What follows belongs to an exercise in optimizing a design on an open flow for small area; a production flow would make more cautious choices. Where RTL was checked, it was by simulation tests only, not by an equivalence proof against the original. The series may have gaps, and a smaller design here may also do less where the tests do not look. For runs 2 to 9, only the layout was checked, not whether the RTL still works.

==> flow/design.v <==
`timescale 1ns/10ps
module lab4(clk_50M,reset_n,write,write_control,write_address,write_data,write_complete,i2c_sda_o,i2c_sda_oe,i2c_scl);
	input clk_50M,reset_n,write;
	input [7:0]write_control;
	input [7:0] write_data;
	input [15:0] write_address;
	output reg write_complete;
	output reg i2c_scl;
	output i2c_sda_o;
	output i2c_sda_oe;
	reg i2c_sda;
	reg i2c_sda_en;
	reg write_d1;
	reg write_d2;
	reg scl_d1;
	reg scl_d2;
	reg start;
	reg OE;
	wire write_neg;
	wire write_pos;
	assign write_neg= ~write_d1 & write_d2;
	assign write_pos= write_d1 & ~write_d2;
	reg [6:0] count_scl;
	reg init;
	reg [20:0] count_100us;
	reg [20:0] count_50us;
	assign i2c_sda_o = i2c_sda;
	assign i2c_sda_oe = i2c_sda_en;
always @ (posedge clk_50M or negedge reset_n)
begin
	if(!reset_n)
	begin
		write_complete<=1'b1;
		i2c_scl<=1'b1;
		i2c_sda<=1'b1;
		i2c_sda_en<=1'b1;
		write_d1<= 1'b0;
		write_d2<= 1'b0;
		start<=1'b0;
		count_scl<=7'd0;
		count_100us<=20'd0;
		count_50us<=20'd0;
		init<=1'b0;
	end
	else begin
		write_d1<= write;
		write_d2<= write_d1;
		if(write_pos==1 && write_complete==1'b1)
		begin
			begin i2c_sda<=1'b0; i2c_sda_en<=1'b1; end
			start<=1'b1;
			write_complete<=1'b0;
		end
		if(start==1)
		begin
			begin i2c_sda<=1'b0; i2c_sda_en<=1'b1; end
			init<=1'b1;    
			start<=1'b0;
		end
		if(init==1 && count_scl<7'd75)    
		begin
			if(count_100us<20'd5000)
			begin
				count_100us<=count_100us+1'd1;
			end
			else if(count_100us>=20'd5000)
			begin
				count_100us<=20'd0;
				count_scl<=count_scl+1'd1;
			end
		end
		else if(init==1 && count_scl>=7'd75)
		begin
			init<=1'b0;
			count_scl<=7'd0;
		end
		case(count_scl)
		7'd1: begin  i2c_scl<=1'b0; if(count_50us<2500)begin    count_50us<=count_50us+1'd1; end  else if(count_50us>=2500)begin i2c_sda<=write_control[7]; i2c_sda_en<=1'b1; end  end
		7'd2: begin  i2c_scl<=1'b1; count_50us<=20'd0; begin i2c_sda<=write_control[7]; i2c_sda_en<=1'b1; end  end
		7'd3: begin  i2c_scl<=1'b0; if(count_50us<2500)begin    count_50us<=count_50us+1'd1; end  else if(count_50us>=2500)begin i2c_sda<=write_control[6]; i2c_sda_en<=1'b1; end  end
		7'd4: begin  i2c_scl<=1'b1;count_50us<=20'd0; begin i2c_sda<=write_control[6]; i2c_sda_en<=1'b1; end  end
		7'd5: begin  i2c_scl<=1'b0; if(count_50us<2500)begin    count_50us<=count_50us+1'd1; end  else if(count_50us>=2500)begin i2c_sda<=write_control[5]; i2c_sda_en<=1'b1; end  end
		7'd6: begin  i2c_scl<=1'b1;count_50us<=20'd0; begin i2c_sda<=write_control[5]; i2c_sda_en<=1'b1; end  end
		7'd7: begin  i2c_scl<=1'b0; if(count_50us<2500)begin    count_50us<=count_50us+1'd1; end  else if(count_50us>=2500)begin i2c_sda<=write_control[4]; i2c_sda_en<=1'b1; end  end
		7'd8: begin  i2c_scl<=1'b1;count_50us<=20'd0; begin i2c_sda<=write_control[4]; i2c_sda_en<=1'b1; end  end
		7'd9: begin  i2c_scl<=1'b0; if(count_50us<2500)begin    count_50us<=count_50us+1'd1; end  else if(count_50us>=2500)begin i2c_sda<=write_control[3]; i2c_sda_en<=1'b1; end  end
		7'd10: begin  i2c_scl<=1'b1;count_50us<=20'd0; begin i2c_sda<=write_control[3]; i2c_sda_en<=1'b1; end  end
		7'd11: begin  i2c_scl<=1'b0;if(count_50us<2500)begin    count_50us<=count_50us+1'd1; end  else if(count_50us>=2500) begin i2c_sda<=write_control[2]; i2c_sda_en<=1'b1; end  end
		7'd12: begin  i2c_scl<=1'b1;count_50us<=20'd0; begin i2c_sda<=write_control[2]; i2c_sda_en<=1'b1; end  end
		7'd13: begin  i2c_scl<=1'b0;if(count_50us<2500)begin    count_50us<=count_50us+1'd1; end  else if(count_50us>=2500) begin i2c_sda<=write_control[1]; i2c_sda_en<=1'b1; end  end
		7'd14: begin  i2c_scl<=1'b1;count_50us<=20'd0; begin i2c_sda<=write_control[1]; i2c_sda_en<=1'b1; end  end
		7'd15: begin  i2c_scl<=1'b0; if(count_50us<2500)begin    count_50us<=count_50us+1'd1; end  else if(count_50us>=2500)begin i2c_sda<=write_control[0]; i2c_sda_en<=1'b1; end  end
		7'd16: begin  i2c_scl<=1'b1;count_50us<=20'd0; begin i2c_sda<=write_control[0]; i2c_sda_en<=1'b1; end  end
		7'd17: begin  i2c_scl<=1'b0;if(count_50us<2500)begin    count_50us<=count_50us+1'd1; end  else if(count_50us>=2500) i2c_sda_en<=1'b0;  end
		7'd18: begin  i2c_scl<=1'b1;count_50us<=20'd0; i2c_sda_en<=1'b0;  end
 		7'd19: begin  i2c_scl<=1'b0;if(count_50us<2500)begin    count_50us<=count_50us+1'd1; end  else if(count_50us>=2500) begin i2c_sda<=1'b0; i2c_sda_en<=1'b1; end  end
		7'd20: begin  i2c_scl<=1'b1; count_50us<=20'd0;begin i2c_sda<=1'b0; i2c_sda_en<=1'b1; end  end
		7'd21: begin  i2c_scl<=1'b0; if(count_50us<2500)begin    count_50us<=count_50us+1'd1; end  else if(count_50us>=2500)begin i2c_sda<=write_address[14]; i2c_sda_en<=1'b1; end  end
		7'd22: begin  i2c_scl<=1'b1; count_50us<=20'd0;begin i2c_sda<=write_address[14]; i2c_sda_en<=1'b1; end  end
		7'd23: begin  i2c_scl<=1'b0; if(count_50us<2500)begin    count_50us<=count_50us+1'd1; end  else if(count_50us>=2500)begin i2c_sda<=write_address[13]; i2c_sda_en<=1'b1; end  end
		7'd24: begin  i2c_scl<=1'b1; count_50us<=20'd0;begin i2c_sda<=write_address[13]; i2c_sda_en<=1'b1; end  end
		7'd25: begin  i2c_scl<=1'b0; if(count_50us<2500)begin    count_50us<=count_50us+1'd1; end  else if(count_50us>=2500)begin i2c_sda<=write_address[12]; i2c_sda_en<=1'b1; end  end
		7'd26: begin  i2c_scl<=1'b1;count_50us<=20'd0; begin i2c_sda<=write_address[12]; i2c_sda_en<=1'b1; end  end
		7'd27: begin  i2c_scl<=1'b0; if(count_50us<2500)begin    count_50us<=count_50us+1'd1; end  else if(count_50us>=2500)begin i2c_sda<=write_address[11]; i2c_sda_en<=1'b1; end  end
		7'd28: begin  i2c_scl<=1'b1; count_50us<=20'd0;begin i2c_sda<=write_address[11]; i2c_sda_en<=1'b1; end  end
		7'd29: begin  i2c_scl<=1'b0; if(count_50us<2500)begin    count_50us<=count_50us+1'd1; end  else if(count_50us>=2500)begin i2c_sda<=write_address[10]; i2c_sda_en<=1'b1; end  end
		7'd30: begin  i2c_scl<=1'b1;count_50us<=20'd0; begin i2c_sda<=write_address[10]; i2c_sda_en<=1'b1; end  end
		7'd31: begin  i2c_scl<=1'b0;if(count_50us<2500)begin    count_50us<=count_50us+1'd1; end  else if(count_50us>=2500) begin i2c_sda<=write_address[9]; i2c_sda_en<=1'b1; end  end
		7'd32: begin  i2c_scl<=1'b1;count_50us<=20'd0; begin i2c_sda<=write_address[9]; i2c_sda_en<=1'b1; end  end
		7'd33: begin  i2c_scl<=1'b0; if(count_50us<2500)begin    count_50us<=count_50us+1'd1; end  else if(count_50us>=2500)begin i2c_sda<=write_address[8]; i2c_sda_en<=1'b1; end  end
		7'd34: begin  i2c_scl<=1'b1; count_50us<=20'd0; begin i2c_sda<=write_address[8]; i2c_sda_en<=1'b1; end  end
		7'd35: begin  i2c_scl<=1'b0;if(count_50us<2500)begin    count_50us<=count_50us+1'd1; end  else if(count_50us>=2500) i2c_sda_en<=1'b0;  end
		7'd36: begin  i2c_scl<=1'b1;count_50us<=20'd0; i2c_sda_en<=1'b0;  end
		7'd37: begin  i2c_scl<=1'b0;if(count_50us<2500)begin    count_50us<=count_50us+1'd1; end  else if(count_50us>=2500) begin i2c_sda<=write_address[7]; i2c_sda_en<=1'b1; end  end
		7'd38: begin  i2c_scl<=1'b1;count_50us<=20'd0; begin i2c_sda<=write_address[7]; i2c_sda_en<=1'b1; end  end
		7'd39: begin  i2c_scl<=1'b0;if(count_50us<2500)begin    count_50us<=count_50us+1'd1; end  else if(count_50us>=2500) begin i2c_sda<=write_address[6]; i2c_sda_en<=1'b1; end  end
		7'd40: begin  i2c_scl<=1'b1;count_50us<=20'd0; begin i2c_sda<=write_address[6]; i2c_sda_en<=1'b1; end  end
		7'd41: begin  i2c_scl<=1'b0;if(count_50us<2500)begin    count_50us<=count_50us+1'd1; end  else if(count_50us>=2500) begin i2c_sda<=write_address[5]; i2c_sda_en<=1'b1; end  end
		7'd42: begin  i2c_scl<=1'b1;count_50us<=20'd0; begin i2c_sda<=write_address[5]; i2c_sda_en<=1'b1; end  end
		7'd43: begin  i2c_scl<=1'b0;if(count_50us<2500)begin    count_50us<=count_50us+1'd1; end  else if(count_50us>=2500) begin i2c_sda<=write_address[4]; i2c_sda_en<=1'b1; end  end
		7'd44: begin  i2c_scl<=1'b1;count_50us<=20'd0; begin i2c_sda<=write_address[4]; i2c_sda_en<=1'b1; end  end
		7'd45: begin  i2c_scl<=1'b0;if(count_50us<2500)begin    count_50us<=count_50us+1'd1; end  else if(count_50us>=2500) begin i2c_sda<=write_address[3]; i2c_sda_en<=1'b1; end  end
		7'd46: begin  i2c_scl<=1'b1;count_50us<=20'd0; begin i2c_sda<=write_address[3]; i2c_sda_en<=1'b1; end  end
		7'd47: begin  i2c_scl<=1'b0; if(count_50us<2500)begin    count_50us<=count_50us+1'd1; end  else if(count_50us>=2500)begin i2c_sda<=write_address[2]; i2c_sda_en<=1'b1; end  end
		7'd48: begin  i2c_scl<=1'b1;count_50us<=20'd0; begin i2c_sda<=write_address[2]; i2c_sda_en<=1'b1; end  end
		7'd49: begin  i2c_scl<=1'b0;if(count_50us<2500)begin    count_50us<=count_50us+1'd1; end  else if(count_50us>=2500) begin i2c_sda<=write_address[1]; i2c_sda_en<=1'b1; end  end
		7'd50: begin  i2c_scl<=1'b1;count_50us<=20'd0; begin i2c_sda<=write_address[1]; i2c_sda_en<=1'b1; end  end
		7'd51: begin  i2c_scl<=1'b0;if(count_50us<2500)begin    count_50us<=count_50us+1'd1; end  else if(count_50us>=2500) begin i2c_sda<=write_address[0]; i2c_sda_en<=1'b1; end  end
		7'd52: begin  i2c_scl<=1'b1;count_50us<=20'd0; begin i2c_sda<=write_address[0]; i2c_sda_en<=1'b1; end  end
		7'd53: begin  i2c_scl<=1'b0;if(count_50us<2500)begin    count_50us<=count_50us+1'd1; end  else if(count_50us>=2500) i2c_sda_en<=1'b0;  end
		7'd54: begin  i2c_scl<=1'b1;count_50us<=20'd0; i2c_sda_en<=1'b0;  end
		7'd55: begin  i2c_scl<=1'b0; if(count_50us<2500)begin    count_50us<=count_50us+1'd1; end  else if(count_50us>=2500)begin i2c_sda<=write_data[7]; i2c_sda_en<=1'b1; end  end
		7'd56: begin  i2c_scl<=1'b1;count_50us<=20'd0; begin i2c_sda<=write_data[7]; i2c_sda_en<=1'b1; end  end
		7'd57: begin  i2c_scl<=1'b0; if(count_50us<2500)begin    count_50us<=count_50us+1'd1; end  else if(count_50us>=2500)begin i2c_sda<=write_data[6]; i2c_sda_en<=1'b1; end  end
		7'd58: begin  i2c_scl<=1'b1;count_50us<=20'd0; begin i2c_sda<=write_data[6]; i2c_sda_en<=1'b1; end  end
		7'd59: begin  i2c_scl<=1'b0; if(count_50us<2500)begin    count_50us<=count_50us+1'd1; end  else if(count_50us>=2500)begin i2c_sda<=write_data[5]; i2c_sda_en<=1'b1; end  end
		7'd60: begin  i2c_scl<=1'b1;count_50us<=20'd0; begin i2c_sda<=write_data[5]; i2c_sda_en<=1'b1; end  end
		7'd61: begin  i2c_scl<=1'b0; if(count_50us<2500)begin    count_50us<=count_50us+1'd1; end  else if(count_50us>=2500)begin i2c_sda<=write_data[4]; i2c_sda_en<=1'b1; end  end
		7'd62: begin  i2c_scl<=1'b1;count_50us<=20'd0; begin i2c_sda<=write_data[4]; i2c_sda_en<=1'b1; end  end
		7'd63: begin  i2c_scl<=1'b0; if(count_50us<2500)begin    count_50us<=count_50us+1'd1; end  else if(count_50us>=2500)begin i2c_sda<=write_data[3]; i2c_sda_en<=1'b1; end  end
		7'd64: begin  i2c_scl<=1'b1;count_50us<=20'd0; begin i2c_sda<=write_data[3]; i2c_sda_en<=1'b1; end  end
		7'd65: begin  i2c_scl<=1'b0; if(count_50us<2500)begin    count_50us<=count_50us+1'd1; end  else if(count_50us>=2500)begin i2c_sda<=write_data[2]; i2c_sda_en<=1'b1; end  end
		7'd66: begin  i2c_scl<=1'b1;count_50us<=20'd0; begin i2c_sda<=write_data[2]; i2c_sda_en<=1'b1; end  end
		7'd67: begin  i2c_scl<=1'b0; if(count_50us<2500)begin    count_50us<=count_50us+1'd1; end  else if(count_50us>=2500)begin i2c_sda<=write_data[1]; i2c_sda_en<=1'b1; end  end
		7'd68: begin  i2c_scl<=1'b1;count_50us<=20'd0; begin i2c_sda<=write_data[1]; i2c_sda_en<=1'b1; end  end
		7'd69: begin  i2c_scl<=1'b0; if(count_50us<2500)begin    count_50us<=count_50us+1'd1; end  else if(count_50us>=2500)begin i2c_sda<=write_data[0]; i2c_sda_en<=1'b1; end  end
		7'd70: begin  i2c_scl<=1'b1;count_50us<=20'd0; begin i2c_sda<=write_data[0]; i2c_sda_en<=1'b1; end  end
		7'd71: begin  i2c_scl<=1'b0; if(count_50us<2500)begin    count_50us<=count_50us+1'd1; end  else if(count_50us>=2500)  i2c_sda_en<=1'b0;  end
		7'd72: begin  i2c_scl<=1'b1;count_50us<=20'd0; i2c_sda_en<=1'b0;  end
		7'd73:begin  i2c_scl<=1'b0; begin i2c_sda<=1'b0; i2c_sda_en<=1'b1; end end
		7'd74:begin  i2c_scl<=1'b1; begin i2c_sda<=1'b0; i2c_sda_en<=1'b1; end end
		7'd75:begin  i2c_scl<=1'b1; begin i2c_sda<=1'b1; i2c_sda_en<=1'b1; end  write_complete<=1'b1; end
		endcase
	end
end
endmodule
==> flow/run.sh <==
#!/bin/bash
# synth_recipe.tcl (not shown) runs the flow's synth.tcl, then flattens the netlist and writes it again
# the make line also repeats each setting of config.mk as NAME=value (left out here)
make -C /OpenROAD-flow-scripts/flow DESIGN_CONFIG=/design/flow/config.mk WORK_HOME=/design/flow/orfs CLKGATE_MAP_FILE= SYNTH_SCRIPT=/design/flow/synth_recipe.tcl finish
==> flow/config.mk <==
export PLATFORM = sky130hd
export DESIGN_NAME = lab4
export DESIGN_NICKNAME = lab4
export VERILOG_FILES = /design/flow/design.v
export SDC_FILE = /design/flow/constraint.sdc
export NUM_CORES = 4
export LEC_CHECK = 0
export CAP_MARGIN = 20
export CORE_MARGIN = 2
export CORE_UTILIZATION = 40
export PLACE_DENSITY = 0.6
export SLEW_MARGIN = 20
==> flow/constraint.sdc <==
create_clock -name core_clock -period 20.0 [get_ports {clk_50M}]
set_input_delay 4.0000 -clock core_clock [delete_from_list [all_inputs] [get_ports {clk_50M}]]
set_output_delay 4.0000 -clock core_clock [all_outputs]
set_load 0.01 [all_outputs]
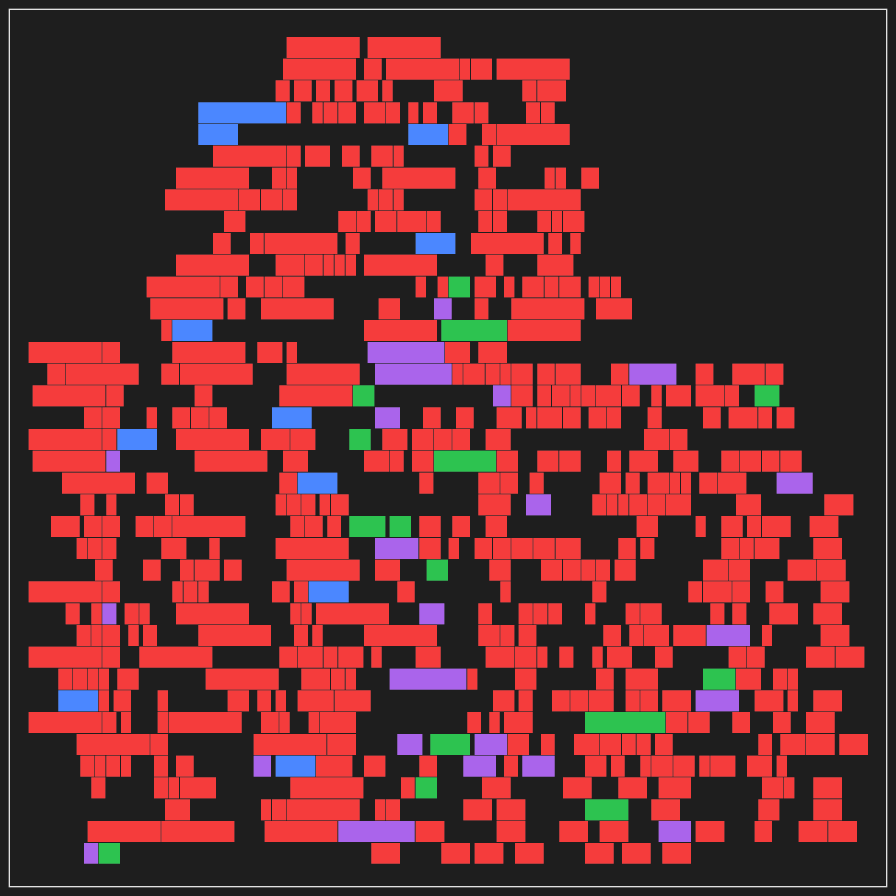
run_1/sizing.png
[purple] x2 | cells: 23 | share: 4.3%
[red] x1 and smaller | cells: 482 | share: 91%
[green] x3 and x4 | cells: 15 | share: 2.8%
[blue] x6 and larger | cells: 11 | share: 2.1%
cell area after layout: 4950 um2
area grow syn2layout: 11.41%
count of plain and timing-repair buffers: 44

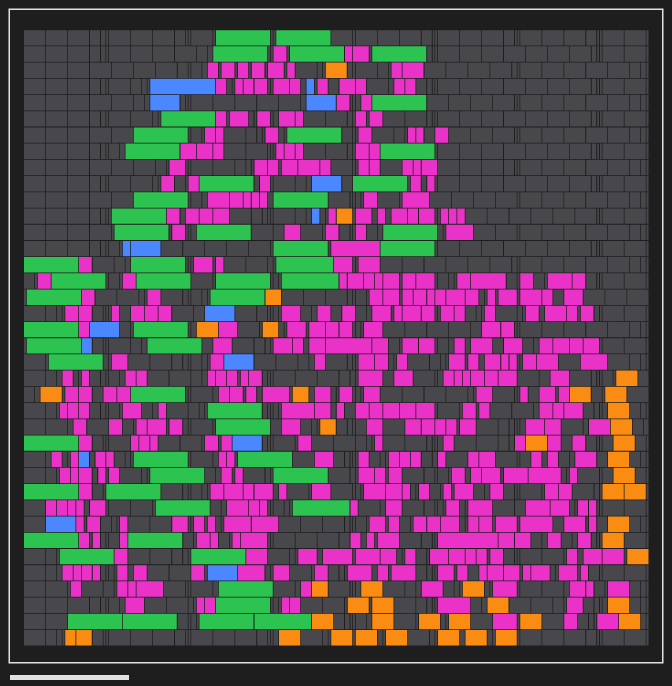
run_1/class_map.png
The bar under the picture is 20 um long. Fill, decap, tap and diode cells in grey.
[orange] remaining buffers and delay cells | cells: 44 | share of their area: 8.8%
[magenta] remaining logic cells | cells: 414 | share of their area: 57%
[green] registers | cells: 57 | share of their area: 30%
[blue] clock drivers and dummy loads | cells: 16 | share of their area: 4.0%

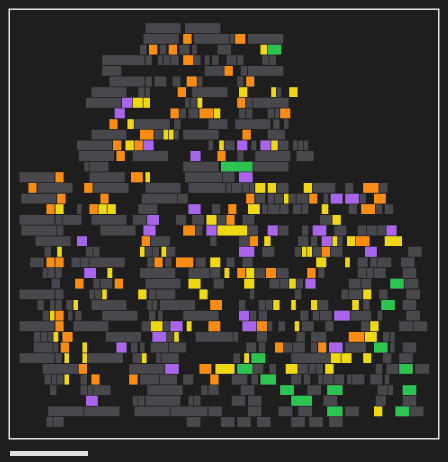
run_1/gates.png
The bar under the picture is 20 um long.
[yellow] nor cells | cells: 75 | most used: nor2_1
[orange] and/or cells | cells: 64 | most used: and2_1 | where: spread over the die
[purple] non-inverting ao/oa cells | cells: 31
[green] mux cells | cells: 15 | most used: mux2i_1
commonest non-fill, non-tap cell in the layout: dfrtp_1
final std cells w/o fill: 671
multi-input combinational area share: 54.45%

==> impl_metrics.tcl, run 1 <==
set metrics [dict create \
    whs_path_depth 0 \
    postCtsSetupRepairBufs 0 \
    place_ws_ns 13.73 \
    synth.cell_area_um2 4443 \
    hold_start "write_d1" \
    ctsHoldBuffers 0 \
    ant_nets 0 \
    hold_path_class "flip-flop to flip-flop" \
    hold_ws_ns 0.4288 \
    design.seq.count 57 \
    tap_cells 140 \
    use_met3_pct 4.268 \
    grt_pass1_vias 3828 \
    rsz0062_at_grt "false" \
    synth-compound-area-share_pct 23.40 \
    yosys-top-cells-area "dfrtp_1 30%, o21ai_0 5.6%, buf_6 3.3%, nand2_1 2.9%, and2_1 2.5%" \
    grt_use_met1_pct 27.62 \
    arrival_ns 6.21 \
    grt_antenna_before_repair 0 \
    dr_wl_met3_um 646 \
    final_cell_mix "53 x dfrtp_1, 49 x o21ai_0, 36 x clkdlybuf4s50_1" \
    yosys.area_share.simple_pct 30.81 \
    dominant_cells "multi-input gates" \
    io_pins 39 \
    track_usage_pct 20.35 \
    num_antenna_cells 0 \
    multi_input_area_um2 2695 \
    worstMarginPinSlew_ns 0.9025 \
    relSlewSlack_pct 39.70 \
    finalSetupViolCount 0 \
    grt.busiest_layer "met2" \
    globalRouteOverflowTotal 0 \
    crit_end "i2c_sda" \
    die_h_um 109.4 \
    numCtsBuffers 9 \
    synth.mux.area_fraction_pct 3.689 \
    drv_slew 0 \
    fmax_mhz 168.3 \
    synth-xor-area-share_pct 0.5914 \
    final_nets 568 \
    outcome "finished clean" \
    wl_per_cell_um 17.40 \
    die_w_um 109.4 \
    hold_end "write_d2" \
    hold_viol_final 0 \
    cp.required_ns 20.27 \
    seq_share_pct 28.92 \
    r2r-end "count_50us[14]" \
    worst_r2r_path_depth 9 \
    syn_inst 509 \
    yosysSeqAreaShare_pct 32.22 \
    dr_wl_met2_mm 5.526 \
    wl_met1_mm 5.412 \
    gp_routability_congestion 0.8708 \
    num-multi-input-gates 403 \
    tns_ns 0 \
    vias 4066 \
    synth.top_cell.area_share_pct 29.85 \
    start_util_pct 40.99 \
    synth_flop_cell "dfrtp_1" \
    use_met2_pct 32.72 \
    synth_top_family_by_area "simple AND/OR/NAND/NOR gates" \
    die-area_um2 11970 \
    fin_util_pct 45.66 \
    synthAdderAreaFrac_pct 1.971 \
    start_kind "input port" \
    place_area_um2 4752 \
    drv_cap 0 \
    path_cells "clkdlybuf4s50_1 -> mux2_1 -> a22oi_1 -> nor2b_1 -> o41ai_4 -> nand2_1 -> or4_1 -> o32a_1" \
    inv_count 11 \
    coreArea_um2 10840 \
    async_reset_ff_share_pct 100.0 \
    dp_cells 655 \
    avgViaCountPerCell 6.060 \
    synth_cell_types 86 \
    worstPathMaxFanout 2 \
    r2r_start "count_scl[1]" \
    num_rows 38 \
    synthTopCellsByCount "53 x dfrtp_1, 50 x o21ai_0, 34 x nand2_1" \
    synth_nets 551 \
    worst-path-buf-inv 1 \
    cts_buffer_depth 2 \
    crit_type "input port to flip-flop" \
    grt_pass1_wl_mm 19.22 \
    drc_errors 0 \
    path_depth 8 \
    clock_buffer_count 13 \
    timing.final.ws_setup_ns 14.06 \
    drive_gt1_share_pct 9.228 \
    rrSetupSlack_ns 16.47 \
    critPathMaxStageDelay_ns 0.50 \
    synth_most_common_cell "dfrtp_1" \
    ys_ff_latch 57 \
    crit_start "write_address[10]" \
    cts_sinks 57 \
    clock_latency_ns 0.34 \
    cts_resized 0 \
    firstDrtPassIters 5 \
    first_iter_violations 376 \
    buffer_area_share_pct 8.443 \
    clkSlewWorstSetupHoldPaths_ns 0.07 \
    tritoncts "yes" \
    end_kind "flip-flop" \
    port_buffers 37 \
    period_minus_slack_ns 5.941 \
    fill_cells 1096 \
    yosysWarnings 1 \
    yosysTopAreaCell "dfrtp_1" \
    dpl.hpwl_mm 7.857 \
    top_layer "met4" \
    layout_worst_path_cycle_share_pct 29.71 \
    slowest_stage "or4_1" \
    top_regs "count_100us (21), count_50us (21), count_scl (7)" \
    clock-root-buffer "clkbuf_8" \
    route.final.wire_length_mm 11.68 \
]
==> run 1 -> run 2 <==
==> flow/design.v (replaced) <==
`timescale 1ns/10ps
module lab4(clk_50M,reset_n,write,write_control,write_address,write_data,write_complete,i2c_sda_o,i2c_sda_oe,i2c_scl);
	input clk_50M,reset_n,write;
	input [7:0] write_control;
	input [7:0] write_data;
	input [15:0] write_address;
	output write_complete;
	output i2c_scl;
	output i2c_sda_o;
	output i2c_sda_oe;
	reg write_d1;
	reg write_d2;
	reg busy;
	reg [11:0] c;
	reg [1:0] g;
	reg [3:0] j;
	reg [1:0] q;
	wire start = write_d1 & ~write_d2 & ~busy;
	wire tc = c[11] & ~c[10] & c[8] & c[7] & c[6] & c[2];
	wire pre = (j == 4'd15);
	wire post = (j == 4'd9);
	wire ack = (j == 4'd8);
	wire last = ack & (g == 2'd3);
	wire done = post & (q == 2'd2) & tc;
	always @(posedge clk_50M or negedge reset_n)
		if (!reset_n) begin
			write_d1 <= 1'b0;
			write_d2 <= 1'b0;
			busy <= 1'b0;
		end else begin
			write_d1 <= write;
			write_d2 <= write_d1;
			if (start)
				busy <= 1'b1;
			else if (done)
				busy <= 1'b0;
		end
	always @(posedge clk_50M)
		if (!busy) begin
			c <= 12'hfff;
			g <= 2'd0;
			j <= 4'd15;
			q <= 2'd1;
		end else if (tc) begin
			c <= {11'd0, ~q[0]};
			q <= q + 1'b1;
			if (q == 2'd3) begin
				if (ack && !last) begin
					j <= 4'd0;
					g <= g + 1'b1;
				end else
					j <= j + 1'b1;
			end
		end else
			c <= c + 1'b1;
	reg bit_v;
	always @(*)
		case ({g, j[2:0]})
			5'd0: bit_v = write_control[7];
			5'd1: bit_v = write_control[6];
			5'd2: bit_v = write_control[5];
			5'd3: bit_v = write_control[4];
			5'd4: bit_v = write_control[3];
			5'd5: bit_v = write_control[2];
			5'd6: bit_v = write_control[1];
			5'd7: bit_v = write_control[0];
			5'd8: bit_v = 1'b0;
			5'd9: bit_v = write_address[14];
			5'd10: bit_v = write_address[13];
			5'd11: bit_v = write_address[12];
			5'd12: bit_v = write_address[11];
			5'd13: bit_v = write_address[10];
			5'd14: bit_v = write_address[9];
			5'd15: bit_v = write_address[8];
			5'd16: bit_v = write_address[7];
			5'd17: bit_v = write_address[6];
			5'd18: bit_v = write_address[5];
			5'd19: bit_v = write_address[4];
			5'd20: bit_v = write_address[3];
			5'd21: bit_v = write_address[2];
			5'd22: bit_v = write_address[1];
			5'd23: bit_v = write_address[0];
			5'd24: bit_v = write_data[7];
			5'd25: bit_v = write_data[6];
			5'd26: bit_v = write_data[5];
			5'd27: bit_v = write_data[4];
			5'd28: bit_v = write_data[3];
			5'd29: bit_v = write_data[2];
			5'd30: bit_v = write_data[1];
			default: bit_v = write_data[0];
		endcase
	wire stop_low = post | (last & (q == 2'd3));
	assign write_complete = ~busy;
	assign i2c_scl = ~busy | (q[1] ^ q[0]);
	assign i2c_sda_o = ~busy | (~pre & ~stop_low & bit_v);
	assign i2c_sda_oe = ~busy | pre | stop_low | ~ack;
endmodule
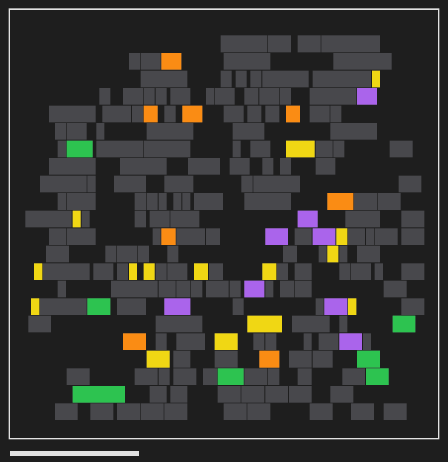
run_2/gates.png
The bar under the picture is 20 um long.
[yellow] nor cells | cells: 15 | most used: nor2_1
[purple] non-inverting ao/oa cells | cells: 8 | most used: o32a_1
[orange] and/or cells | cells: 8 | most used: and3_1
[green] mux cells | cells: 7 | most used: mux2i_1
commonest non-fill, non-tap cell in the layout: clkdlybuf4s50_1
multi-input combinational area share: 49.87%
final std cells w/o fill: 254

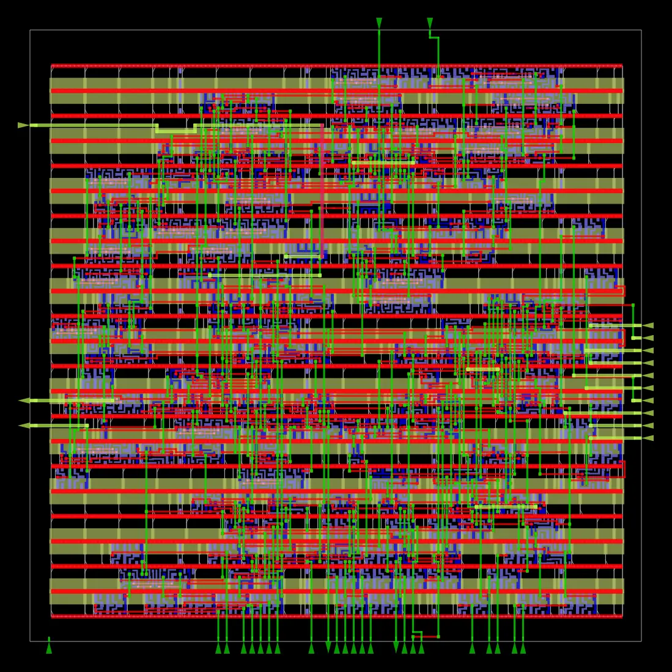
run_2/routed.png
wl on met1: 1.731 mm
Vias: 1357

==> run 2 against run 1 <==
Net effect: register-to-register slack gained 1.8 ns; maximum frequency shrank 42%; non-clock buffer count shrank 6; wire length shrank 71%; final cell count shrank 62%; first-iteration DRC count shrank 77%; via count shrank 67%.
==> impl_metrics.tcl, run 2 <==
set metrics [dict create \
    outcome "finished clean" \
    dr_wl_met2_mm 1.574 \
    drive_gt1_share_pct 5.825 \
    critPathMaxStageDelay_ns 0.53 \
    period_minus_slack_ns 10.17 \
    worstPathMaxFanout 1 \
    synth.top_cell.area_share_pct 25.66 \
    worstMarginPinSlew_ns 0.8748 \
    crit_type "input port to output pin" \
    synthAdderAreaFrac_pct 6.415 \
    fin_area_um2 1972 \
    dominant_cells "multi-input gates" \
    num_rows 22 \
    synthTopCellsByCount "20 x dfxtp_1, 13 x nand3_1, 12 x nand2_1, 12 x o21ai_0, 11 x xor2_1" \
    hold_start "write_d1" \
    synth-xor-area-share_pct 8.420 \
    design.seq.count 23 \
    seq_share_pct 24.11 \
    hold_path_class "flip-flop to flip-flop" \
    drv_slew 0 \
    cp.required_ns 16.00 \
    cts_sinks 23 \
    finalSetupViolCount 0 \
    place_ws_ns 9.822 \
    syn_inst 178 \
    gp_routability_congestion 0.8025 \
    fill_cells 368 \
    clock-skew-final_ns 0.003124 \
    path_depth 7 \
    final_nets 250 \
    synth_most_common_cell "dfxtp_1" \
    crit_end "i2c_sda_o" \
    fmax_mhz 98.35 \
    r2r-end "g[1]" \
    grt_pass1_vias 1312 \
    synth.mux.area_fraction_pct 5.453 \
    postCtsSetupRepairBufs 0 \
    relSlewSlack_pct 41.60 \
    synth_top_family_by_area "simple AND/OR/NAND/NOR gates" \
    place_area_um2 1927 \
    n_all_buffers 38 \
    tritoncts "yes" \
    die-area_um2 4416 \
    top_regs "c (12), j (4)" \
    cts_buffer_depth 2 \
    dr_wl_met3_um 123 \
    arrival_ns 6.17 \
    start_kind "input port" \
    grt_use_met1_pct 22.70 \
    yosys.area_share.simple_pct 23.34 \
    clkSlewWorstSetupHoldPaths_ns 0.07 \
    syn2layout_area_growth_pct 26.38 \
    path_cells "clkdlybuf4s50_1 -> a222oi_1 -> nor3_1 -> or4_4 -> nor4b_2 -> o21ai_1 -> clkdlybuf4s50_1" \
    inv_count 8 \
    crit_start "write_address[0]" \
    worst_r2r_path_depth 5 \
    rrSetupSlack_ns 18.22 \
    firstDrtPassIters 4 \
    wl_per_cell_um 13.56 \
    num-multi-input-gates 133 \
    synth_nets 221 \
    whs_path_depth 0 \
    multi_input_area_um2 983.4 \
    crit_top_cell "clkdlybuf4s50_1" \
    coreArea_um2 3716 \
    dpl.hpwl_mm 2.505 \
    clk_share_pct 2.284 \
    drc_errors 0 \
    layout_worst_path_cycle_share_pct 50.84 \
    route.final.wire_length_mm 3.443 \
    ctsHoldBuffers 0 \
    drv_cap 0 \
    clock_buffer_count 4 \
    worst-path-buf-inv 2 \
    synth-compound-area-share_pct 19.09 \
    r2r_start "g[1]" \
    clock-root-buffer "clkbuf_8" \
    start_util_pct 41.99 \
    buffer_area_share_pct 19.16 \
    hold_ws_ns 0.3857 \
    slowest_stage "or4_4" \
    yosysSeqAreaShare_pct 30.47 \
    fin_util_pct 53.06 \
    rsz0062_at_grt "false" \
    io_pins 39 \
    avgViaCountPerCell 5.343 \
    dp_cells 250 \
    port_buffers 37 \
    grt_antenna_before_repair 0 \
    num_antenna_cells 0 \
    final_cell_mix "37 x clkdlybuf4s50_1, 20 x dfxtp_1, 13 x nand3_1" \
    yosysWarnings 1 \
    numCtsBuffers 3 \
    synth_cell_types 49 \
    clock_latency_ns 0.25 \
    track_usage_pct 16.86 \
    hold_viol_final 0 \
    use_met3_pct 3.716 \
    use_met2_pct 28.25 \
    die_h_um 66.46 \
    async_reset_ff_share_pct 13.04 \
    grt_pass1_wl_mm 5.844 \
    hold_end "write_d2" \
    grt.busiest_layer "met2" \
    ant_nets 0 \
    ys_ff_latch 23 \
    cts_resized 0 \
    tap_cells 48 \
    top_layer "met4" \
    end_kind "output pin" \
    yosys-top-cells-area "dfxtp_1 26%, ha_1 6.4%, xor2_1 6.2%, dfrtp_1 4.8%, nand3_1 4.2%" \
    first_iter_violations 87 \
    timing.final.ws_setup_ns 9.832 \
    synth_flop_cell "dfxtp_1" \
    synth.cell_area_um2 1560 \
    tns_ns 0 \
    die_w_um 66.46 \
    globalRouteOverflowTotal 0 \
    yosysTopAreaCell "dfxtp_1" \
    synth-edff-count 0 \
]
==> run 2 -> run 3 <==
==> flow/design.v (replaced) <==
`timescale 1ns/10ps
module lab4(clk_50M,reset_n,write,write_control,write_address,write_data,write_complete,i2c_sda_o,i2c_sda_oe,i2c_scl);
	input clk_50M,reset_n,write;
	input [7:0] write_control;
	input [7:0] write_data;
	input [15:0] write_address;
	output write_complete;
	output i2c_scl;
	output i2c_sda_o;
	output i2c_sda_oe;
	reg write_d1;
	reg write_d2;
	reg idle;
	reg [11:0] c;
	reg [1:0] q;
	reg [3:0] j;
	reg [1:0] g;
	wire busy = ~idle;
	wire tc = ~c[11] & c[10] & ~c[9] & ~c[8] & c[7] & c[5] & c[4] & c[2] & ~c[1] & ~c[0];
	wire adv = tc & q[1] & ~q[0];
	wire g3 = g[1] & g[0];
	wire tostop = j[3] & ~j[0] & g3;
	wire done = j[3] & j[0] & ~g[1] & ~g[0] & q[1] & q[0] & tc;
	always @(posedge clk_50M or negedge reset_n)
		if (!reset_n) begin
			write_d1 <= 1'b0;
			write_d2 <= 1'b0;
			idle <= 1'b1;
		end else begin
			write_d1 <= write;
			write_d2 <= write_d1;
			idle <= idle ? ~(write_d1 & ~write_d2) : done;
		end
	always @(posedge clk_50M) begin
		c[11:10] <= idle ? 2'b11 : tc ? 2'b00 : c[10:9];
		c[9:1] <= (idle | tc) ? 9'd0 : c[8:0];
		c[0] <= busy & (tc ? q[0] : ~(c[11] ^ c[0]));
		if (idle)
			q <= 2'b01;
		else if (tc)
			q <= {q[0], ~q[1]};
		if (idle) begin
			j <= 4'b1111;
			g <= 2'b11;
		end else if (adv) begin
			if (j[3])
				j <= {4{tostop}};
			else
				j <= j + 1'b1;
			if (j[3])
				g <= g + 1'b1;
		end
	end
	wire [31:0] dv = {write_data[0], write_data[1], write_data[2], write_data[3],
		write_data[4], write_data[5], write_data[6], write_data[7],
		write_address[0], write_address[1], write_address[2], write_address[3],
		write_address[4], write_address[5], write_address[6], write_address[7],
		write_address[8], write_address[9], write_address[10], write_address[11],
		write_address[12], write_address[13], write_address[14], j[3],
		write_control[0], write_control[1], write_control[2], write_control[3],
		write_control[4], write_control[5], write_control[6], write_control[7]};
	wire [7:0] m1;
	wire [1:0] m2;
	genvar k;
	generate for (k = 0; k < 8; k = k + 1) begin : l1
		lab4_mux4 u (.s(j[1:0]), .d(dv[4*k+3:4*k]), .y(m1[k]));
	end endgenerate
	lab4_mux4 u20 (.s({g[0], j[2]}), .d(m1[3:0]), .y(m2[0]));
	lab4_mux4 u21 (.s({g[0], j[2]}), .d(m1[7:4]), .y(m2[1]));
	wire bit_v = g[1] ? m2[1] : m2[0];
	assign write_complete = idle;
	assign i2c_scl = idle | q[0];
	assign i2c_sda_o = idle | (~j[3] & bit_v);
	assign i2c_sda_oe = idle | ~j[3] | j[0] | (g3 & q[1] & ~q[0]);
endmodule
module lab4_mux4(s, d, y);
	input [1:0] s;
	input [3:0] d;
	output y;
	assign y = d[s];
endmodule
==> flow/flow/run.sh (new file) <==
#!/bin/bash
# Standard ORFS layout, with two changes:
#  - synthesis maps logic with an area-oriented ABC script (flow/abc_area.script)
#    in place of ORFS's abc_speed.script;
#  - port buffers are sky130_fd_sc_hd__buf_1.
set -euo pipefail
D=$(pwd)
mkdir -p "$D/scripts"
for f in "$FLOW_HOME"/scripts/*; do ln -sf "$f" "$D/scripts/"; done
rm -f "$D/scripts/abc_speed.script"
cp "$D/flow/abc_area.script" "$D/scripts/abc_speed.script"
export SCRIPTS_DIR="$D/scripts"
export BUFFER_PORTS_ARGS="-buffer_cell sky130_fd_sc_hd__buf_1"
bash standard.sh finish > "$D/standard.log" 2>&1
==> flow/flow/abc_area.script (new file) <==
&get -n
&st
&dch
&nf -R 1000 -p
&put
==> flow/standard.sh (new file) <==
#!/bin/bash
# synth_recipe.tcl (not shown) runs the flow's synth.tcl, then flattens the netlist and writes it again
# the make line also repeats each setting of config.mk as NAME=value (left out here)
make -C /OpenROAD-flow-scripts/flow DESIGN_CONFIG=/design/flow/config.mk WORK_HOME=/design/flow/orfs CLKGATE_MAP_FILE= SYNTH_SCRIPT=/design/flow/synth_recipe.tcl "${@:-finish}"
--- a/flow/config.mk
+++ b/flow/config.mk
@@ -10,3 +10,5 @@
 export CORE_UTILIZATION = 40
 export PLACE_DENSITY = 0.6
 export SLEW_MARGIN = 20
+export SYNTH_HIERARCHICAL = 1
+export SYNTH_MINIMUM_KEEP_SIZE = 0
removed: flow/run.sh
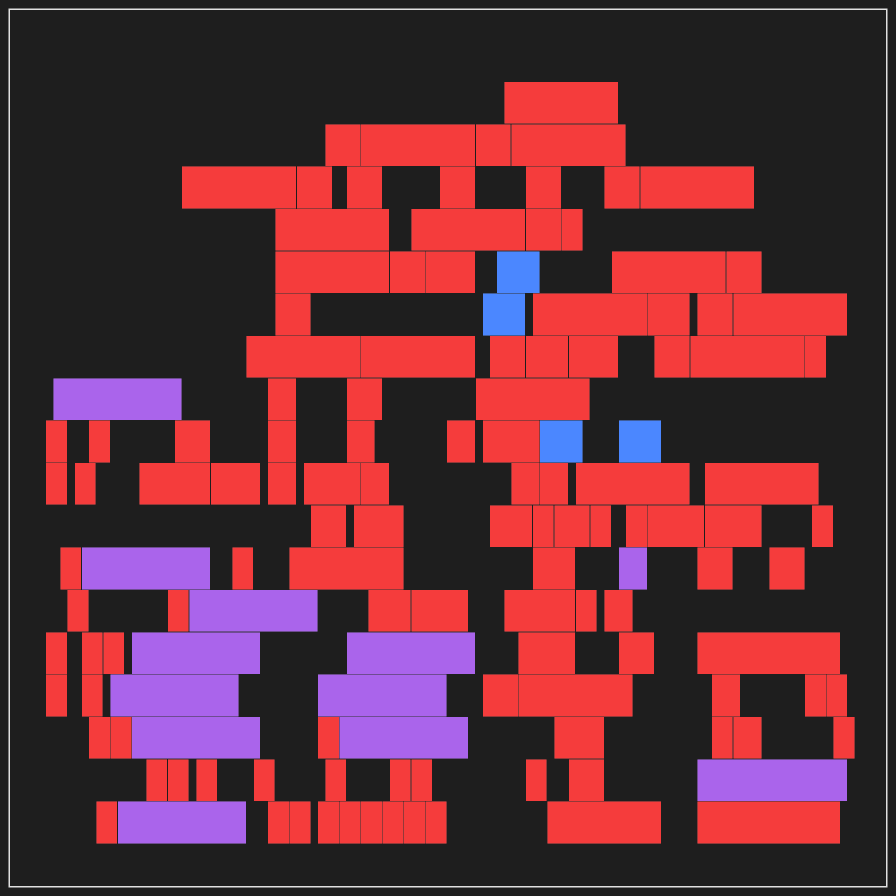
run_3/sizing.png
[blue] x3 and x4 | cells: 4 | share: 3.0%
[red] x1 and smaller | cells: 118 | share: 88%
[purple] x2 | cells: 12 | share: 9.0%
area grow syn2layout: 19.34%
post-route setup slack: 10.64 ns
cell area after layout: 1305 um2
count of plain and timing-repair buffers: 38

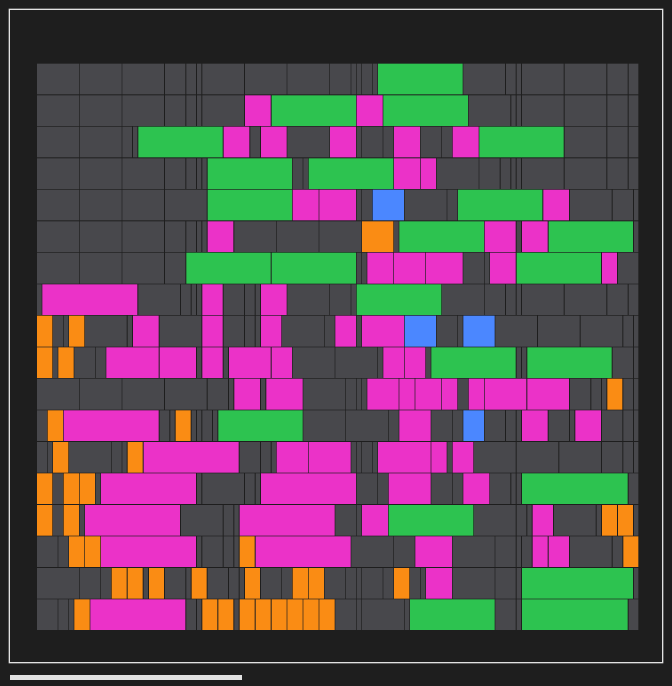
run_3/class_map.png
The bar under the picture is 20 um long. Fill, decap, tap and diode cells in grey.
[orange] remaining buffers and delay cells | cells: 38 | share of their area: 12%
[blue] clock drivers and dummy loads | cells: 4 | share of their area: 2.2%
[magenta] remaining logic cells | cells: 69 | share of their area: 49%
[green] registers | cells: 23 | share of their area: 38%

==> run 3 against run 2 <==
Net effect: non-clock buffer count unchanged; global-route usage decreased by 3.2 points; still clean on timing, DRC and antenna; final cell count decreased by 35%.
==> impl_metrics.tcl, run 3 <==
set metrics [dict create \
    ctsHoldBuffers 0 \
    synth_nets 129 \
    die_w_um 56.29 \
    worst-path-buf-inv 2 \
    seq_share_pct 36.53 \
    synth_cell_types 27 \
    clk_share_pct 2.109 \
    route.final.wire_length_mm 1.970 \
    coreArea_um2 2545 \
    synth_most_common_cell "dfxtp_1" \
    globalRouteOverflowTotal 0 \
    rrSetupSlack_ns 18.13 \
    synthAdderAreaFrac_pct 2.288 \
    rsz0062_at_grt "false" \
    end_kind "output pin" \
    gp_routability_congestion 0.7333 \
    start_kind "input port" \
    grt.busiest_layer "met2" \
    fill_cells 252 \
    use_met2_pct 22.69 \
    start_util_pct 42.97 \
    period_minus_slack_ns 9.361 \
    num_rows 18 \
    dr_wl_met2_um 920 \
    final_nets 172 \
    multi_input_area_um2 605.6 \
    hold_path_class "flip-flop to flip-flop" \
    worst_r2r_path_depth 7 \
    firstDrtPassIters 4 \
    port_buffers 37 \
    yosysWarnings 7 \
    die_h_um 56.29 \
    outcome "finished clean" \
    whs_path_depth 0 \
    synth_top_family_by_area "multiplexers" \
    yosys.area_share.simple_pct 18.42 \
    worstPathMaxFanout 1 \
    ys_ff_latch 23 \
    cts_sinks 23 \
    cts_resized 0 \
    final_common_cell "buf_1" \
    syn_inst 92 \
    first_iter_violations 15 \
    grt_pass1_wl_mm 3.525 \
    fin_util_pct 51.28 \
    numCtsBuffers 3 \
    place_area_um2 1277 \
    ant_nets 0 \
    dpl.hpwl_mm 1.546 \
    layout_worst_path_cycle_share_pct 46.80 \
    synth.cell_area_um2 1094 \
    synth-xor-area-share_pct 2.403 \
    vias 859 \
    place_ws_ns 10.63 \
    wl_met1_um 945 \
    use_met3_pct 1.382 \
    stdcell_count 164 \
    crit_end "i2c_sda_o" \
    crit_type "input port to output pin" \
    num_antenna_cells 0 \
    synth-compound-area-share_pct 6.178 \
]
==> run 3 -> run 4 <==
--- a/flow/design.v
+++ b/flow/design.v
@@ -11,14 +11,15 @@
 	reg write_d1;
 	reg write_d2;
 	reg idle;
-	reg [11:0] c;
+	reg [11:0] cs;
 	reg [1:0] q;
 	reg [3:0] j;
 	reg [1:0] g;
 	wire busy = ~idle;
-	wire tc = ~c[11] & c[10] & ~c[9] & ~c[8] & c[7] & c[5] & c[4] & c[2] & ~c[1] & ~c[0];
+	wire tc = cs[11] & cs[10] & cs[9] & ~cs[8] & ~cs[7] & ~cs[5] & cs[4] & cs[2] & cs[1] & ~cs[0];
+	wire load = idle | tc;
 	wire adv = tc & q[1] & ~q[0];
-	wire g3 = g[1] & g[0];
+	wire g3 = g[1] & ~g[0];
 	wire tostop = j[3] & ~j[0] & g3;
 	wire done = j[3] & j[0] & ~g[1] & ~g[0] & q[1] & q[0] & tc;
 	always @(posedge clk_50M or negedge reset_n)
@@ -32,29 +33,39 @@
 			idle <= idle ? ~(write_d1 & ~write_d2) : done;
 		end
 	always @(posedge clk_50M) begin
-		c[11:10] <= idle ? 2'b11 : tc ? 2'b00 : c[10:9];
-		c[9:1] <= (idle | tc) ? 9'd0 : c[8:0];
-		c[0] <= busy & (tc ? q[0] : ~(c[11] ^ c[0]));
+		cs[11] <= ~(idle | (~tc & cs[10]));
+		cs[10] <= ~(busy & (tc | cs[9]));
+		cs[9] <= ~(~load & cs[8]);
+		cs[8] <= ~(load | cs[7]);
+		cs[7] <= ~(~load & cs[6]);
+		cs[6] <= ~(load | cs[5]);
+		cs[5] <= ~(~load & cs[4]);
+		cs[4] <= ~(load | cs[3]);
+		cs[3] <= ~(~load & cs[2]);
+		cs[2] <= ~(load | cs[1]);
+		cs[1] <= ~(~load & cs[0]);
+		cs[0] <= busy & (tc ? q[0] : cs[11] ^ cs[0]);
 		if (idle)
 			q <= 2'b01;
 		else if (tc)
 			q <= {q[0], ~q[1]};
 		if (idle) begin
 			j <= 4'b1111;
-			g <= 2'b11;
+			g <= 2'b10;
 		end else if (adv) begin
+			j[0] <= ~j[0] & (~j[3] | g3);
+			j[1] <= (j[1] ^ j[0]) | tostop;
+			j[2] <= (j[2] ^ (j[1] & j[0])) | tostop;
+			j[3] <= (~j[3] & j[2] & j[1] & j[0]) | tostop;
 			if (j[3])
-				j <= {4{tostop}};
-			else
-				j <= j + 1'b1;
-			if (j[3])
-				g <= g + 1'b1;
+				g <= {g[0], ~g[1]};
 		end
 	end
-	wire [31:0] dv = {write_data[0], write_data[1], write_data[2], write_data[3],
-		write_data[4], write_data[5], write_data[6], write_data[7],
+	wire [31:0] dv = {
 		write_address[0], write_address[1], write_address[2], write_address[3],
 		write_address[4], write_address[5], write_address[6], write_address[7],
+		write_data[0], write_data[1], write_data[2], write_data[3],
+		write_data[4], write_data[5], write_data[6], write_data[7],
 		write_address[8], write_address[9], write_address[10], write_address[11],
 		write_address[12], write_address[13], write_address[14], j[3],
 		write_control[0], write_control[1], write_control[2], write_control[3],
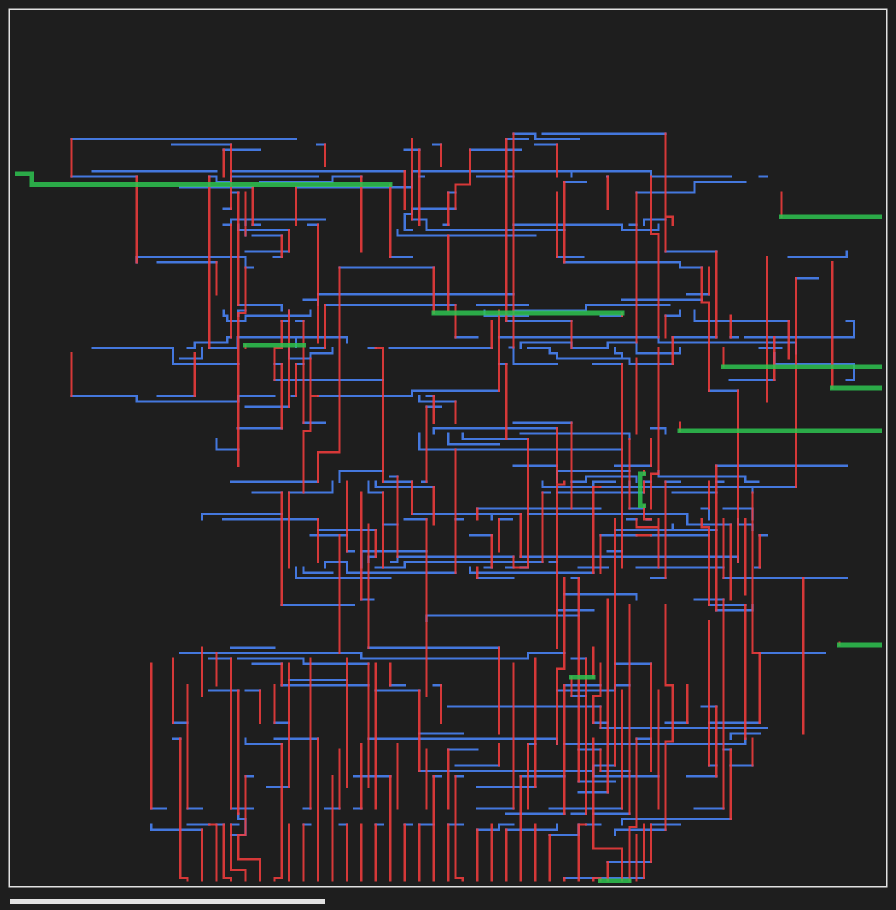
run_4/layers.png
The bar under the picture is 20 um long.
[red] M2 | wire length: 1060 um
[blue] M1 | wire length: 1020 um
[green] M3 | wire length: 80.1 um

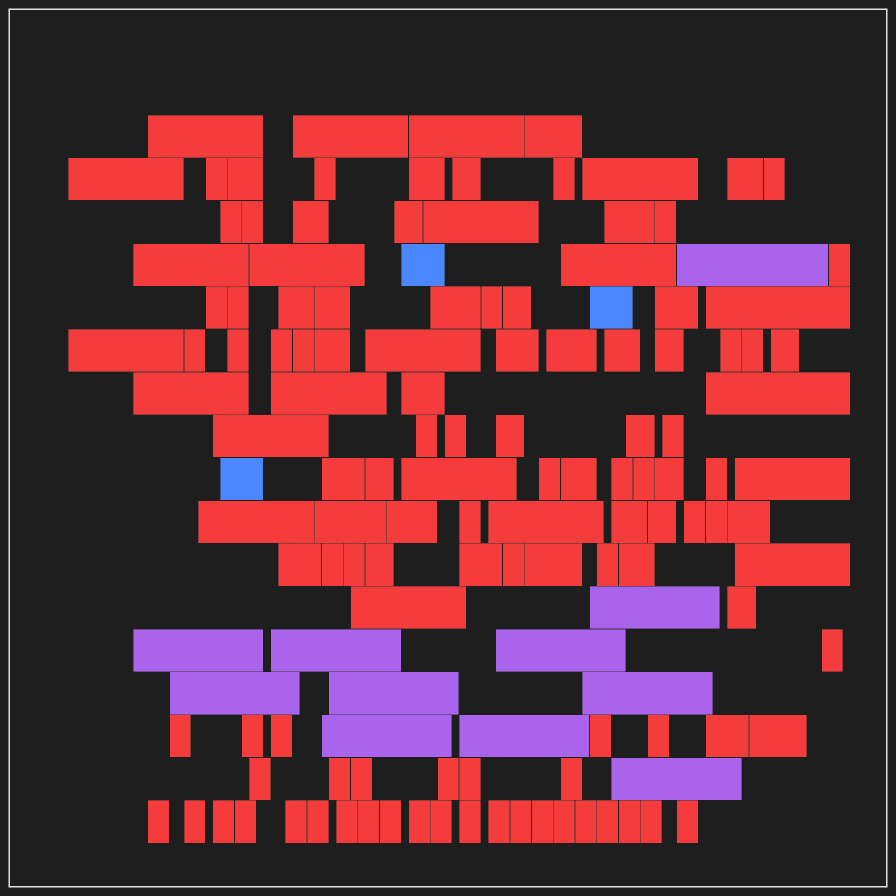
run_4/sizing.png
[purple] x2 | cells: 11 | share: 7.9%
[red] x1 and smaller | cells: 125 | share: 90%
[blue] x3 and x4 | cells: 3 | share: 2.2%

==> run 4 against run 3 <==
Net effect: synthesized cell count increased by 6.5%; die area down 2.3%; non-clock buffer count is 1 lower; register-to-register slack got worse by 0.37 ns; hold slack worse by 0.027 ns; sequential share of layout area up 1.0 points; worst setup slack worse by 0.011 ns; final cell count is 3.0% higher; count of clock-buffer cells in the layout up 1; design area fell by 2.8%; highest routed layer is now met3.
==> impl_metrics.tcl, run 4 <==
set metrics [dict create \
    place_ws_ns 10.63 \
    final_nets 176 \
    worstPathMaxFanout 1 \
    async_reset_ff_share_pct 13.04 \
    cts_sinks 23 \
    crit_start "write_address[3]" \
    yosysTopAreaCell "dfxtp_1" \
    fin_area_um2 1269 \
    synth.top_cell.area_share_pct 37.56 \
    stdcell_count 169 \
    synth_top_family_by_area "multiplexers" \
    n_all_buffers 37 \
    ys_ff_latch 23 \
    period_minus_slack_ns 9.372 \
    relSlewSlack_pct 54.63 \
    wl_per_cell_um 12.72 \
    use_met2_pct 26.19 \
    worst-path-buf-inv 2 \
    start_kind "input port" \
    syn_inst 98 \
    num_antenna_cells 0 \
    die_h_um 55.63 \
    yosys-top-cells-area "dfxtp_1 38%, mux4_2 21%, nand2_1 5.3%, dfrtp_1 4.7%, nand3b_1 3.5%" \
    place_area_um2 1242 \
    clk_share_pct 2.071 \
    dp_cells 165 \
    final_common_cell "buf_1" \
    synthAdderAreaFrac_pct 1.174 \
    first_iter_violations 17 \
    start_util_pct 42.64 \
    tritoncts "yes" \
    outcome "finished clean" \
    final_cell_mix "37 x buf_1, 20 x dfxtp_1, 15 x nand2_1" \
    gp_routability_congestion 0.7120 \
    drv_slew 0 \
    yosys.area_share.simple_pct 21.83 \
    vias 869 \
    crit_type "input port to output pin" \
    hold_end "cs[7]" \
    grt.busiest_layer "met2" \
    worst_r2r_path_depth 7 \
    drive_gt1_share_pct 10.07 \
    worstMarginPinSlew_ns 0.6790 \
    yosysWarnings 7 \
    cts_buffer_depth 2 \
    use_met3_pct 4.651 \
    drc_errors 0 \
    wl_met1_mm 1.015 \
    slowest_stage "mux4_2" \
    hold_path_class "flip-flop to flip-flop" \
    seq_share_pct 37.57 \
    port_buffers 37 \
    clkSlewWorstSetupHoldPaths_ns 0.11 \
    ctsHoldBuffers 0 \
    clock_buffer_count 4 \
    dr_wl_met3_um 80 \
    num-multi-input-gates 73 \
    cp.required_ns 16.00 \
    whs_path_depth 1 \
]
==> run 4 -> run 5 <==
--- a/flow/config.mk
+++ b/flow/config.mk
@@ -7,8 +7,8 @@
 export LEC_CHECK = 0
 export CAP_MARGIN = 20
 export CORE_MARGIN = 2
-export CORE_UTILIZATION = 40
-export PLACE_DENSITY = 0.6
+export CORE_UTILIZATION = 70
+export PLACE_DENSITY = 0.85
 export SLEW_MARGIN = 20
 export SYNTH_HIERARCHICAL = 1
 export SYNTH_MINIMUM_KEEP_SIZE = 0
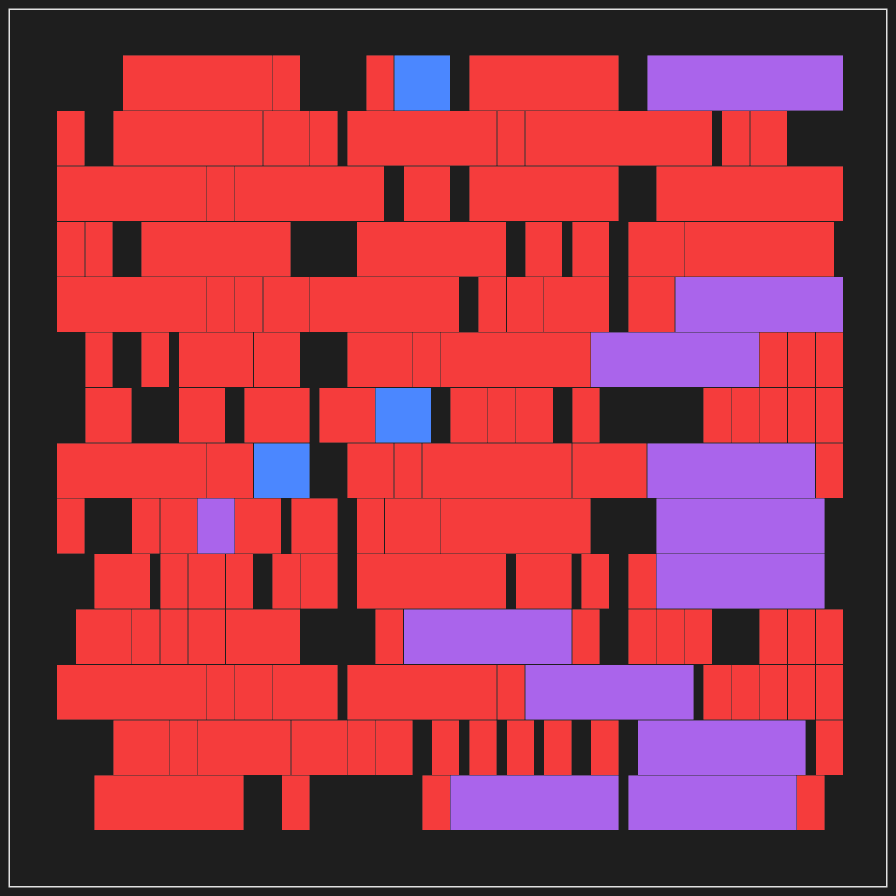
run_5/sizing.png
[blue] x3 and x4 | cells: 3 | share: 2.2%
[red] x1 and smaller | cells: 124 | share: 89%
[purple] x2 | cells: 12 | share: 8.6%
cell area after layout: 1252 um2
post-route setup slack: 10.58 ns
area grow syn2layout: 17.49%
count of plain and timing-repair buffers: 37

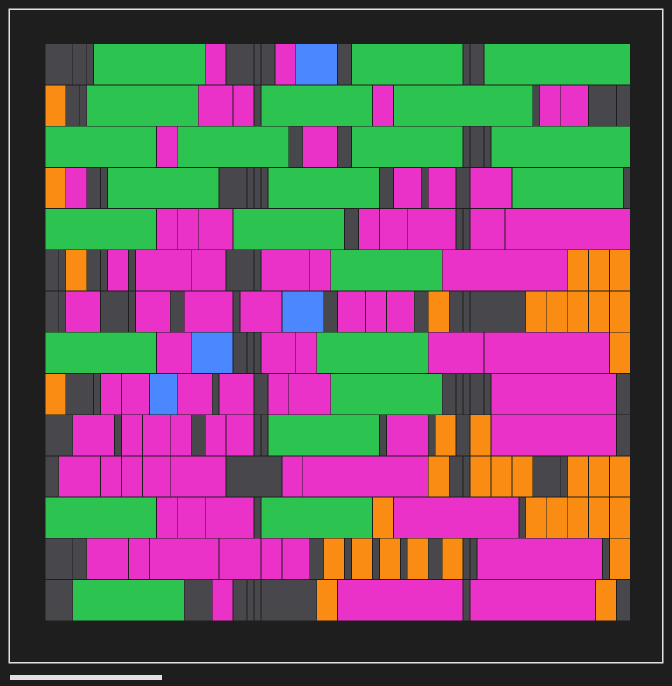
run_5/class_map.png
The bar under the picture is 10 um long. Fill, decap, tap and diode cells in grey.
[magenta] remaining logic cells | cells: 75 | share of their area: 48%
[orange] remaining buffers and delay cells | cells: 37 | share of their area: 11%
[green] registers | cells: 23 | share of their area: 39%
[blue] clock drivers and dummy loads | cells: 4 | share of their area: 2.2%

==> run 5 against run 4 <==
Net effect: worst setup slack got worse by 0.045 ns; global-route usage rose by 12 points; design area fell by 1.3%; still clean on timing, DRC and antenna.
==> impl_metrics.tcl, run 5 <==
set metrics [dict create \
    outcome "finished clean" \
    grt_pass1_vias 846 \
    synthAdderAreaFrac_pct 1.174 \
    yosysWarnings 7 \
    synthTopCellsByCount "20 x dfxtp_1, 15 x nand2_1, 10 x mux4_2" \
    port_buffers 37 \
    tritoncts "yes" \
    ctsHoldBuffers 0 \
    seq_share_pct 38.06 \
    track_usage_pct 27.48 \
    num-multi-input-gates 73 \
    place_area_um2 1225 \
    worstPathMaxFanout 1 \
    rrSetupSlack_ns 17.74 \
    synth_flop_cell "dfxtp_1" \
    grt_pass1_wl_mm 3.712 \
    finalSetupViolCount 0 \
    final_nets 176 \
    crit_start "write_control[4]" \
    cts_resized 0 \
    synth.mux.area_fraction_pct 23.00 \
    ys_ff_latch 23 \
    first_iter_violations 25 \
    yosysTopAreaCell "dfxtp_1" \
    syn_inst 98 \
    end_kind "output pin" \
    globalRouteOverflowTotal 0 \
    cts_sinks 23 \
    synth-xor-area-share_pct 1.643 \
    drv_slew 0 \
    r2r-end "g[0]" \
    synth-compound-area-share_pct 6.925 \
    firstDrtPassIters 4 \
    num_rows 14 \
    worst_r2r_path_depth 8 \
    period_minus_slack_ns 9.416 \
    cts_buffer_depth 2 \
    path_cells "buf_1 -> mux4_2 -> mux4_2 -> mux2i_1 -> o21bai_1 -> buf_1" \
    dominant_cells "multi-input gates" \
    avgViaCountPerCell 5.910 \
    final_cell_mix "37 x buf_1, 20 x dfxtp_1, 15 x nand2_1" \
    dr_wl_met2_mm 1.199 \
    start_kind "input port" \
    drive_gt1_share_pct 10.79 \
    slowest_stage "mux4_2" \
    yosys.area_share.simple_pct 21.83 \
    tap_cells 16 \
    clock_latency_ns 0.30 \
    synth_nets 134 \
    worstMarginPinSlew_ns 0.6658 \
    clk_share_pct 2.198 \
    synth.cell_area_um2 1066 \
    inv_count 2 \
    fmax_mhz 106.2 \
    place_ws_ns 10.57 \
    die_h_um 43.03 \
    synth_most_common_cell "dfxtp_1" \
    wl_per_cell_um 15.19 \
    top_regs "cs (12), j (4)" \
    whs_path_depth 0 \
    coreArea_um2 1471 \
    grt_use_met1_pct 35.71 \
    synth-edff-count 0 \
    clkSlewWorstSetupHoldPaths_ns 0.12 \
    dp_cells 151 \
    multi_input_area_um2 581.8 \
    dr_wl_met3_um 158 \
    multi_input_area_share_pct 46.45 \
    synth_top_family_by_area "multiplexers" \
    drv_cap 0 \
    design.seq.count 23 \
    grt.busiest_layer "met2" \
    final_common_cell "buf_1" \
    hold_path_class "flip-flop to flip-flop" \
    numCtsBuffers 3 \
    stdcell_count 155 \
    dpl.hpwl_mm 1.834 \
    wl_met1_um 970 \
    hold_ws_ns 0.3929 \
    synth.top_cell.area_share_pct 37.56 \
    cp.required_ns 16.00 \
    buffer_area_share_pct 11.09 \
    num_antenna_cells 0 \
    tns_ns 0 \
    grt_max_degree 21 \
    ant_nets 0 \
    critPathMaxStageDelay_ns 0.48 \
    clock_buffer_count 3 \
    fin_util_pct 85.12 \
    top_layer "met4" \
    arrival_ns 5.42 \
    die_w_um 43.03 \
    synth_cell_types 27 \
    drc_errors 0 \
    vias 916 \
    crit_end "i2c_sda_o" \
    use_met3_pct 5.532 \
    die-area_um2 1851 \
    yosys-top-cells-area "dfxtp_1 38%, mux4_2 21%, nand2_1 5.3%, dfrtp_1 4.7%, nand3b_1 3.5%" \
    clock-skew-final_ns 0.002896 \
    relSlewSlack_pct 55.55 \
    grt_antenna_before_repair 0 \
    use_met2_pct 46.67 \
    start_util_pct 72.45 \
]
==> run 5 -> run 6 <==
--- a/flow/config.mk
+++ b/flow/config.mk
@@ -8,6 +8,9 @@
 export CAP_MARGIN = 20
 export CORE_MARGIN = 2
 export CORE_UTILIZATION = 70
+export CTS_BUF_LIST = sky130_fd_sc_hd__clkbuf_8
+export CTS_CLUSTER_DIAMETER = 200
+export CTS_CLUSTER_SIZE = 30
 export PLACE_DENSITY = 0.85
 export SLEW_MARGIN = 20
 export SYNTH_HIERARCHICAL = 1
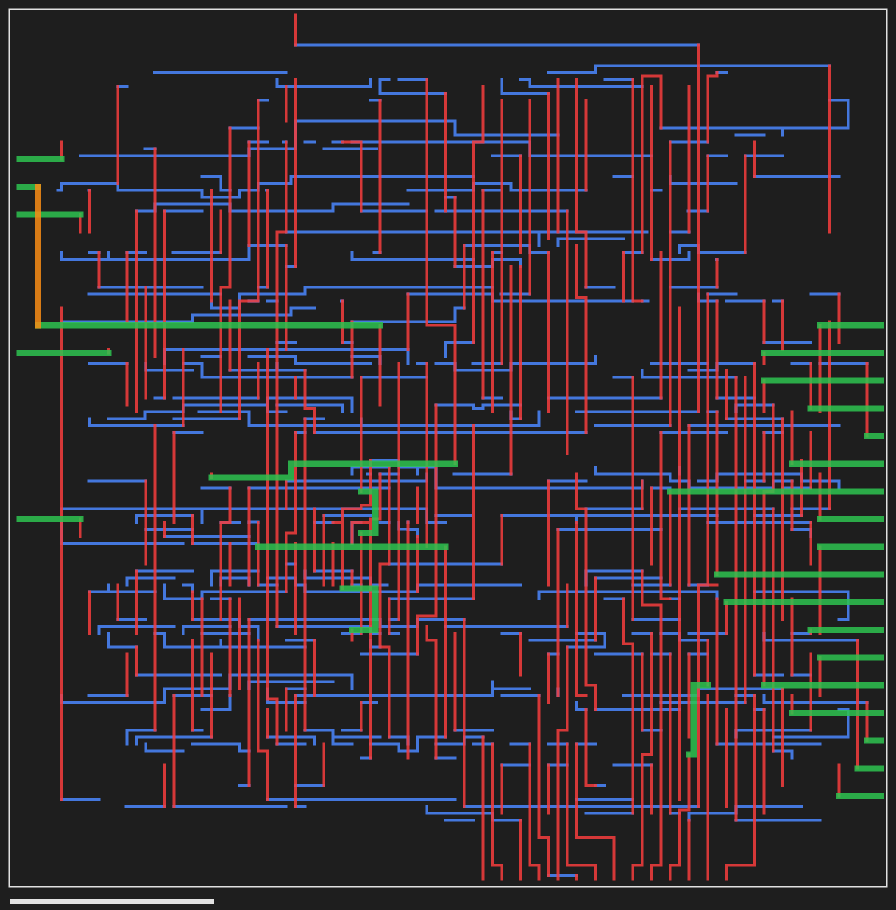
run_6/layers.png
The bar under the picture is 10 um long.
[orange] M4 | wire length: 6.80 um
[blue] M1 | wire length: 1010 um
[red] M2 | wire length: 1280 um
[green] M3 | wire length: 140 um

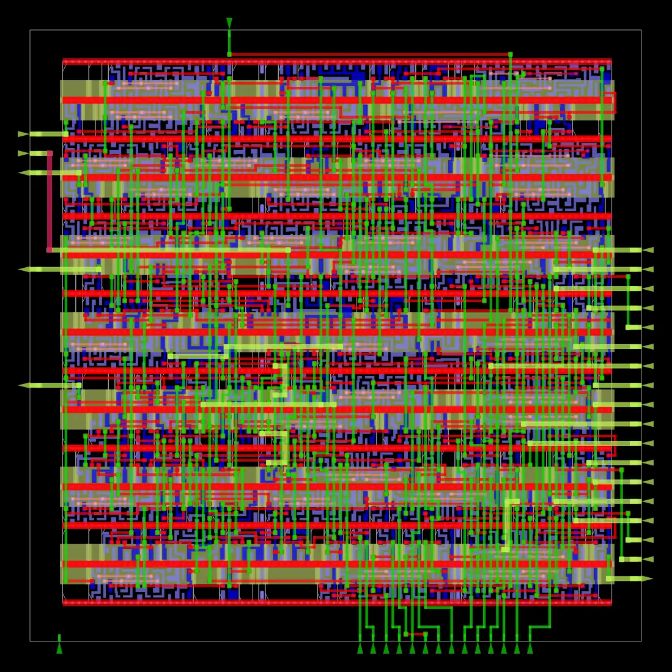
run_6/routed.png
GRT Overall Usage: 28.29%
final WL: 2.441 mm
WL met3: 139 um

==> run 6 against run 5 <==
Net effect: worst setup slack barely moved; hold slack got worse by 0.014 ns; non-clock buffer count did not move; critical path depth did not move; critical path type unchanged.
==> impl_metrics.tcl, run 6 <==
set metrics [dict create \
    hold_viol_final 0 \
    hold_path_class "flip-flop to flip-flop" \
    numCtsBuffers 3 \
    worst_r2r_path_depth 7 \
    syn2layout_area_growth_pct 19.25 \
    buffer_area_share_pct 10.93 \
    firstDrtPassIters 4 \
    dpl.hpwl_mm 1.834 \
    final_common_cell "buf_1" \
    cp.required_ns 16.00 \
    grt.busiest_layer "met2" \
    synth.top_cell.area_share_pct 37.56 \
    synth-edff-count 0 \
    clock_buffer_count 3 \
    hold_start "cs[6]" \
    start_kind "input port" \
    synthTopCellsByCount "20 x dfxtp_1, 15 x nand2_1, 10 x mux4_2" \
    clock-skew-final_ns 0.005294 \
    async_reset_ff_share_pct 13.04 \
    slowest_stage "mux4_2" \
    multi_input_area_share_pct 45.77 \
    wl_met1_mm 1.014 \
    dr_wl_met2_mm 1.279 \
    relSlewSlack_pct 54.96 \
    worstPathMaxFanout 1 \
    vias 902 \
    worstMarginPinSlew_ns 0.6747 \
    cts_resized 0 \
    r2r-end "g[0]" \
    tritoncts "yes" \
    ys_ff_latch 23 \
    avgViaCountPerCell 5.819 \
    syn_inst 98 \
    grt_max_degree 21 \
    tap_cells 16 \
    yosysSeqAreaShare_pct 44.72 \
    hold_ws_ns 0.3793 \
    synth_nets 134 \
    drc_errors 0 \
    design.seq.count 23 \
    drive_gt1_share_pct 10.79 \
    multi_input_area_um2 581.8 \
    synth_flop_cell "dfxtp_1" \
    clock-root-buffer "clkbuf_8" \
    ctsHoldBuffers 0 \
    rrSetupSlack_ns 17.71 \
    synth_most_common_cell "dfxtp_1" \
    yosysWarnings 7 \
    synth.mux.area_fraction_pct 23.00 \
    hold_end "cs[7]" \
    top_layer "met4" \
    yosysTopAreaCell "dfxtp_1" \
    start_util_pct 72.45 \
    final_cell_mix "37 x buf_1, 20 x dfxtp_1, 15 x nand2_1" \
    outcome "finished clean" \
    cts_buffer_depth 2 \
    num_rows 14 \
    synth-xor-area-share_pct 1.643 \
    path_cells "buf_1 -> mux4_2 -> mux4_2 -> mux2i_1 -> o21bai_1 -> buf_1" \
    drv_cap 0 \
    period_minus_slack_ns 9.417 \
    wl_per_cell_um 15.75 \
    cts_sinks 23 \
    port_buffers 37 \
    end_kind "output pin" \
    use_met3_pct 6.809 \
    synth-compound-area-share_pct 6.925 \
    first_iter_violations 14 \
    die_w_um 43.03 \
    fill_cells 79 \
    tns_ns 0 \
    critPathMaxStageDelay_ns 0.48 \
    ant_nets 0 \
    io_pins 39 \
    use_met2_pct 47.58 \
    grt_antenna_before_repair 0 \
    finalSetupViolCount 0 \
    drv_slew 0 \
    num-multi-input-gates 73 \
    whs_path_depth 1 \
    gp_routability_congestion 0.7796 \
    coreArea_um2 1471 \
    clkSlewWorstSetupHoldPaths_ns 0.08 \
    worst-path-buf-inv 2 \
    globalRouteOverflowTotal 0 \
    grt_use_met1_pct 36.86 \
    seq_share_pct 37.50 \
    crit_type "input port to output pin" \
    grt_pass1_wl_mm 3.795 \
    dominant_cells "multi-input gates" \
    rsz0062_at_grt "false" \
    timing.final.ws_setup_ns 10.58 \
    crit_end "i2c_sda_o" \
    final_nets 176 \
]
==> run 6 -> run 7 <==
--- a/flow/flow/run.sh
+++ b/flow/flow/run.sh
@@ -11,4 +11,5 @@
 cp "$D/flow/abc_area.script" "$D/scripts/abc_speed.script"
 export SCRIPTS_DIR="$D/scripts"
 export BUFFER_PORTS_ARGS="-buffer_cell sky130_fd_sc_hd__buf_1"
+export CTS_ARGS="-buf_list sky130_fd_sc_hd__clkbuf_8 -root_buf sky130_fd_sc_hd__clkbuf_8 -dont_use_dummy_load -repair_clock_nets"
 bash standard.sh finish > "$D/standard.log" 2>&1
--- a/flow/config.mk
+++ b/flow/config.mk
@@ -8,9 +8,6 @@
 export CAP_MARGIN = 20
 export CORE_MARGIN = 2
 export CORE_UTILIZATION = 70
-export CTS_BUF_LIST = sky130_fd_sc_hd__clkbuf_8
-export CTS_CLUSTER_DIAMETER = 200
-export CTS_CLUSTER_SIZE = 30
 export PLACE_DENSITY = 0.85
 export SLEW_MARGIN = 20
 export SYNTH_HIERARCHICAL = 1
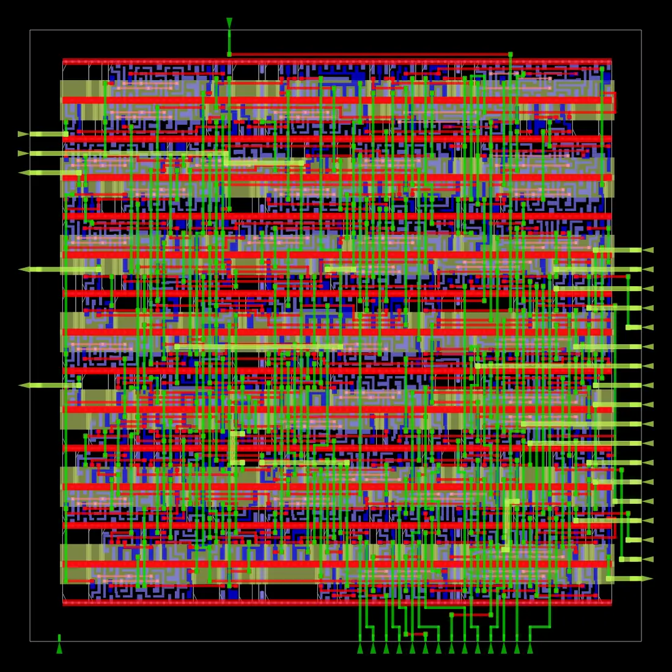
run_7/routed.png
DR WL/cell: 15.97 um
met2 routed WL: 1.301 mm
Vias: 902
WL met3: 131 um
GRT Overall Usage: 28.92%

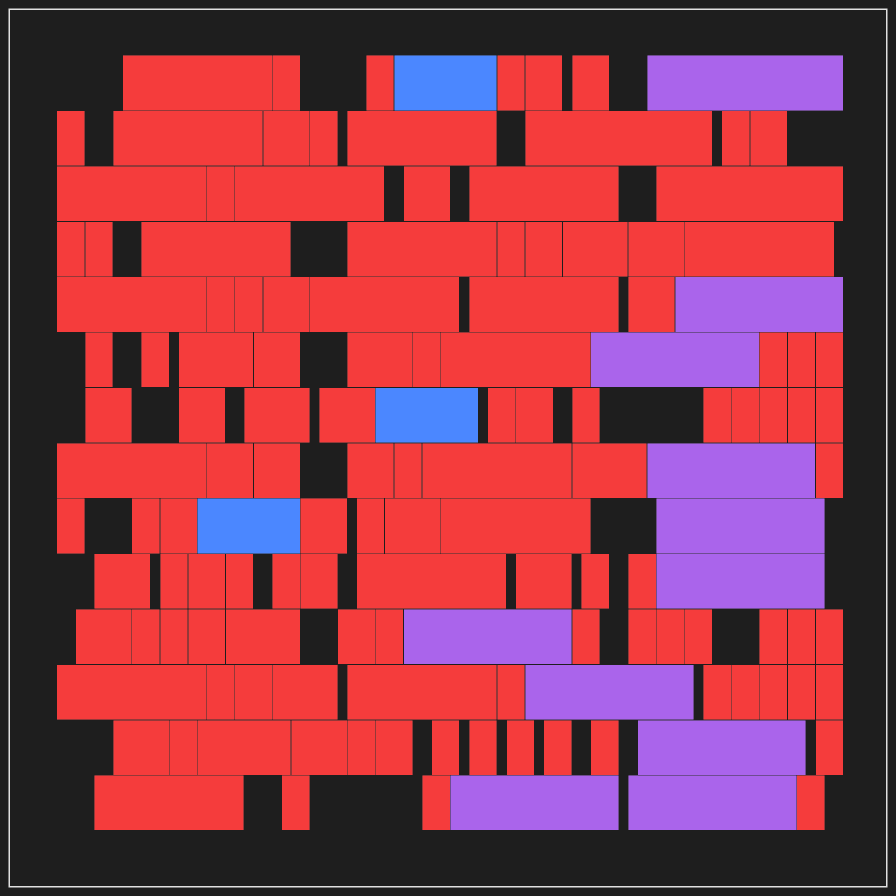
run_7/sizing.png
[red] x1 and smaller | cells: 124 | share: 90%
[blue] x6 and larger | cells: 3 | share: 2.2%
[purple] x2 | cells: 11 | share: 8.0%
cell area after layout: 1266 um2
post-route setup slack: 10.58 ns
area grow syn2layout: 18.78%

==> run 7 against run 6 <==
Net effect: still clean on timing, DRC and antenna; register-to-register slack hardly changed; design area decreased by 0.39%; synthesized cell count did not move; maximum frequency about the same; wire length up 0.78%; flip-flop and latch count unchanged; area after synthesis stayed put; via count unchanged; first-iteration DRC count is 64% higher; highest routed layer is now met3.
==> impl_metrics.tcl, run 7 <==
set metrics [dict create \
    drv_slew 0 \
    die_w_um 43.03 \
    slowest_stage "mux4_2" \
    globalRouteOverflowTotal 0 \
    cts_sinks 23 \
    inv_count 2 \
    whs_path_depth 0 \
    clock-skew-final_ns 0.005501 \
    yosysWarnings 7 \
    use_met2_pct 49.09 \
    wl_met1_mm 1.027 \
    synthAdderAreaFrac_pct 1.174 \
    synthTopCellsByCount "20 x dfxtp_1, 15 x nand2_1, 10 x mux4_2" \
    synth_nets 134 \
    crit_end "i2c_sda_o" \
    num_antenna_cells 0 \
    worstMarginPinSlew_ns 0.6740 \
    fmax_mhz 106.2 \
    ant_nets 0 \
    fill_cells 79 \
    final_nets 176 \
    path_cells "buf_1 -> mux4_2 -> mux4_2 -> mux2i_1 -> o21bai_1 -> buf_1" \
    syn_inst 98 \
    path_depth 6 \
    buffer_area_share_pct 10.97 \
    grt_antenna_before_repair 0 \
    die-area_um2 1851 \
    avgViaCountPerCell 5.857 \
    synth_top_family_by_area "multiplexers" \
    synth_most_common_cell "dfxtp_1" \
    yosys-top-cells-area "dfxtp_1 38%, mux4_2 21%, nand2_1 5.3%, dfrtp_1 4.7%, nand3b_1 3.5%" \
    postCtsSetupRepairBufs 0 \
    end_kind "output pin" \
    multi_input_area_um2 581.8 \
    synth-edff-count 0 \
    synth.mux.area_fraction_pct 23.00 \
    hold_path_class "flip-flop to flip-flop" \
    finalSetupViolCount 0 \
    multi_input_area_share_pct 45.95 \
    gp_routability_congestion 0.7796 \
    layout_worst_path_cycle_share_pct 47.08 \
    top_layer "met3" \
    drc_errors 0 \
    clkSlewWorstSetupHoldPaths_ns 0.08 \
    cts_buffer_depth 2 \
    drive_gt1_share_pct 10.14 \
    hold_end "write_d2" \
    tap_cells 16 \
    rsz0062_at_grt "false" \
    first_iter_violations 23 \
    dp_cells 151 \
    grt_use_met1_pct 36.57 \
    grt_pass1_wl_mm 3.836 \
    grt.busiest_layer "met2" \
    crit_start "write_control[4]" \
    hold_ws_ns 0.3844 \
    numCtsBuffers 3 \
    synth.top_cell.area_share_pct 37.56 \
    drv_cap 0 \
    firstDrtPassIters 4 \
    synth.cell_area_um2 1066 \
    worst_r2r_path_depth 7 \
    yosys.area_share.simple_pct 21.83 \
    r2r-end "g[0]" \
    final_common_cell "buf_1" \
    crit_type "input port to output pin" \
    synth_flop_cell "dfxtp_1" \
    grt_pass1_vias 872 \
    cp.required_ns 16.00 \
    worst-path-buf-inv 2 \
    coreArea_um2 1471 \
    cts_resized 0 \
    design.seq.count 23 \
    io_pins 39 \
    seq_share_pct 37.65 \
    clock_latency_ns 0.26 \
    clock-root-buffer "clkbuf_8" \
    route.final.wire_length_mm 2.460 \
    arrival_ns 5.42 \
    place_area_um2 1225 \
    use_met3_pct 8.085 \
    async_reset_ff_share_pct 13.04 \
    dpl.hpwl_mm 1.834 \
    die_h_um 43.03 \
    critPathMaxStageDelay_ns 0.48 \
    outcome "finished clean" \
    period_minus_slack_ns 9.415 \
    start_util_pct 72.45 \
    start_kind "input port" \
    hold_start "write_d1" \
    synth_cell_types 27 \
    num_rows 14 \
    clock_buffer_count 3 \
    top_regs "cs (12), j (4)" \
    stdcell_count 154 \
    worstPathMaxFanout 1 \
    num-multi-input-gates 73 \
    tritoncts "yes" \
    relSlewSlack_pct 55.00 \
    hold_viol_final 0 \
    synth-xor-area-share_pct 1.643 \
]
==> run 7 -> run 8 <==
--- a/flow/flow/run.sh
+++ b/flow/flow/run.sh
@@ -11,5 +11,5 @@
 cp "$D/flow/abc_area.script" "$D/scripts/abc_speed.script"
 export SCRIPTS_DIR="$D/scripts"
 export BUFFER_PORTS_ARGS="-buffer_cell sky130_fd_sc_hd__buf_1"
-export CTS_ARGS="-buf_list sky130_fd_sc_hd__clkbuf_8 -root_buf sky130_fd_sc_hd__clkbuf_8 -dont_use_dummy_load -repair_clock_nets"
+export CTS_ARGS="-sink_clustering_enable -sink_clustering_size 40 -sink_clustering_max_diameter 500 -buf_list sky130_fd_sc_hd__clkbuf_8 -root_buf sky130_fd_sc_hd__clkbuf_8 -dont_use_dummy_load -repair_clock_nets"
 bash standard.sh finish > "$D/standard.log" 2>&1
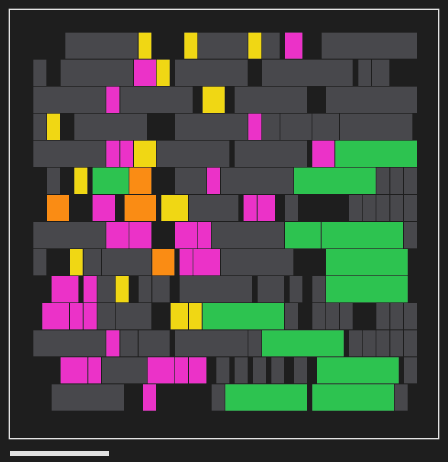
run_8/gates.png
The bar under the picture is 10 um long.
[yellow] nor cells | cells: 13 | most used: nor2_1
[green] mux cells | cells: 12 | most used: mux4_2
[orange] and/or cells | cells: 4 | most used: or2_0
[magenta] nand cells | cells: 29 | most used: nand2_1
multi-input combinational area share: 45.95%
final std cells w/o fill: 154
commonest non-fill, non-tap cell in the layout: buf_1

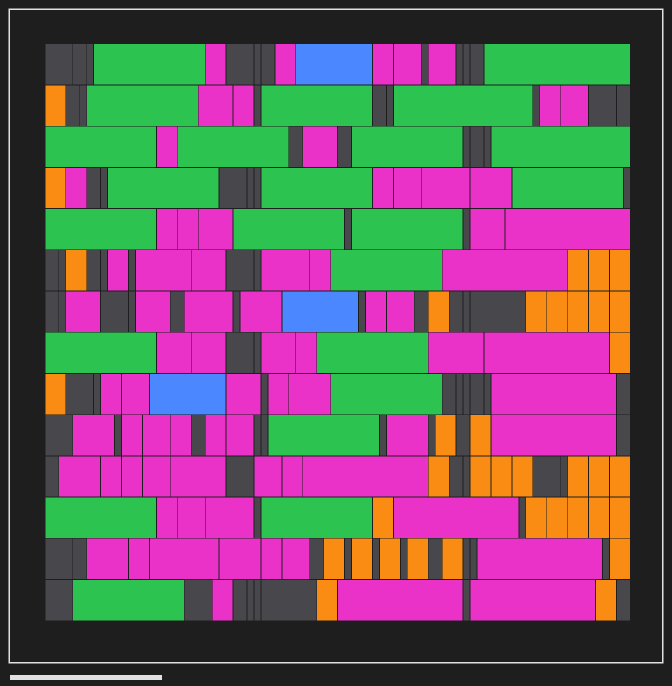
run_8/class_map.png
The bar under the picture is 10 um long. Fill, decap, tap and diode cells in grey.
[blue] clock-net drivers | cells: 3 | share of their area: 3.3%
[green] registers | cells: 23 | share of their area: 38%
[magenta] remaining logic cells | cells: 75 | share of their area: 47%
[orange] remaining buffers and delay cells | cells: 37 | share of their area: 11%
Rows: 14
Layout Utilization: 86.05%
total core area: 1471 um2
Seq/total area: 37.65%

==> run 8 against run 7 <==
Net effect: maximum frequency is the same; count of clock-buffer cells in the layout is the same; register-to-register slack is essentially flat; worst setup slack is the same; synthesized cell count is the same; first-iteration DRC count is the same; still clean on timing, DRC and antenna; sequential share of layout area is the same.
==> impl_metrics.tcl, run 8 <==
set metrics [dict create \
    outcome "finished clean" \
    postCtsSetupRepairBufs 0 \
    worstPathMaxFanout 1 \
    num_antenna_cells 0 \
    grt_antenna_before_repair 0 \
    gp_routability_congestion 0.7796 \
    worst-path-buf-inv 2 \
    fill_cells 79 \
    hold_ws_ns 0.3844 \
    yosys-top-cells-area "dfxtp_1 38%, mux4_2 21%, nand2_1 5.3%, dfrtp_1 4.7%, nand3b_1 3.5%" \
    synth.cell_area_um2 1066 \
    inv_count 2 \
    dp_cells 151 \
    tns_ns 0 \
    synth_cell_types 27 \
    synthAdderAreaFrac_pct 1.174 \
    async_reset_ff_share_pct 13.04 \
    crit_type "input port to output pin" \
    synthTopCellsByCount "20 x dfxtp_1, 15 x nand2_1, 10 x mux4_2" \
    clkSlewWorstSetupHoldPaths_ns 0.08 \
    cts_buffer_depth 2 \
    n_all_buffers 37 \
    drv_slew 0 \
    clk_share_pct 3.261 \
    cts_sinks 23 \
    die-area_um2 1851 \
    grt_max_degree 21 \
    critPathMaxStageDelay_ns 0.48 \
    crit_end "i2c_sda_o" \
    period_minus_slack_ns 9.415 \
    first_iter_violations 23 \
    rsz0062_at_grt "false" \
    r2r-end "g[0]" \
    hold_path_class "flip-flop to flip-flop" \
    clock-skew-final_ns 0.005501 \
    numCtsBuffers 3 \
    ctsHoldBuffers 0 \
    die_h_um 43.03 \
    synth-xor-area-share_pct 1.643 \
    yosys.area_share.simple_pct 21.83 \
    io_pins 39 \
    syn2layout_area_growth_pct 18.78 \
    final_nets 176 \
    cts_resized 0 \
    drc_errors 0 \
    buffer_area_share_pct 10.97 \
    dominant_cells "multi-input gates" \
    firstDrtPassIters 4 \
    path_depth 6 \
    grt_use_met1_pct 36.57 \
    die_w_um 43.03 \
    crit_start "write_control[4]" \
    start_kind "input port" \
    worstMarginPinSlew_ns 0.6740 \
    vias 902 \
    dr_wl_met2_mm 1.301 \
    wl_per_cell_um 15.97 \
    synth_nets 134 \
    avgViaCountPerCell 5.857 \
    synth_top_family_by_area "multiplexers" \
    rrSetupSlack_ns 17.71 \
    arrival_ns 5.42 \
    grt_pass1_wl_mm 3.836 \
    grt.busiest_layer "met2" \
    use_met2_pct 49.09 \
    tritoncts "yes" \
    synth.top_cell.area_share_pct 37.56 \
    grt_pass1_vias 872 \
    hold_viol_final 0 \
    clock_latency_ns 0.26 \
    layout_worst_path_cycle_share_pct 47.08 \
    end_kind "output pin" \
    port_buffers 37 \
    fmax_mhz 106.2 \
    hold_start "write_d1" \
    syn_inst 98 \
    ant_nets 0 \
    synth-edff-count 0 \
    start_util_pct 72.45 \
    synth-compound-area-share_pct 6.925 \
    top_layer "met3" \
    dpl.hpwl_mm 1.834 \
    hold_end "write_d2" \
    cp.required_ns 16.00 \
    place_area_um2 1225 \
    whs_path_depth 0 \
    design.seq.count 23 \
    relSlewSlack_pct 55.00 \
    synth_flop_cell "dfxtp_1" \
    slowest_stage "mux4_2" \
    route.final.wire_length_mm 2.460 \
    final_cell_mix "37 x buf_1, 20 x dfxtp_1, 15 x nand2_1" \
    clock_buffer_count 3 \
    finalSetupViolCount 0 \
    drv_cap 0 \
    multi_input_area_um2 581.8 \
    synth_most_common_cell "dfxtp_1" \
    track_usage_pct 28.92 \
    wl_met1_mm 1.027 \
    worst_r2r_path_depth 7 \
    ys_ff_latch 23 \
    clock-root-buffer "clkbuf_8" \
    dr_wl_met3_um 131 \
    timing.final.ws_setup_ns 10.58 \
    yosysWarnings 7 \
    path_cells "buf_1 -> mux4_2 -> mux4_2 -> mux2i_1 -> o21bai_1 -> buf_1" \
    drive_gt1_share_pct 10.14 \
    synth.mux.area_fraction_pct 23.00 \
    fin_area_um2 1266 \
    yosysSeqAreaShare_pct 44.72 \
    r2r_start "cs[11]" \
    num-multi-input-gates 73 \
    yosysTopAreaCell "dfxtp_1" \
    top_regs "cs (12), j (4)" \
    globalRouteOverflowTotal 0 \
]
==> run 8 -> run 9 <==
--- a/flow/flow/run.sh
+++ b/flow/flow/run.sh
@@ -11,5 +11,5 @@
 cp "$D/flow/abc_area.script" "$D/scripts/abc_speed.script"
 export SCRIPTS_DIR="$D/scripts"
 export BUFFER_PORTS_ARGS="-buffer_cell sky130_fd_sc_hd__buf_1"
-export CTS_ARGS="-sink_clustering_enable -sink_clustering_size 40 -sink_clustering_max_diameter 500 -buf_list sky130_fd_sc_hd__clkbuf_8 -root_buf sky130_fd_sc_hd__clkbuf_8 -dont_use_dummy_load -repair_clock_nets"
+export CTS_ARGS="-buf_list sky130_fd_sc_hd__clkbuf_4 sky130_fd_sc_hd__clkbuf_8 -root_buf sky130_fd_sc_hd__clkbuf_2 -dont_use_dummy_load -repair_clock_nets"
 bash standard.sh finish > "$D/standard.log" 2>&1
==> run 9 against run 8 <==
Net effect: the run now fails in clock tree synthesis; synthesized cell count unchanged; area after synthesis is the same.
==> impl_metrics.tcl, run 9 <==
set metrics [dict create \
    die_w_um 43.03 \
    outcome "did not finish" \
    die_h_um 43.03 \
    num_rows 14 \
    postSynthAreaPerCell_um2 10.88 \
    dpl.hpwl_mm 1.834 \
    port_buffers 37 \
    synth-edff-count 0 \
    synthAdderAreaFrac_pct 1.174 \
    place_ws_ns 10.57 \
    synth-xor-area-share_pct 1.643 \
    synth-compound-area-share_pct 6.925 \
    yosys-top-cells-area "dfxtp_1 38%, mux4_2 21%, nand2_1 5.3%, dfrtp_1 4.7%, nand3b_1 3.5%" \
    synth_flop_cell "dfxtp_1" \
    first-error "[ERROR STA-0564] clock_tree_synthesis positional arguments not supported." \
    synth_most_common_cell "dfxtp_1" \
    yosysTopAreaCell "dfxtp_1" \
    start_util_pct 72.45 \
    synthTopCellsByCount "20 x dfxtp_1, 15 x nand2_1, 10 x mux4_2" \
    synth_cell_types 27 \
    synth_nets 134 \
    synth.top_cell.area_share_pct 37.56 \
    syn_inst 98 \
    yosysSeqAreaShare_pct 44.72 \
    ys_ff_latch 23 \
    io_pins 39 \
    async_reset_ff_share_pct 13.04 \
    place_area_um2 1225 \
    yosys.area_share.simple_pct 21.83 \
    gp_routability_congestion 0.7796 \
    synth_top_family_by_area "multiplexers" \
    stop_stage "clock tree synthesis" \
    synth.cell_area_um2 1066 \
    dp_cells 151 \
    synth.mux.area_fraction_pct 23.00 \
    yosysWarnings 7 \
]
==> run 9 -> run 10 <==
--- a/flow/design.v
+++ b/flow/design.v
@@ -25,13 +25,13 @@
 	always @(posedge clk_50M or negedge reset_n)
 		if (!reset_n) begin
 			write_d1 <= 1'b0;
-			write_d2 <= 1'b0;
 			idle <= 1'b1;
 		end else begin
 			write_d1 <= write;
-			write_d2 <= write_d1;
 			idle <= idle ? ~(write_d1 & ~write_d2) : done;
 		end
+	always @(posedge clk_50M)
+		write_d2 <= write_d1;
 	always @(posedge clk_50M) begin
 		cs[11] <= ~(idle | (~tc & cs[10]));
 		cs[10] <= ~(busy & (tc | cs[9]));
==> flow/flow/run.sh (replaced) <==
#!/bin/bash
# Standard ORFS layout (standard.sh), with these changes:
#  - synthesis maps logic with an area-oriented ABC script (flow/abc_area.script)
#    in place of ORFS's abc_speed.script;
#  - port buffers are sky130_fd_sc_hd__buf_1;
#  - CTS adds no dummy load cells.
set -euo pipefail
D=$(pwd)
mkdir -p "$D/scripts"
for f in "$FLOW_HOME"/scripts/*; do ln -sf "$f" "$D/scripts/"; done
rm -f "$D/scripts/abc_speed.script"
cp "$D/flow/abc_area.script" "$D/scripts/abc_speed.script"
export SCRIPTS_DIR="$D/scripts"
export BUFFER_PORTS_ARGS="-buffer_cell sky130_fd_sc_hd__buf_1"
export CTS_ARGS="-sink_clustering_enable -repair_clock_nets -dont_use_dummy_load"
bash standard.sh finish > "$D/standard.log" 2>&1
==> flow/flow/abc_area.script (replaced) <==
&get -n
&st
&dc2
&dch -f
&nf -R 1000 -p -C 32 -F 8 -A 8
&put
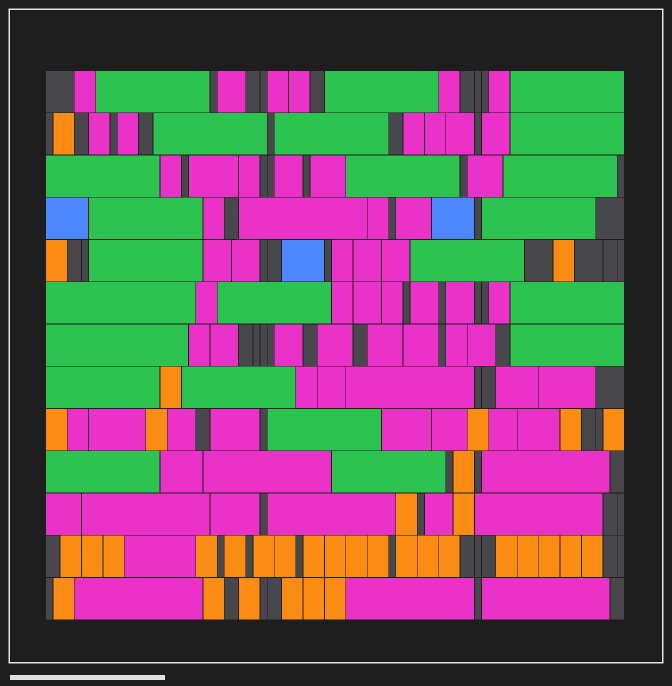
run_10/class_map.png
The bar under the picture is 10 um long. Fill, decap, tap and diode cells in grey.
[orange] remaining buffers and delay cells | cells: 37 | share of their area: 12%
[green] registers | cells: 23 | share of their area: 40%
[blue] clock-net drivers | cells: 3 | share of their area: 1.9%
[magenta] remaining logic cells | cells: 68 | share of their area: 46%

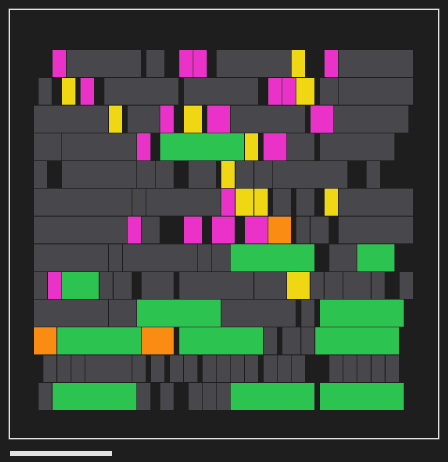
run_10/gates.png
The bar under the picture is 10 um long.
[yellow] nor cells | cells: 11 | most used: nor2_1
[green] mux cells | cells: 12 | most used: mux4_2
[orange] and/or cells | cells: 3
[magenta] nand cells | cells: 18 | most used: nand2_1
multi-input combinational area share: 44.27%
final std cells w/o fill: 146

==> run 10 against run 9 <==
Net effect: the run now finishes clean; synthesized cell count decreased by 7.1%; area after synthesis shrank 5.3%.
==> impl_metrics.tcl, run 10 <==
set metrics [dict create \
    hold_ws_ns 0.3807 \
    io_pins 39 \
    crit_start "write_data[4]" \
    clock_latency_ns 0.30 \
    place_area_um2 1167 \
    yosysWarnings 7 \
    relSlewSlack_pct 58.07 \
    start_kind "input port" \
    r2r-end "g[0]" \
    clkSlewWorstSetupHoldPaths_ns 0.11 \
    grt_antenna_before_repair 0 \
    path_cells "buf_1 -> mux4_2 -> mux4_2 -> mux2i_1 -> o21bai_1 -> buf_1" \
    top_regs "cs (12), j (4)" \
    finalSetupViolCount 0 \
    grt_pass1_wl_mm 4.098 \
    ys_ff_latch 23 \
    synth_cell_types 25 \
    die_h_um 41.98 \
    fmax_mhz 106.3 \
    final_cell_mix "37 x buf_1, 21 x dfxtp_1, 12 x nand2_1" \
    worstPathMaxFanout 1 \
    yosysTopAreaCell "dfxtp_1" \
    rrSetupSlack_ns 17.91 \
    synthAdderAreaFrac_pct 1.239 \
    die_w_um 41.98 \
    crit_end "i2c_sda_o" \
    hold_path_class "flip-flop to flip-flop" \
    dominant_cells "multi-input gates" \
    postCtsSetupRepairBufs 0 \
    clock_buffer_count 3 \
    ant_nets 0 \
    design.seq.count 23 \
    slowest_stage "mux4_2" \
    fill_cells 61 \
    tns_ns 0 \
    end_kind "output pin" \
    avgViaCountPerCell 6.315 \
    synth.mux.area_fraction_pct 24.29 \
    yosysSeqAreaShare_pct 46.72 \
    drive_gt1_share_pct 10.69 \
    synth.top_cell.area_share_pct 41.64 \
    synth-xor-area-share_pct 0.8674 \
    wl_per_cell_um 16.40 \
    synth-compound-area-share_pct 10.90 \
    grt_max_degree 17 \
    use_met2_pct 49.69 \
    drv_cap 0 \
    seq_share_pct 39.64 \
    first_iter_violations 19 \
    clk_share_pct 1.893 \
    ctsHoldBuffers 0 \
    num_rows 13 \
    firstDrtPassIters 4 \
    buffer_area_share_pct 11.67 \
    arrival_ns 5.40 \
    cts_sinks 23 \
    num_antenna_cells 0 \
    fin_area_um2 1190 \
    postSynthAreaPerCell_um2 11.10 \
    wl_met1_um 929 \
    cp.required_ns 16.00 \
    timing.final.ws_setup_ns 10.60 \
    port_buffers 37 \
    critPathMaxStageDelay_ns 0.49 \
    final_nets 169 \
    place_ws_ns 10.62 \
    cts_buffer_depth 2 \
    top_layer "met4" \
    final_common_cell "buf_1" \
    inv_count 3 \
    grt_use_met1_pct 38.48 \
    worst-path-buf-inv 2 \
    vias 922 \
    num-multi-input-gates 65 \
    hold_end "cs[7]" \
    outcome "finished clean" \
]
==> run 10 -> run 11 <==
--- a/flow/config.mk
+++ b/flow/config.mk
@@ -6,9 +6,9 @@
 export NUM_CORES = 4
 export LEC_CHECK = 0
 export CAP_MARGIN = 20
-export CORE_MARGIN = 2
-export CORE_UTILIZATION = 70
-export PLACE_DENSITY = 0.85
+export CORE_AREA = 2 2 68 68
+export DIE_AREA = 0 0 70 70
+export PLACE_DENSITY = 0.9
 export SLEW_MARGIN = 20
 export SYNTH_HIERARCHICAL = 1
 export SYNTH_MINIMUM_KEEP_SIZE = 0
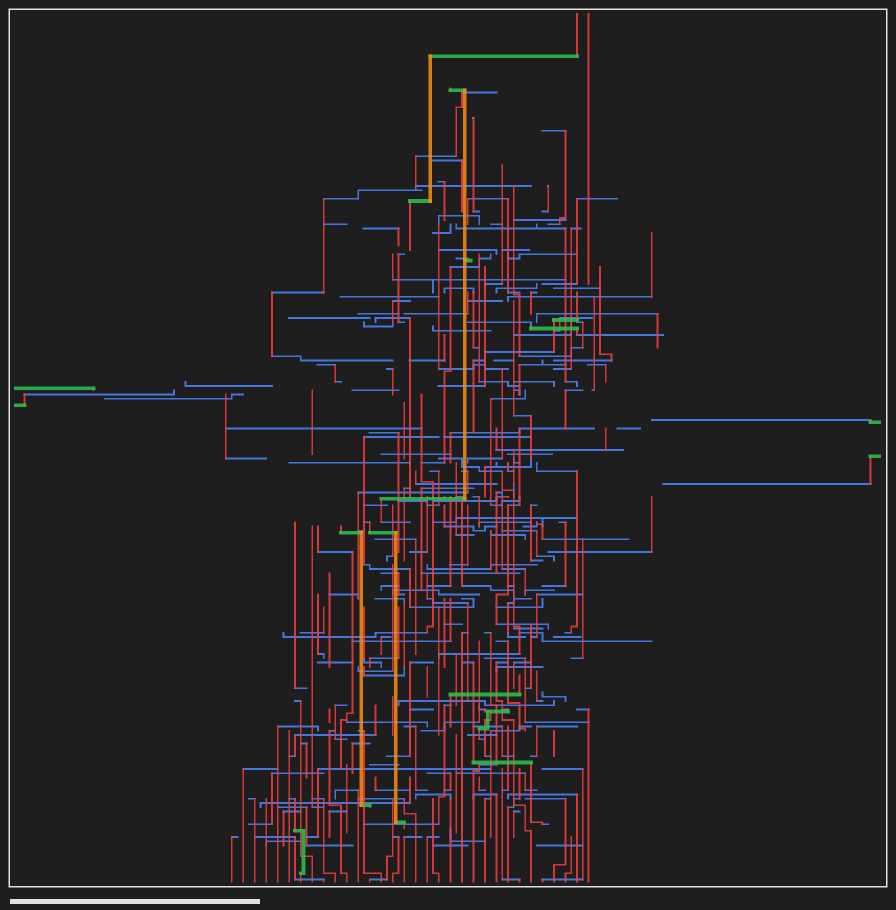
run_11/layers.png
The bar under the picture is 20 um long.
[red] M2 | wire length: 1120 um
[blue] M1 | wire length: 886 um
[green] M3 | wire length: 58.4 um
[orange] M4 | wire length: 89.1 um

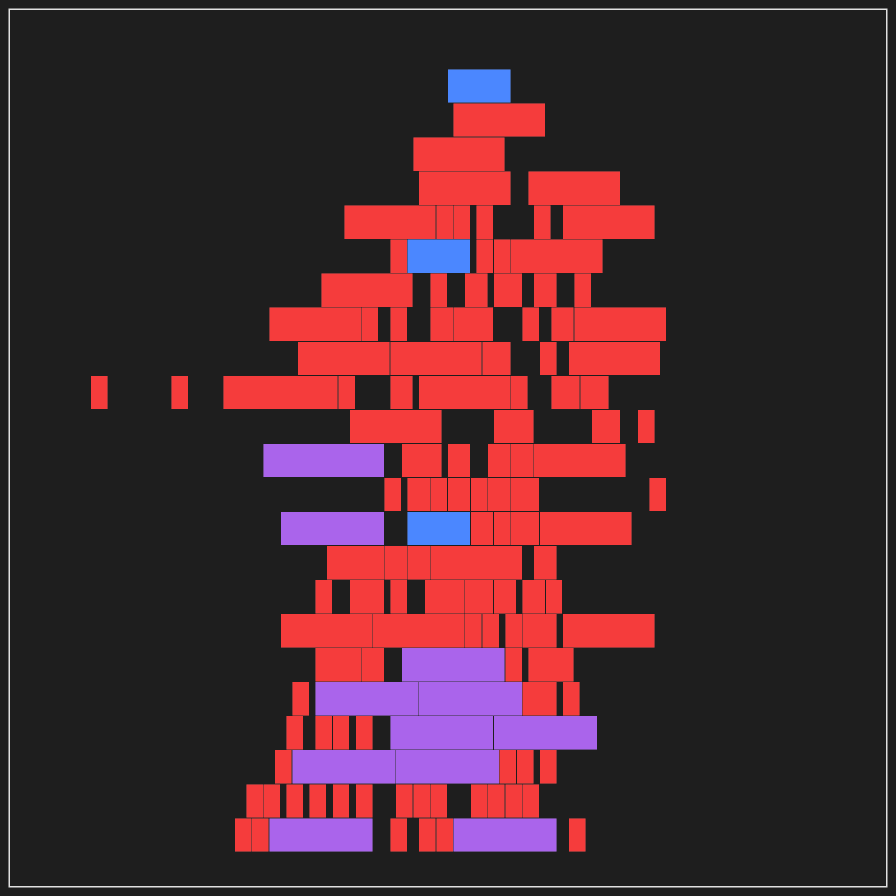
run_11/sizing.png
[red] x1 and smaller | cells: 117 | share: 89%
[blue] x6 and larger | cells: 3 | share: 2.3%
[purple] x2 | cells: 11 | share: 8.4%
cell area after layout: 1255 um2
area grow syn2layout: 24.29%
post-route setup slack: 10.65 ns

==> run 11 against run 10 <==
Net effect: largest cell class unchanged; critical path depth unchanged; die area increased to 2.8 times the previous value; still clean on timing, DRC and antenna; utilization decreased by 61 points; count of clock-buffer cells in the layout unchanged; synthesized cell count unchanged; highest routed layer unchanged.
==> impl_metrics.tcl, run 11 <==
set metrics [dict create \
    outcome "finished clean" \
    crit_type "input port to output pin" \
    postSynthAreaPerCell_um2 11.10 \
    design.seq.count 23 \
    dr_wl_met3_um 58 \
    die-area_um2 4900 \
    synth-compound-area-share_pct 10.90 \
    grt_antenna_before_repair 0 \
    wl_met1_um 886 \
    crit_start "write_address[7]" \
    synth_cell_types 25 \
    clock_latency_ns 0.26 \
    tns_ns 0 \
    synth.top_cell.area_share_pct 41.64 \
    synth_top_family_by_area "multiplexers" \
    clock-skew-final_ns 0.005889 \
    final_nets 169 \
    postCtsSetupRepairBufs 0 \
    synth.mux.area_fraction_pct 24.29 \
    grt_max_degree 17 \
    r2r_start "cs[11]" \
    place_area_um2 1214 \
    buffer_area_share_pct 11.07 \
    worst_r2r_path_depth 7 \
    multi_input_area_um2 526.8 \
    cts_sinks 23 \
    multi_input_area_share_pct 41.97 \
    grt_pass1_vias 884 \
    gp_routability_congestion 0.7156 \
    inv_count 3 \
    use_met2_pct 16.40 \
    clock_buffer_count 3 \
    hold_viol_final 0 \
    num_rows 24 \
    crit_end "i2c_sda_o" \
    slowest_stage "mux4_2" \
    ctsHoldBuffers 0 \
    ant_nets 0 \
    track_usage_pct 9.570 \
    die_h_um 70 \
    num_antenna_cells 0 \
    arrival_ns 5.35 \
    route.final.wire_length_mm 2.148 \
    synth_nets 127 \
    period_minus_slack_ns 9.351 \
    port_buffers 37 \
    dominant_cells "multi-input gates" \
    cts_buffer_depth 2 \
    critPathMaxStageDelay_ns 0.46 \
    firstDrtPassIters 4 \
    n_all_buffers 37 \
    drv_cap 0 \
    place_ws_ns 10.65 \
    clk_share_pct 3.290 \
    top_regs "cs (12), j (4)" \
    globalRouteOverflowTotal 0 \
    io_pins 39 \
    numCtsBuffers 3 \
    synthAdderAreaFrac_pct 1.239 \
    hold_ws_ns 0.3683 \
    path_depth 6 \
    ys_ff_latch 23 \
    first_iter_violations 7 \
    yosys.area_share.simple_pct 14.87 \
    hold_path_class "flip-flop to flip-flop" \
    synth-edff-count 0 \
    num-multi-input-gates 65 \
    vias 859 \
    worstPathMaxFanout 1 \
    synth.cell_area_um2 1010 \
    dpl.hpwl_mm 1.730 \
    drc_errors 0 \
    syn_inst 91 \
    yosysWarnings 7 \
    worst-path-buf-inv 2 \
    grt.busiest_layer "met2" \
    rrSetupSlack_ns 18.18 \
    drv_slew 0 \
    clock-root-buffer "clkbuf_8" \
    async_reset_ff_share_pct 8.696 \
    hold_start "write_d1" \
    coreArea_um2 4264 \
    final_cell_mix "37 x buf_1, 21 x dfxtp_1, 12 x nand2_1" \
    end_kind "output pin" \
    fin_util_pct 29.43 \
    start_util_pct 23.68 \
    avgViaCountPerCell 4.694 \
    synthTopCellsByCount "21 x dfxtp_1, 12 x nand2_1, 10 x mux4_2" \
    start_kind "input port" \
    stdcell_count 183 \
    relSlewSlack_pct 58.13 \
    seq_share_pct 37.59 \
    fill_cells 450 \
    dr_wl_met2_mm 1.115 \
    yosys-top-cells-area "dfxtp_1 42%, mux4_2 22%, o21ai_0 4.5%, nand2_1 4.5%, dfstp_2 2.6%" \
    clkSlewWorstSetupHoldPaths_ns 0.07 \
    grt_pass1_wl_mm 3.836 \
    synth-xor-area-share_pct 0.8674 \
    use_met3_pct 1.587 \
    synth_most_common_cell "dfxtp_1" \
    fmax_mhz 106.9 \
    drive_gt1_share_pct 10.69 \
    dp_cells 180 \
    worstMarginPinSlew_ns 0.6273 \
    tap_cells 52 \
    wl_per_cell_um 11.74 \
    tritoncts "yes" \
]
==> run 11 -> run 12 <==
--- a/flow/flow/run.sh
+++ b/flow/flow/run.sh
@@ -12,5 +12,5 @@
 cp "$D/flow/abc_area.script" "$D/scripts/abc_speed.script"
 export SCRIPTS_DIR="$D/scripts"
 export BUFFER_PORTS_ARGS="-buffer_cell sky130_fd_sc_hd__buf_1"
-export CTS_ARGS="-sink_clustering_enable -repair_clock_nets -dont_use_dummy_load"
+export CTS_ARGS="-sink_clustering_enable -repair_clock_nets -dont_use_dummy_load -buf_list sky130_fd_sc_hd__clkbuf_4"
 bash standard.sh finish > "$D/standard.log" 2>&1
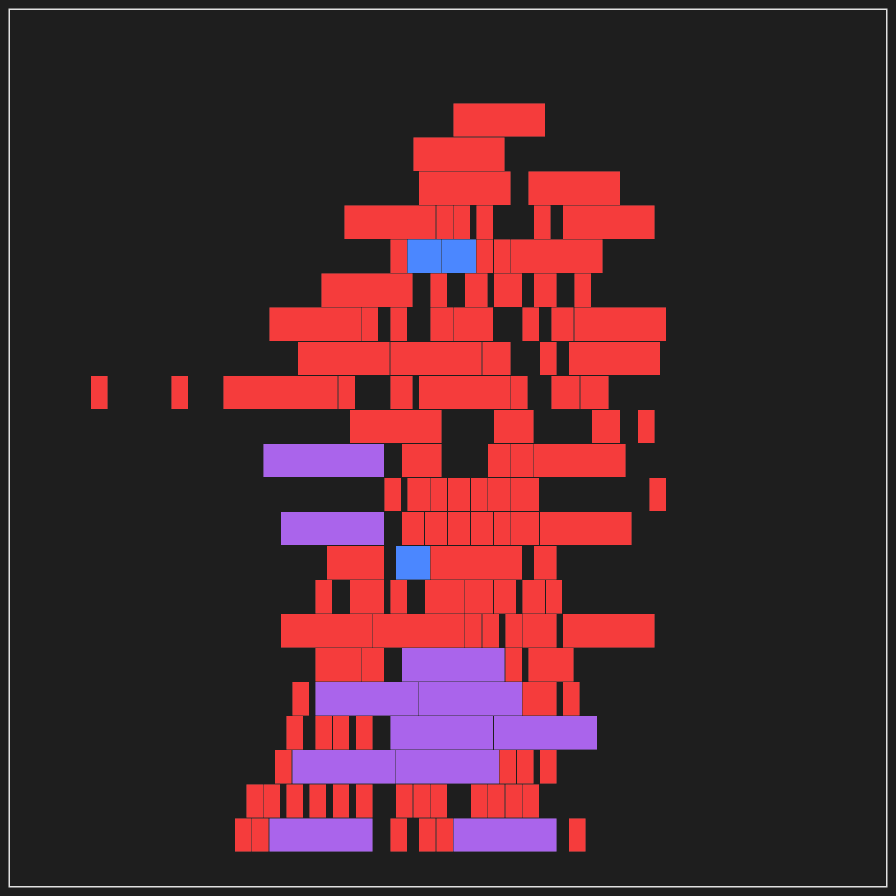
run_12/sizing.png
[red] x1 and smaller | cells: 117 | share: 89%
[purple] x2 | cells: 11 | share: 8.4%
[blue] x3 and x4 | cells: 3 | share: 2.3%
post-route setup slack: 10.64 ns
area grow syn2layout: 22.43%
cell area after layout: 1236 um2

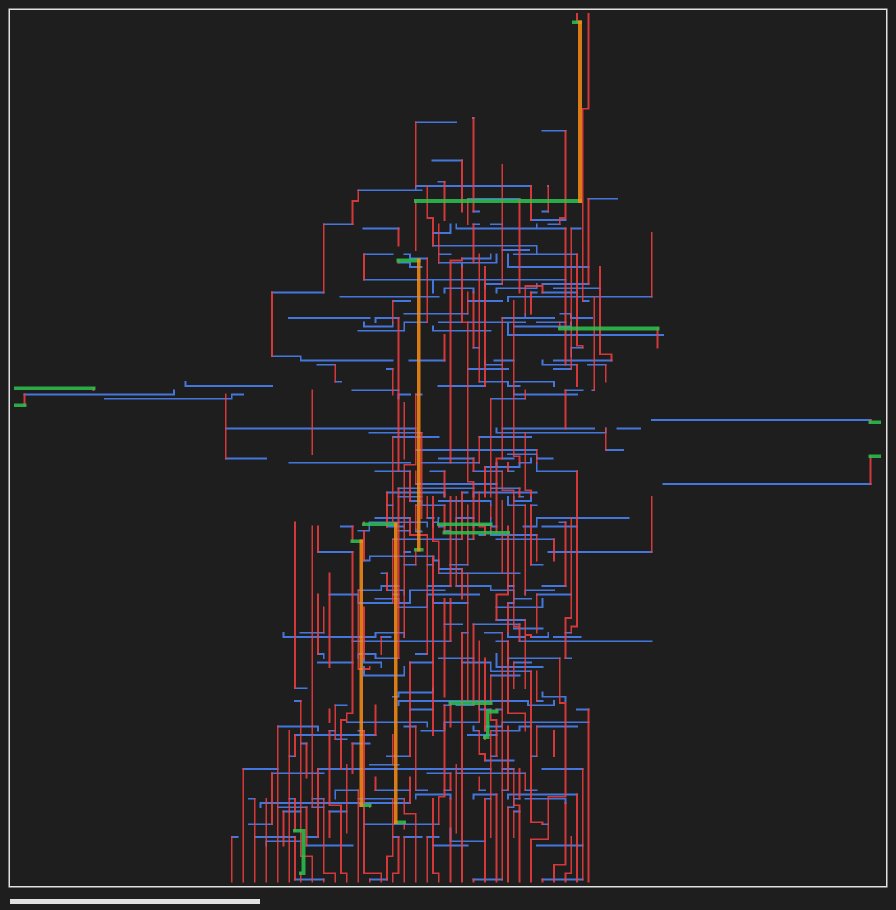
run_12/layers.png
The bar under the picture is 20 um long.
[orange] M4 | wire length: 82.3 um
[green] M3 | wire length: 55.6 um
[red] M2 | wire length: 1110 um
[blue] M1 | wire length: 907 um
final WL: 2.156 mm
GRT Overall Usage: 9.328%
Vias: 851
DR WL/cell: 11.78 um

==> run 12 against run 11 <==
Net effect: wire length rose by 0.37%; first-iteration DRC count rose to 3.0 times the previous value; maximum frequency fell by 0.11%; critical path type unchanged; highest routed layer unchanged.
==> impl_metrics.tcl, run 12 <==
set metrics [dict create \
    fill_cells 450 \
    async_reset_ff_share_pct 8.696 \
    die-area_um2 4900 \
    outcome "finished clean" \
    final_nets 169 \
    synth-edff-count 0 \
    synth-xor-area-share_pct 0.8674 \
    hold_ws_ns 0.3737 \
    synth.cell_area_um2 1010 \
    use_met2_pct 16.19 \
    whs_path_depth 0 \
    synth_flop_cell "dfxtp_1" \
    globalRouteOverflowTotal 0 \
    dr_wl_met2_mm 1.112 \
    synth_top_family_by_area "multiplexers" \
    ant_nets 0 \
    clkSlewWorstSetupHoldPaths_ns 0.12 \
    clock_latency_ns 0.30 \
    drv_slew 0 \
    cts_resized 0 \
    grt_pass1_vias 866 \
    hold_path_class "flip-flop to flip-flop" \
    layout_worst_path_cycle_share_pct 46.80 \
    multi_input_area_share_pct 42.61 \
    yosysWarnings 7 \
    clock_buffer_count 3 \
    critPathMaxStageDelay_ns 0.46 \
    grt_antenna_before_repair 0 \
    top_regs "cs (12), j (4)" \
    synth_cell_types 25 \
    yosysSeqAreaShare_pct 46.72 \
    worstPathMaxFanout 1 \
    hold_viol_final 0 \
    port_buffers 37 \
    num_antenna_cells 0 \
    crit_start "write_address[7]" \
    avgViaCountPerCell 4.650 \
    start_util_pct 23.68 \
    synth-compound-area-share_pct 10.90 \
    r2r_start "cs[11]" \
    buffer_area_share_pct 11.23 \
    synthTopCellsByCount "21 x dfxtp_1, 12 x nand2_1, 10 x mux4_2" \
    numCtsBuffers 3 \
    drv_cap 0 \
    num_rows 24 \
    stdcell_count 183 \
    synthAdderAreaFrac_pct 1.239 \
    final_common_cell "buf_1" \
    n_all_buffers 37 \
    io_pins 39 \
    yosys-top-cells-area "dfxtp_1 42%, mux4_2 22%, o21ai_0 4.5%, nand2_1 4.5%, dfstp_2 2.6%" \
    clock-root-buffer "clkbuf_4" \
    use_met3_pct 1.443 \
    die_h_um 70 \
    dr_wl_met3_um 55 \
    yosysTopAreaCell "dfxtp_1" \
    cts_buffer_depth 2 \
    worstMarginPinSlew_ns 0.6302 \
    first_iter_violations 21 \
    end_kind "output pin" \
    path_cells "buf_1 -> mux4_2 -> mux4_2 -> mux2i_1 -> o21bai_1 -> buf_1" \
    inv_count 3 \
    synth_nets 127 \
    place_ws_ns 10.65 \
    top_layer "met4" \
    rsz0062_at_grt "false" \
    final_cell_mix "37 x buf_1, 21 x dfxtp_1, 12 x nand2_1" \
    yosys.area_share.simple_pct 14.87 \
    coreArea_um2 4264 \
    grt_max_degree 17 \
    seq_share_pct 38.16 \
    die_w_um 70 \
    drc_errors 0 \
    clock-skew-final_ns 0.009333 \
    dpl.hpwl_mm 1.730 \
    synth_most_common_cell "dfxtp_1" \
    fin_util_pct 28.99 \
    period_minus_slack_ns 9.361 \
    clk_share_pct 1.822 \
    grt.busiest_layer "met2" \
    start_kind "input port" \
    postSynthAreaPerCell_um2 11.10 \
    dominant_cells "multi-input gates" \
    worst-path-buf-inv 2 \
    gp_routability_congestion 0.7156 \
    drive_gt1_share_pct 10.69 \
    r2r-end "g[0]" \
    ctsHoldBuffers 0 \
    ys_ff_latch 23 \
    path_depth 6 \
    grt_use_met1_pct 10.67 \
    worst_r2r_path_depth 7 \
    design.seq.count 23 \
    crit_end "i2c_sda_o" \
    tns_ns 0 \
    postCtsSetupRepairBufs 0 \
    fmax_mhz 106.8 \
    hold_end "write_d2" \
    multi_input_area_um2 526.8 \
    rrSetupSlack_ns 18.16 \
    synth.top_cell.area_share_pct 41.64 \
    syn_inst 91 \
    place_area_um2 1214 \
    cp.required_ns 16.00 \
    grt_pass1_wl_mm 3.739 \
    cts_sinks 23 \
    wl_met1_um 906 \
]

==> layout pictures side by side <==
Logic cells by family.
picture 1
The bar under the picture is 20 um long.
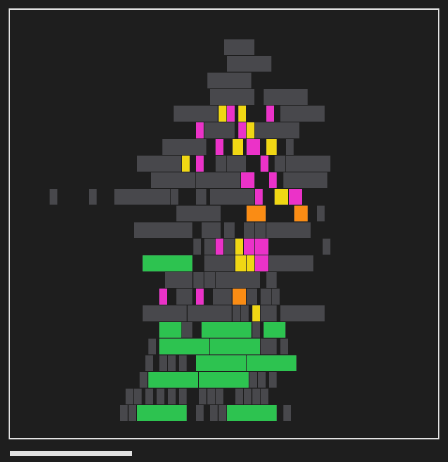
picture 2
The bar under the picture is 10 um long.
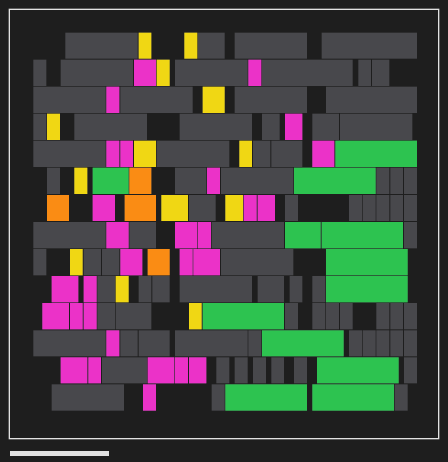
picture 3
The bar under the picture is 20 um long.
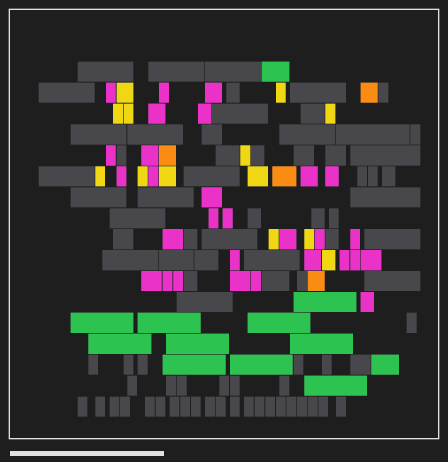
picture 4
The bar under the picture is 20 um long.
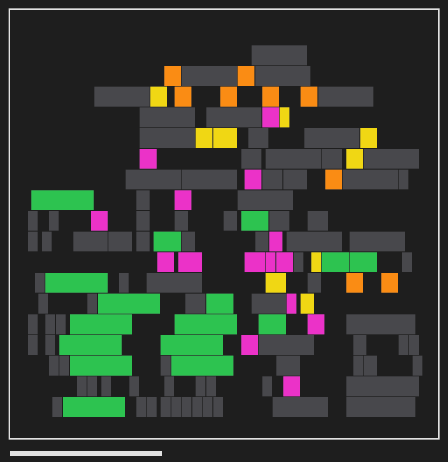
picture 2: run 5
picture 3: run 4
picture 4: run 3
picture 1: run 11
The one with the smallest die is picture 2.


==> notes/layouts.md <==
Pictures saved along the way, in no particular order.

Routed metal, one colour a layer.
panel A
The bar under the picture is 10 um long.
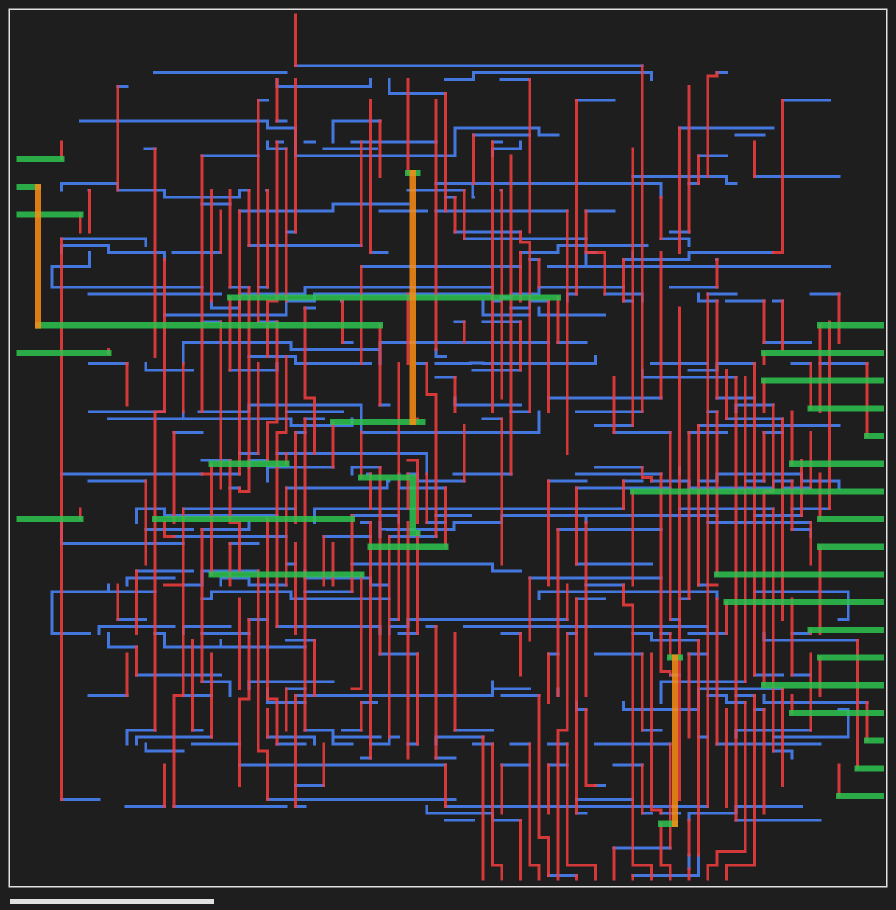
panel B
The bar under the picture is 20 um long.
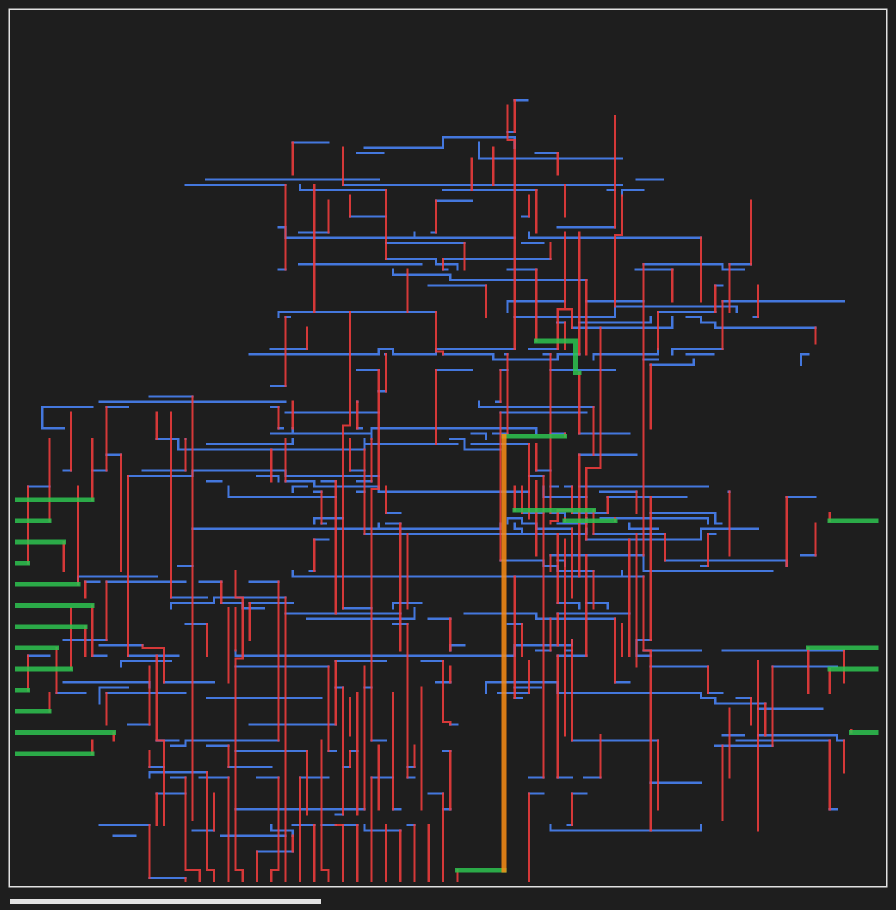
panel C
The bar under the picture is 20 um long.
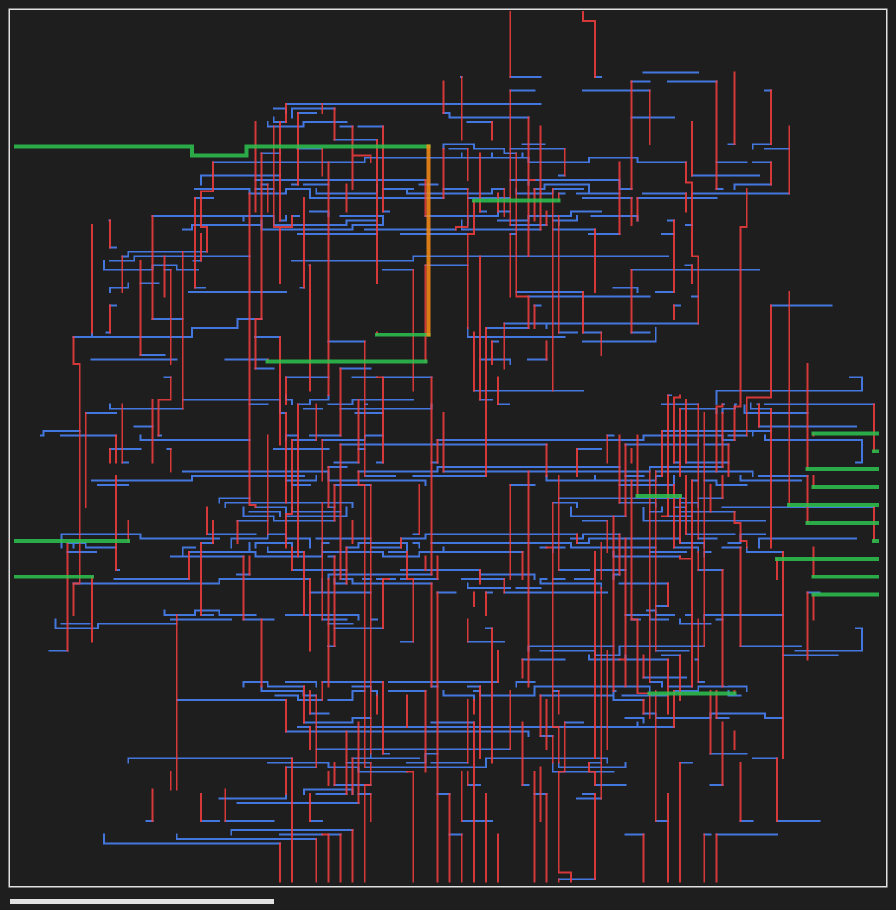
panel D
The bar under the picture is 10 um long.
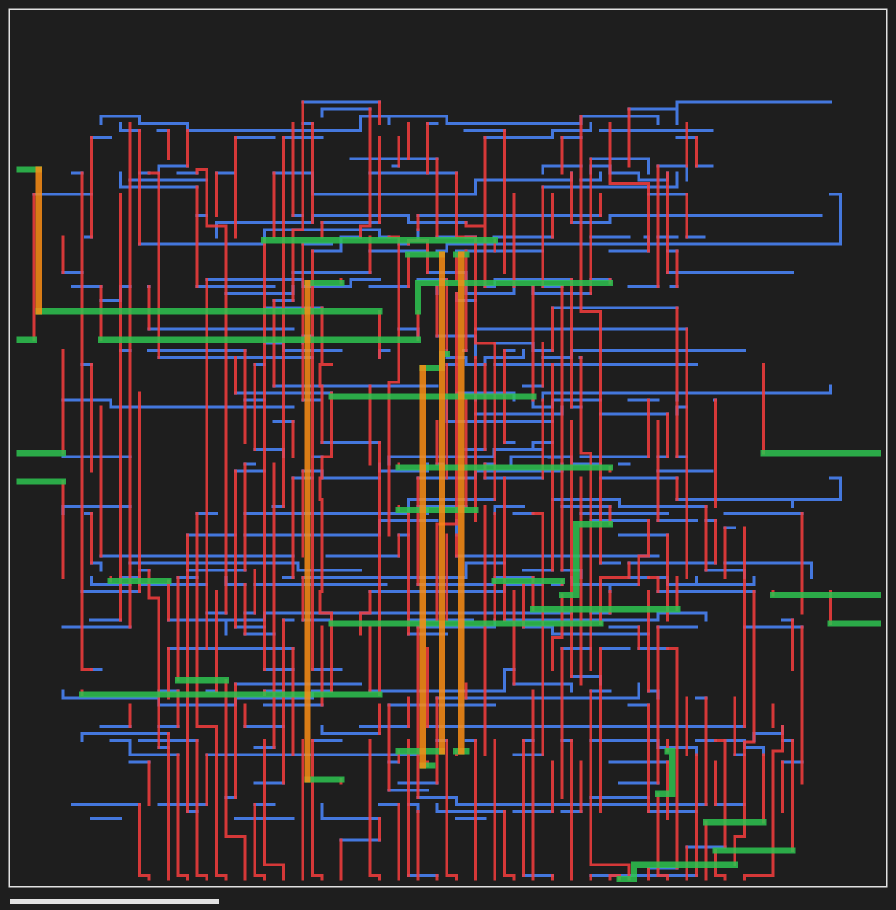
| from | picture |
|---|---|
| run 2 | panel C |
| run 5 | panel A |
| run 10 | panel D |
| run 3 | panel B |
- largest die: panel C
- least wire: panel B

Key to panel D:
[red] M2 | wire length: 1200 um
[green] M3 | wire length: 168 um
[blue] M1 | wire length: 929 um
[orange] M4 | wire length: 97.2 um

## static timing again, ports no longer ideal
How much do the figures lean on ideal ports? The routed layouts below were timed once more, with nothing changed but the port constraints.
Step 1, drivers: a clkbuf_16 drives clk_50M and a buf_2 each remaining input, both assumed.
Step 2, shift: input delay + t, output delay - t, t = (earliest + latest rising clock arrival at the registers) / 2. This alone moves slack from input paths to output paths.
a / b / c = ideal / step 1 / step 2; a / b = the first two.
run | shift t [ns] | setup slack, ns | slew at the worst register clock pin (ns)
run 1 | 0.361 | 14.059 / 14.065 / 13.704 | 0.07 / 0.07
run 2 | 0.278 | 9.832 / 9.810 / 9.810 | 0.07 / 0.07
run 3 | 0.321 | 10.639 / 10.610 / 10.610 | 0.12 / 0.12
run 4 | 0.323 | 10.628 / 10.606 / 10.606 | 0.12 / 0.12
run 5 | 0.321 | 10.584 / 10.560 / 10.560 | 0.12 / 0.12
run 6 | 0.281 | 10.583 / 10.560 / 10.560 | 0.08 / 0.08
run 7 | 0.277 | 10.585 / 10.562 / 10.562 | 0.08 / 0.08
run 8 | 0.277 | 10.585 / 10.562 / 10.562 | 0.08 / 0.08
run 10 | 0.318 | 10.596 / 10.574 / 10.574 | 0.11 / 0.11
run 11 | 0.281 | 10.649 / 10.629 / 10.629 | 0.07 / 0.07
run 12 | 0.320 | 10.640 / 10.619 / 10.619 | 0.12 / 0.12
After both steps setup and hold are still met in every run listed. The setup slack of run 1, which loses most, moves by +0.006 ns with the drivers and by -0.355 ns with both steps.
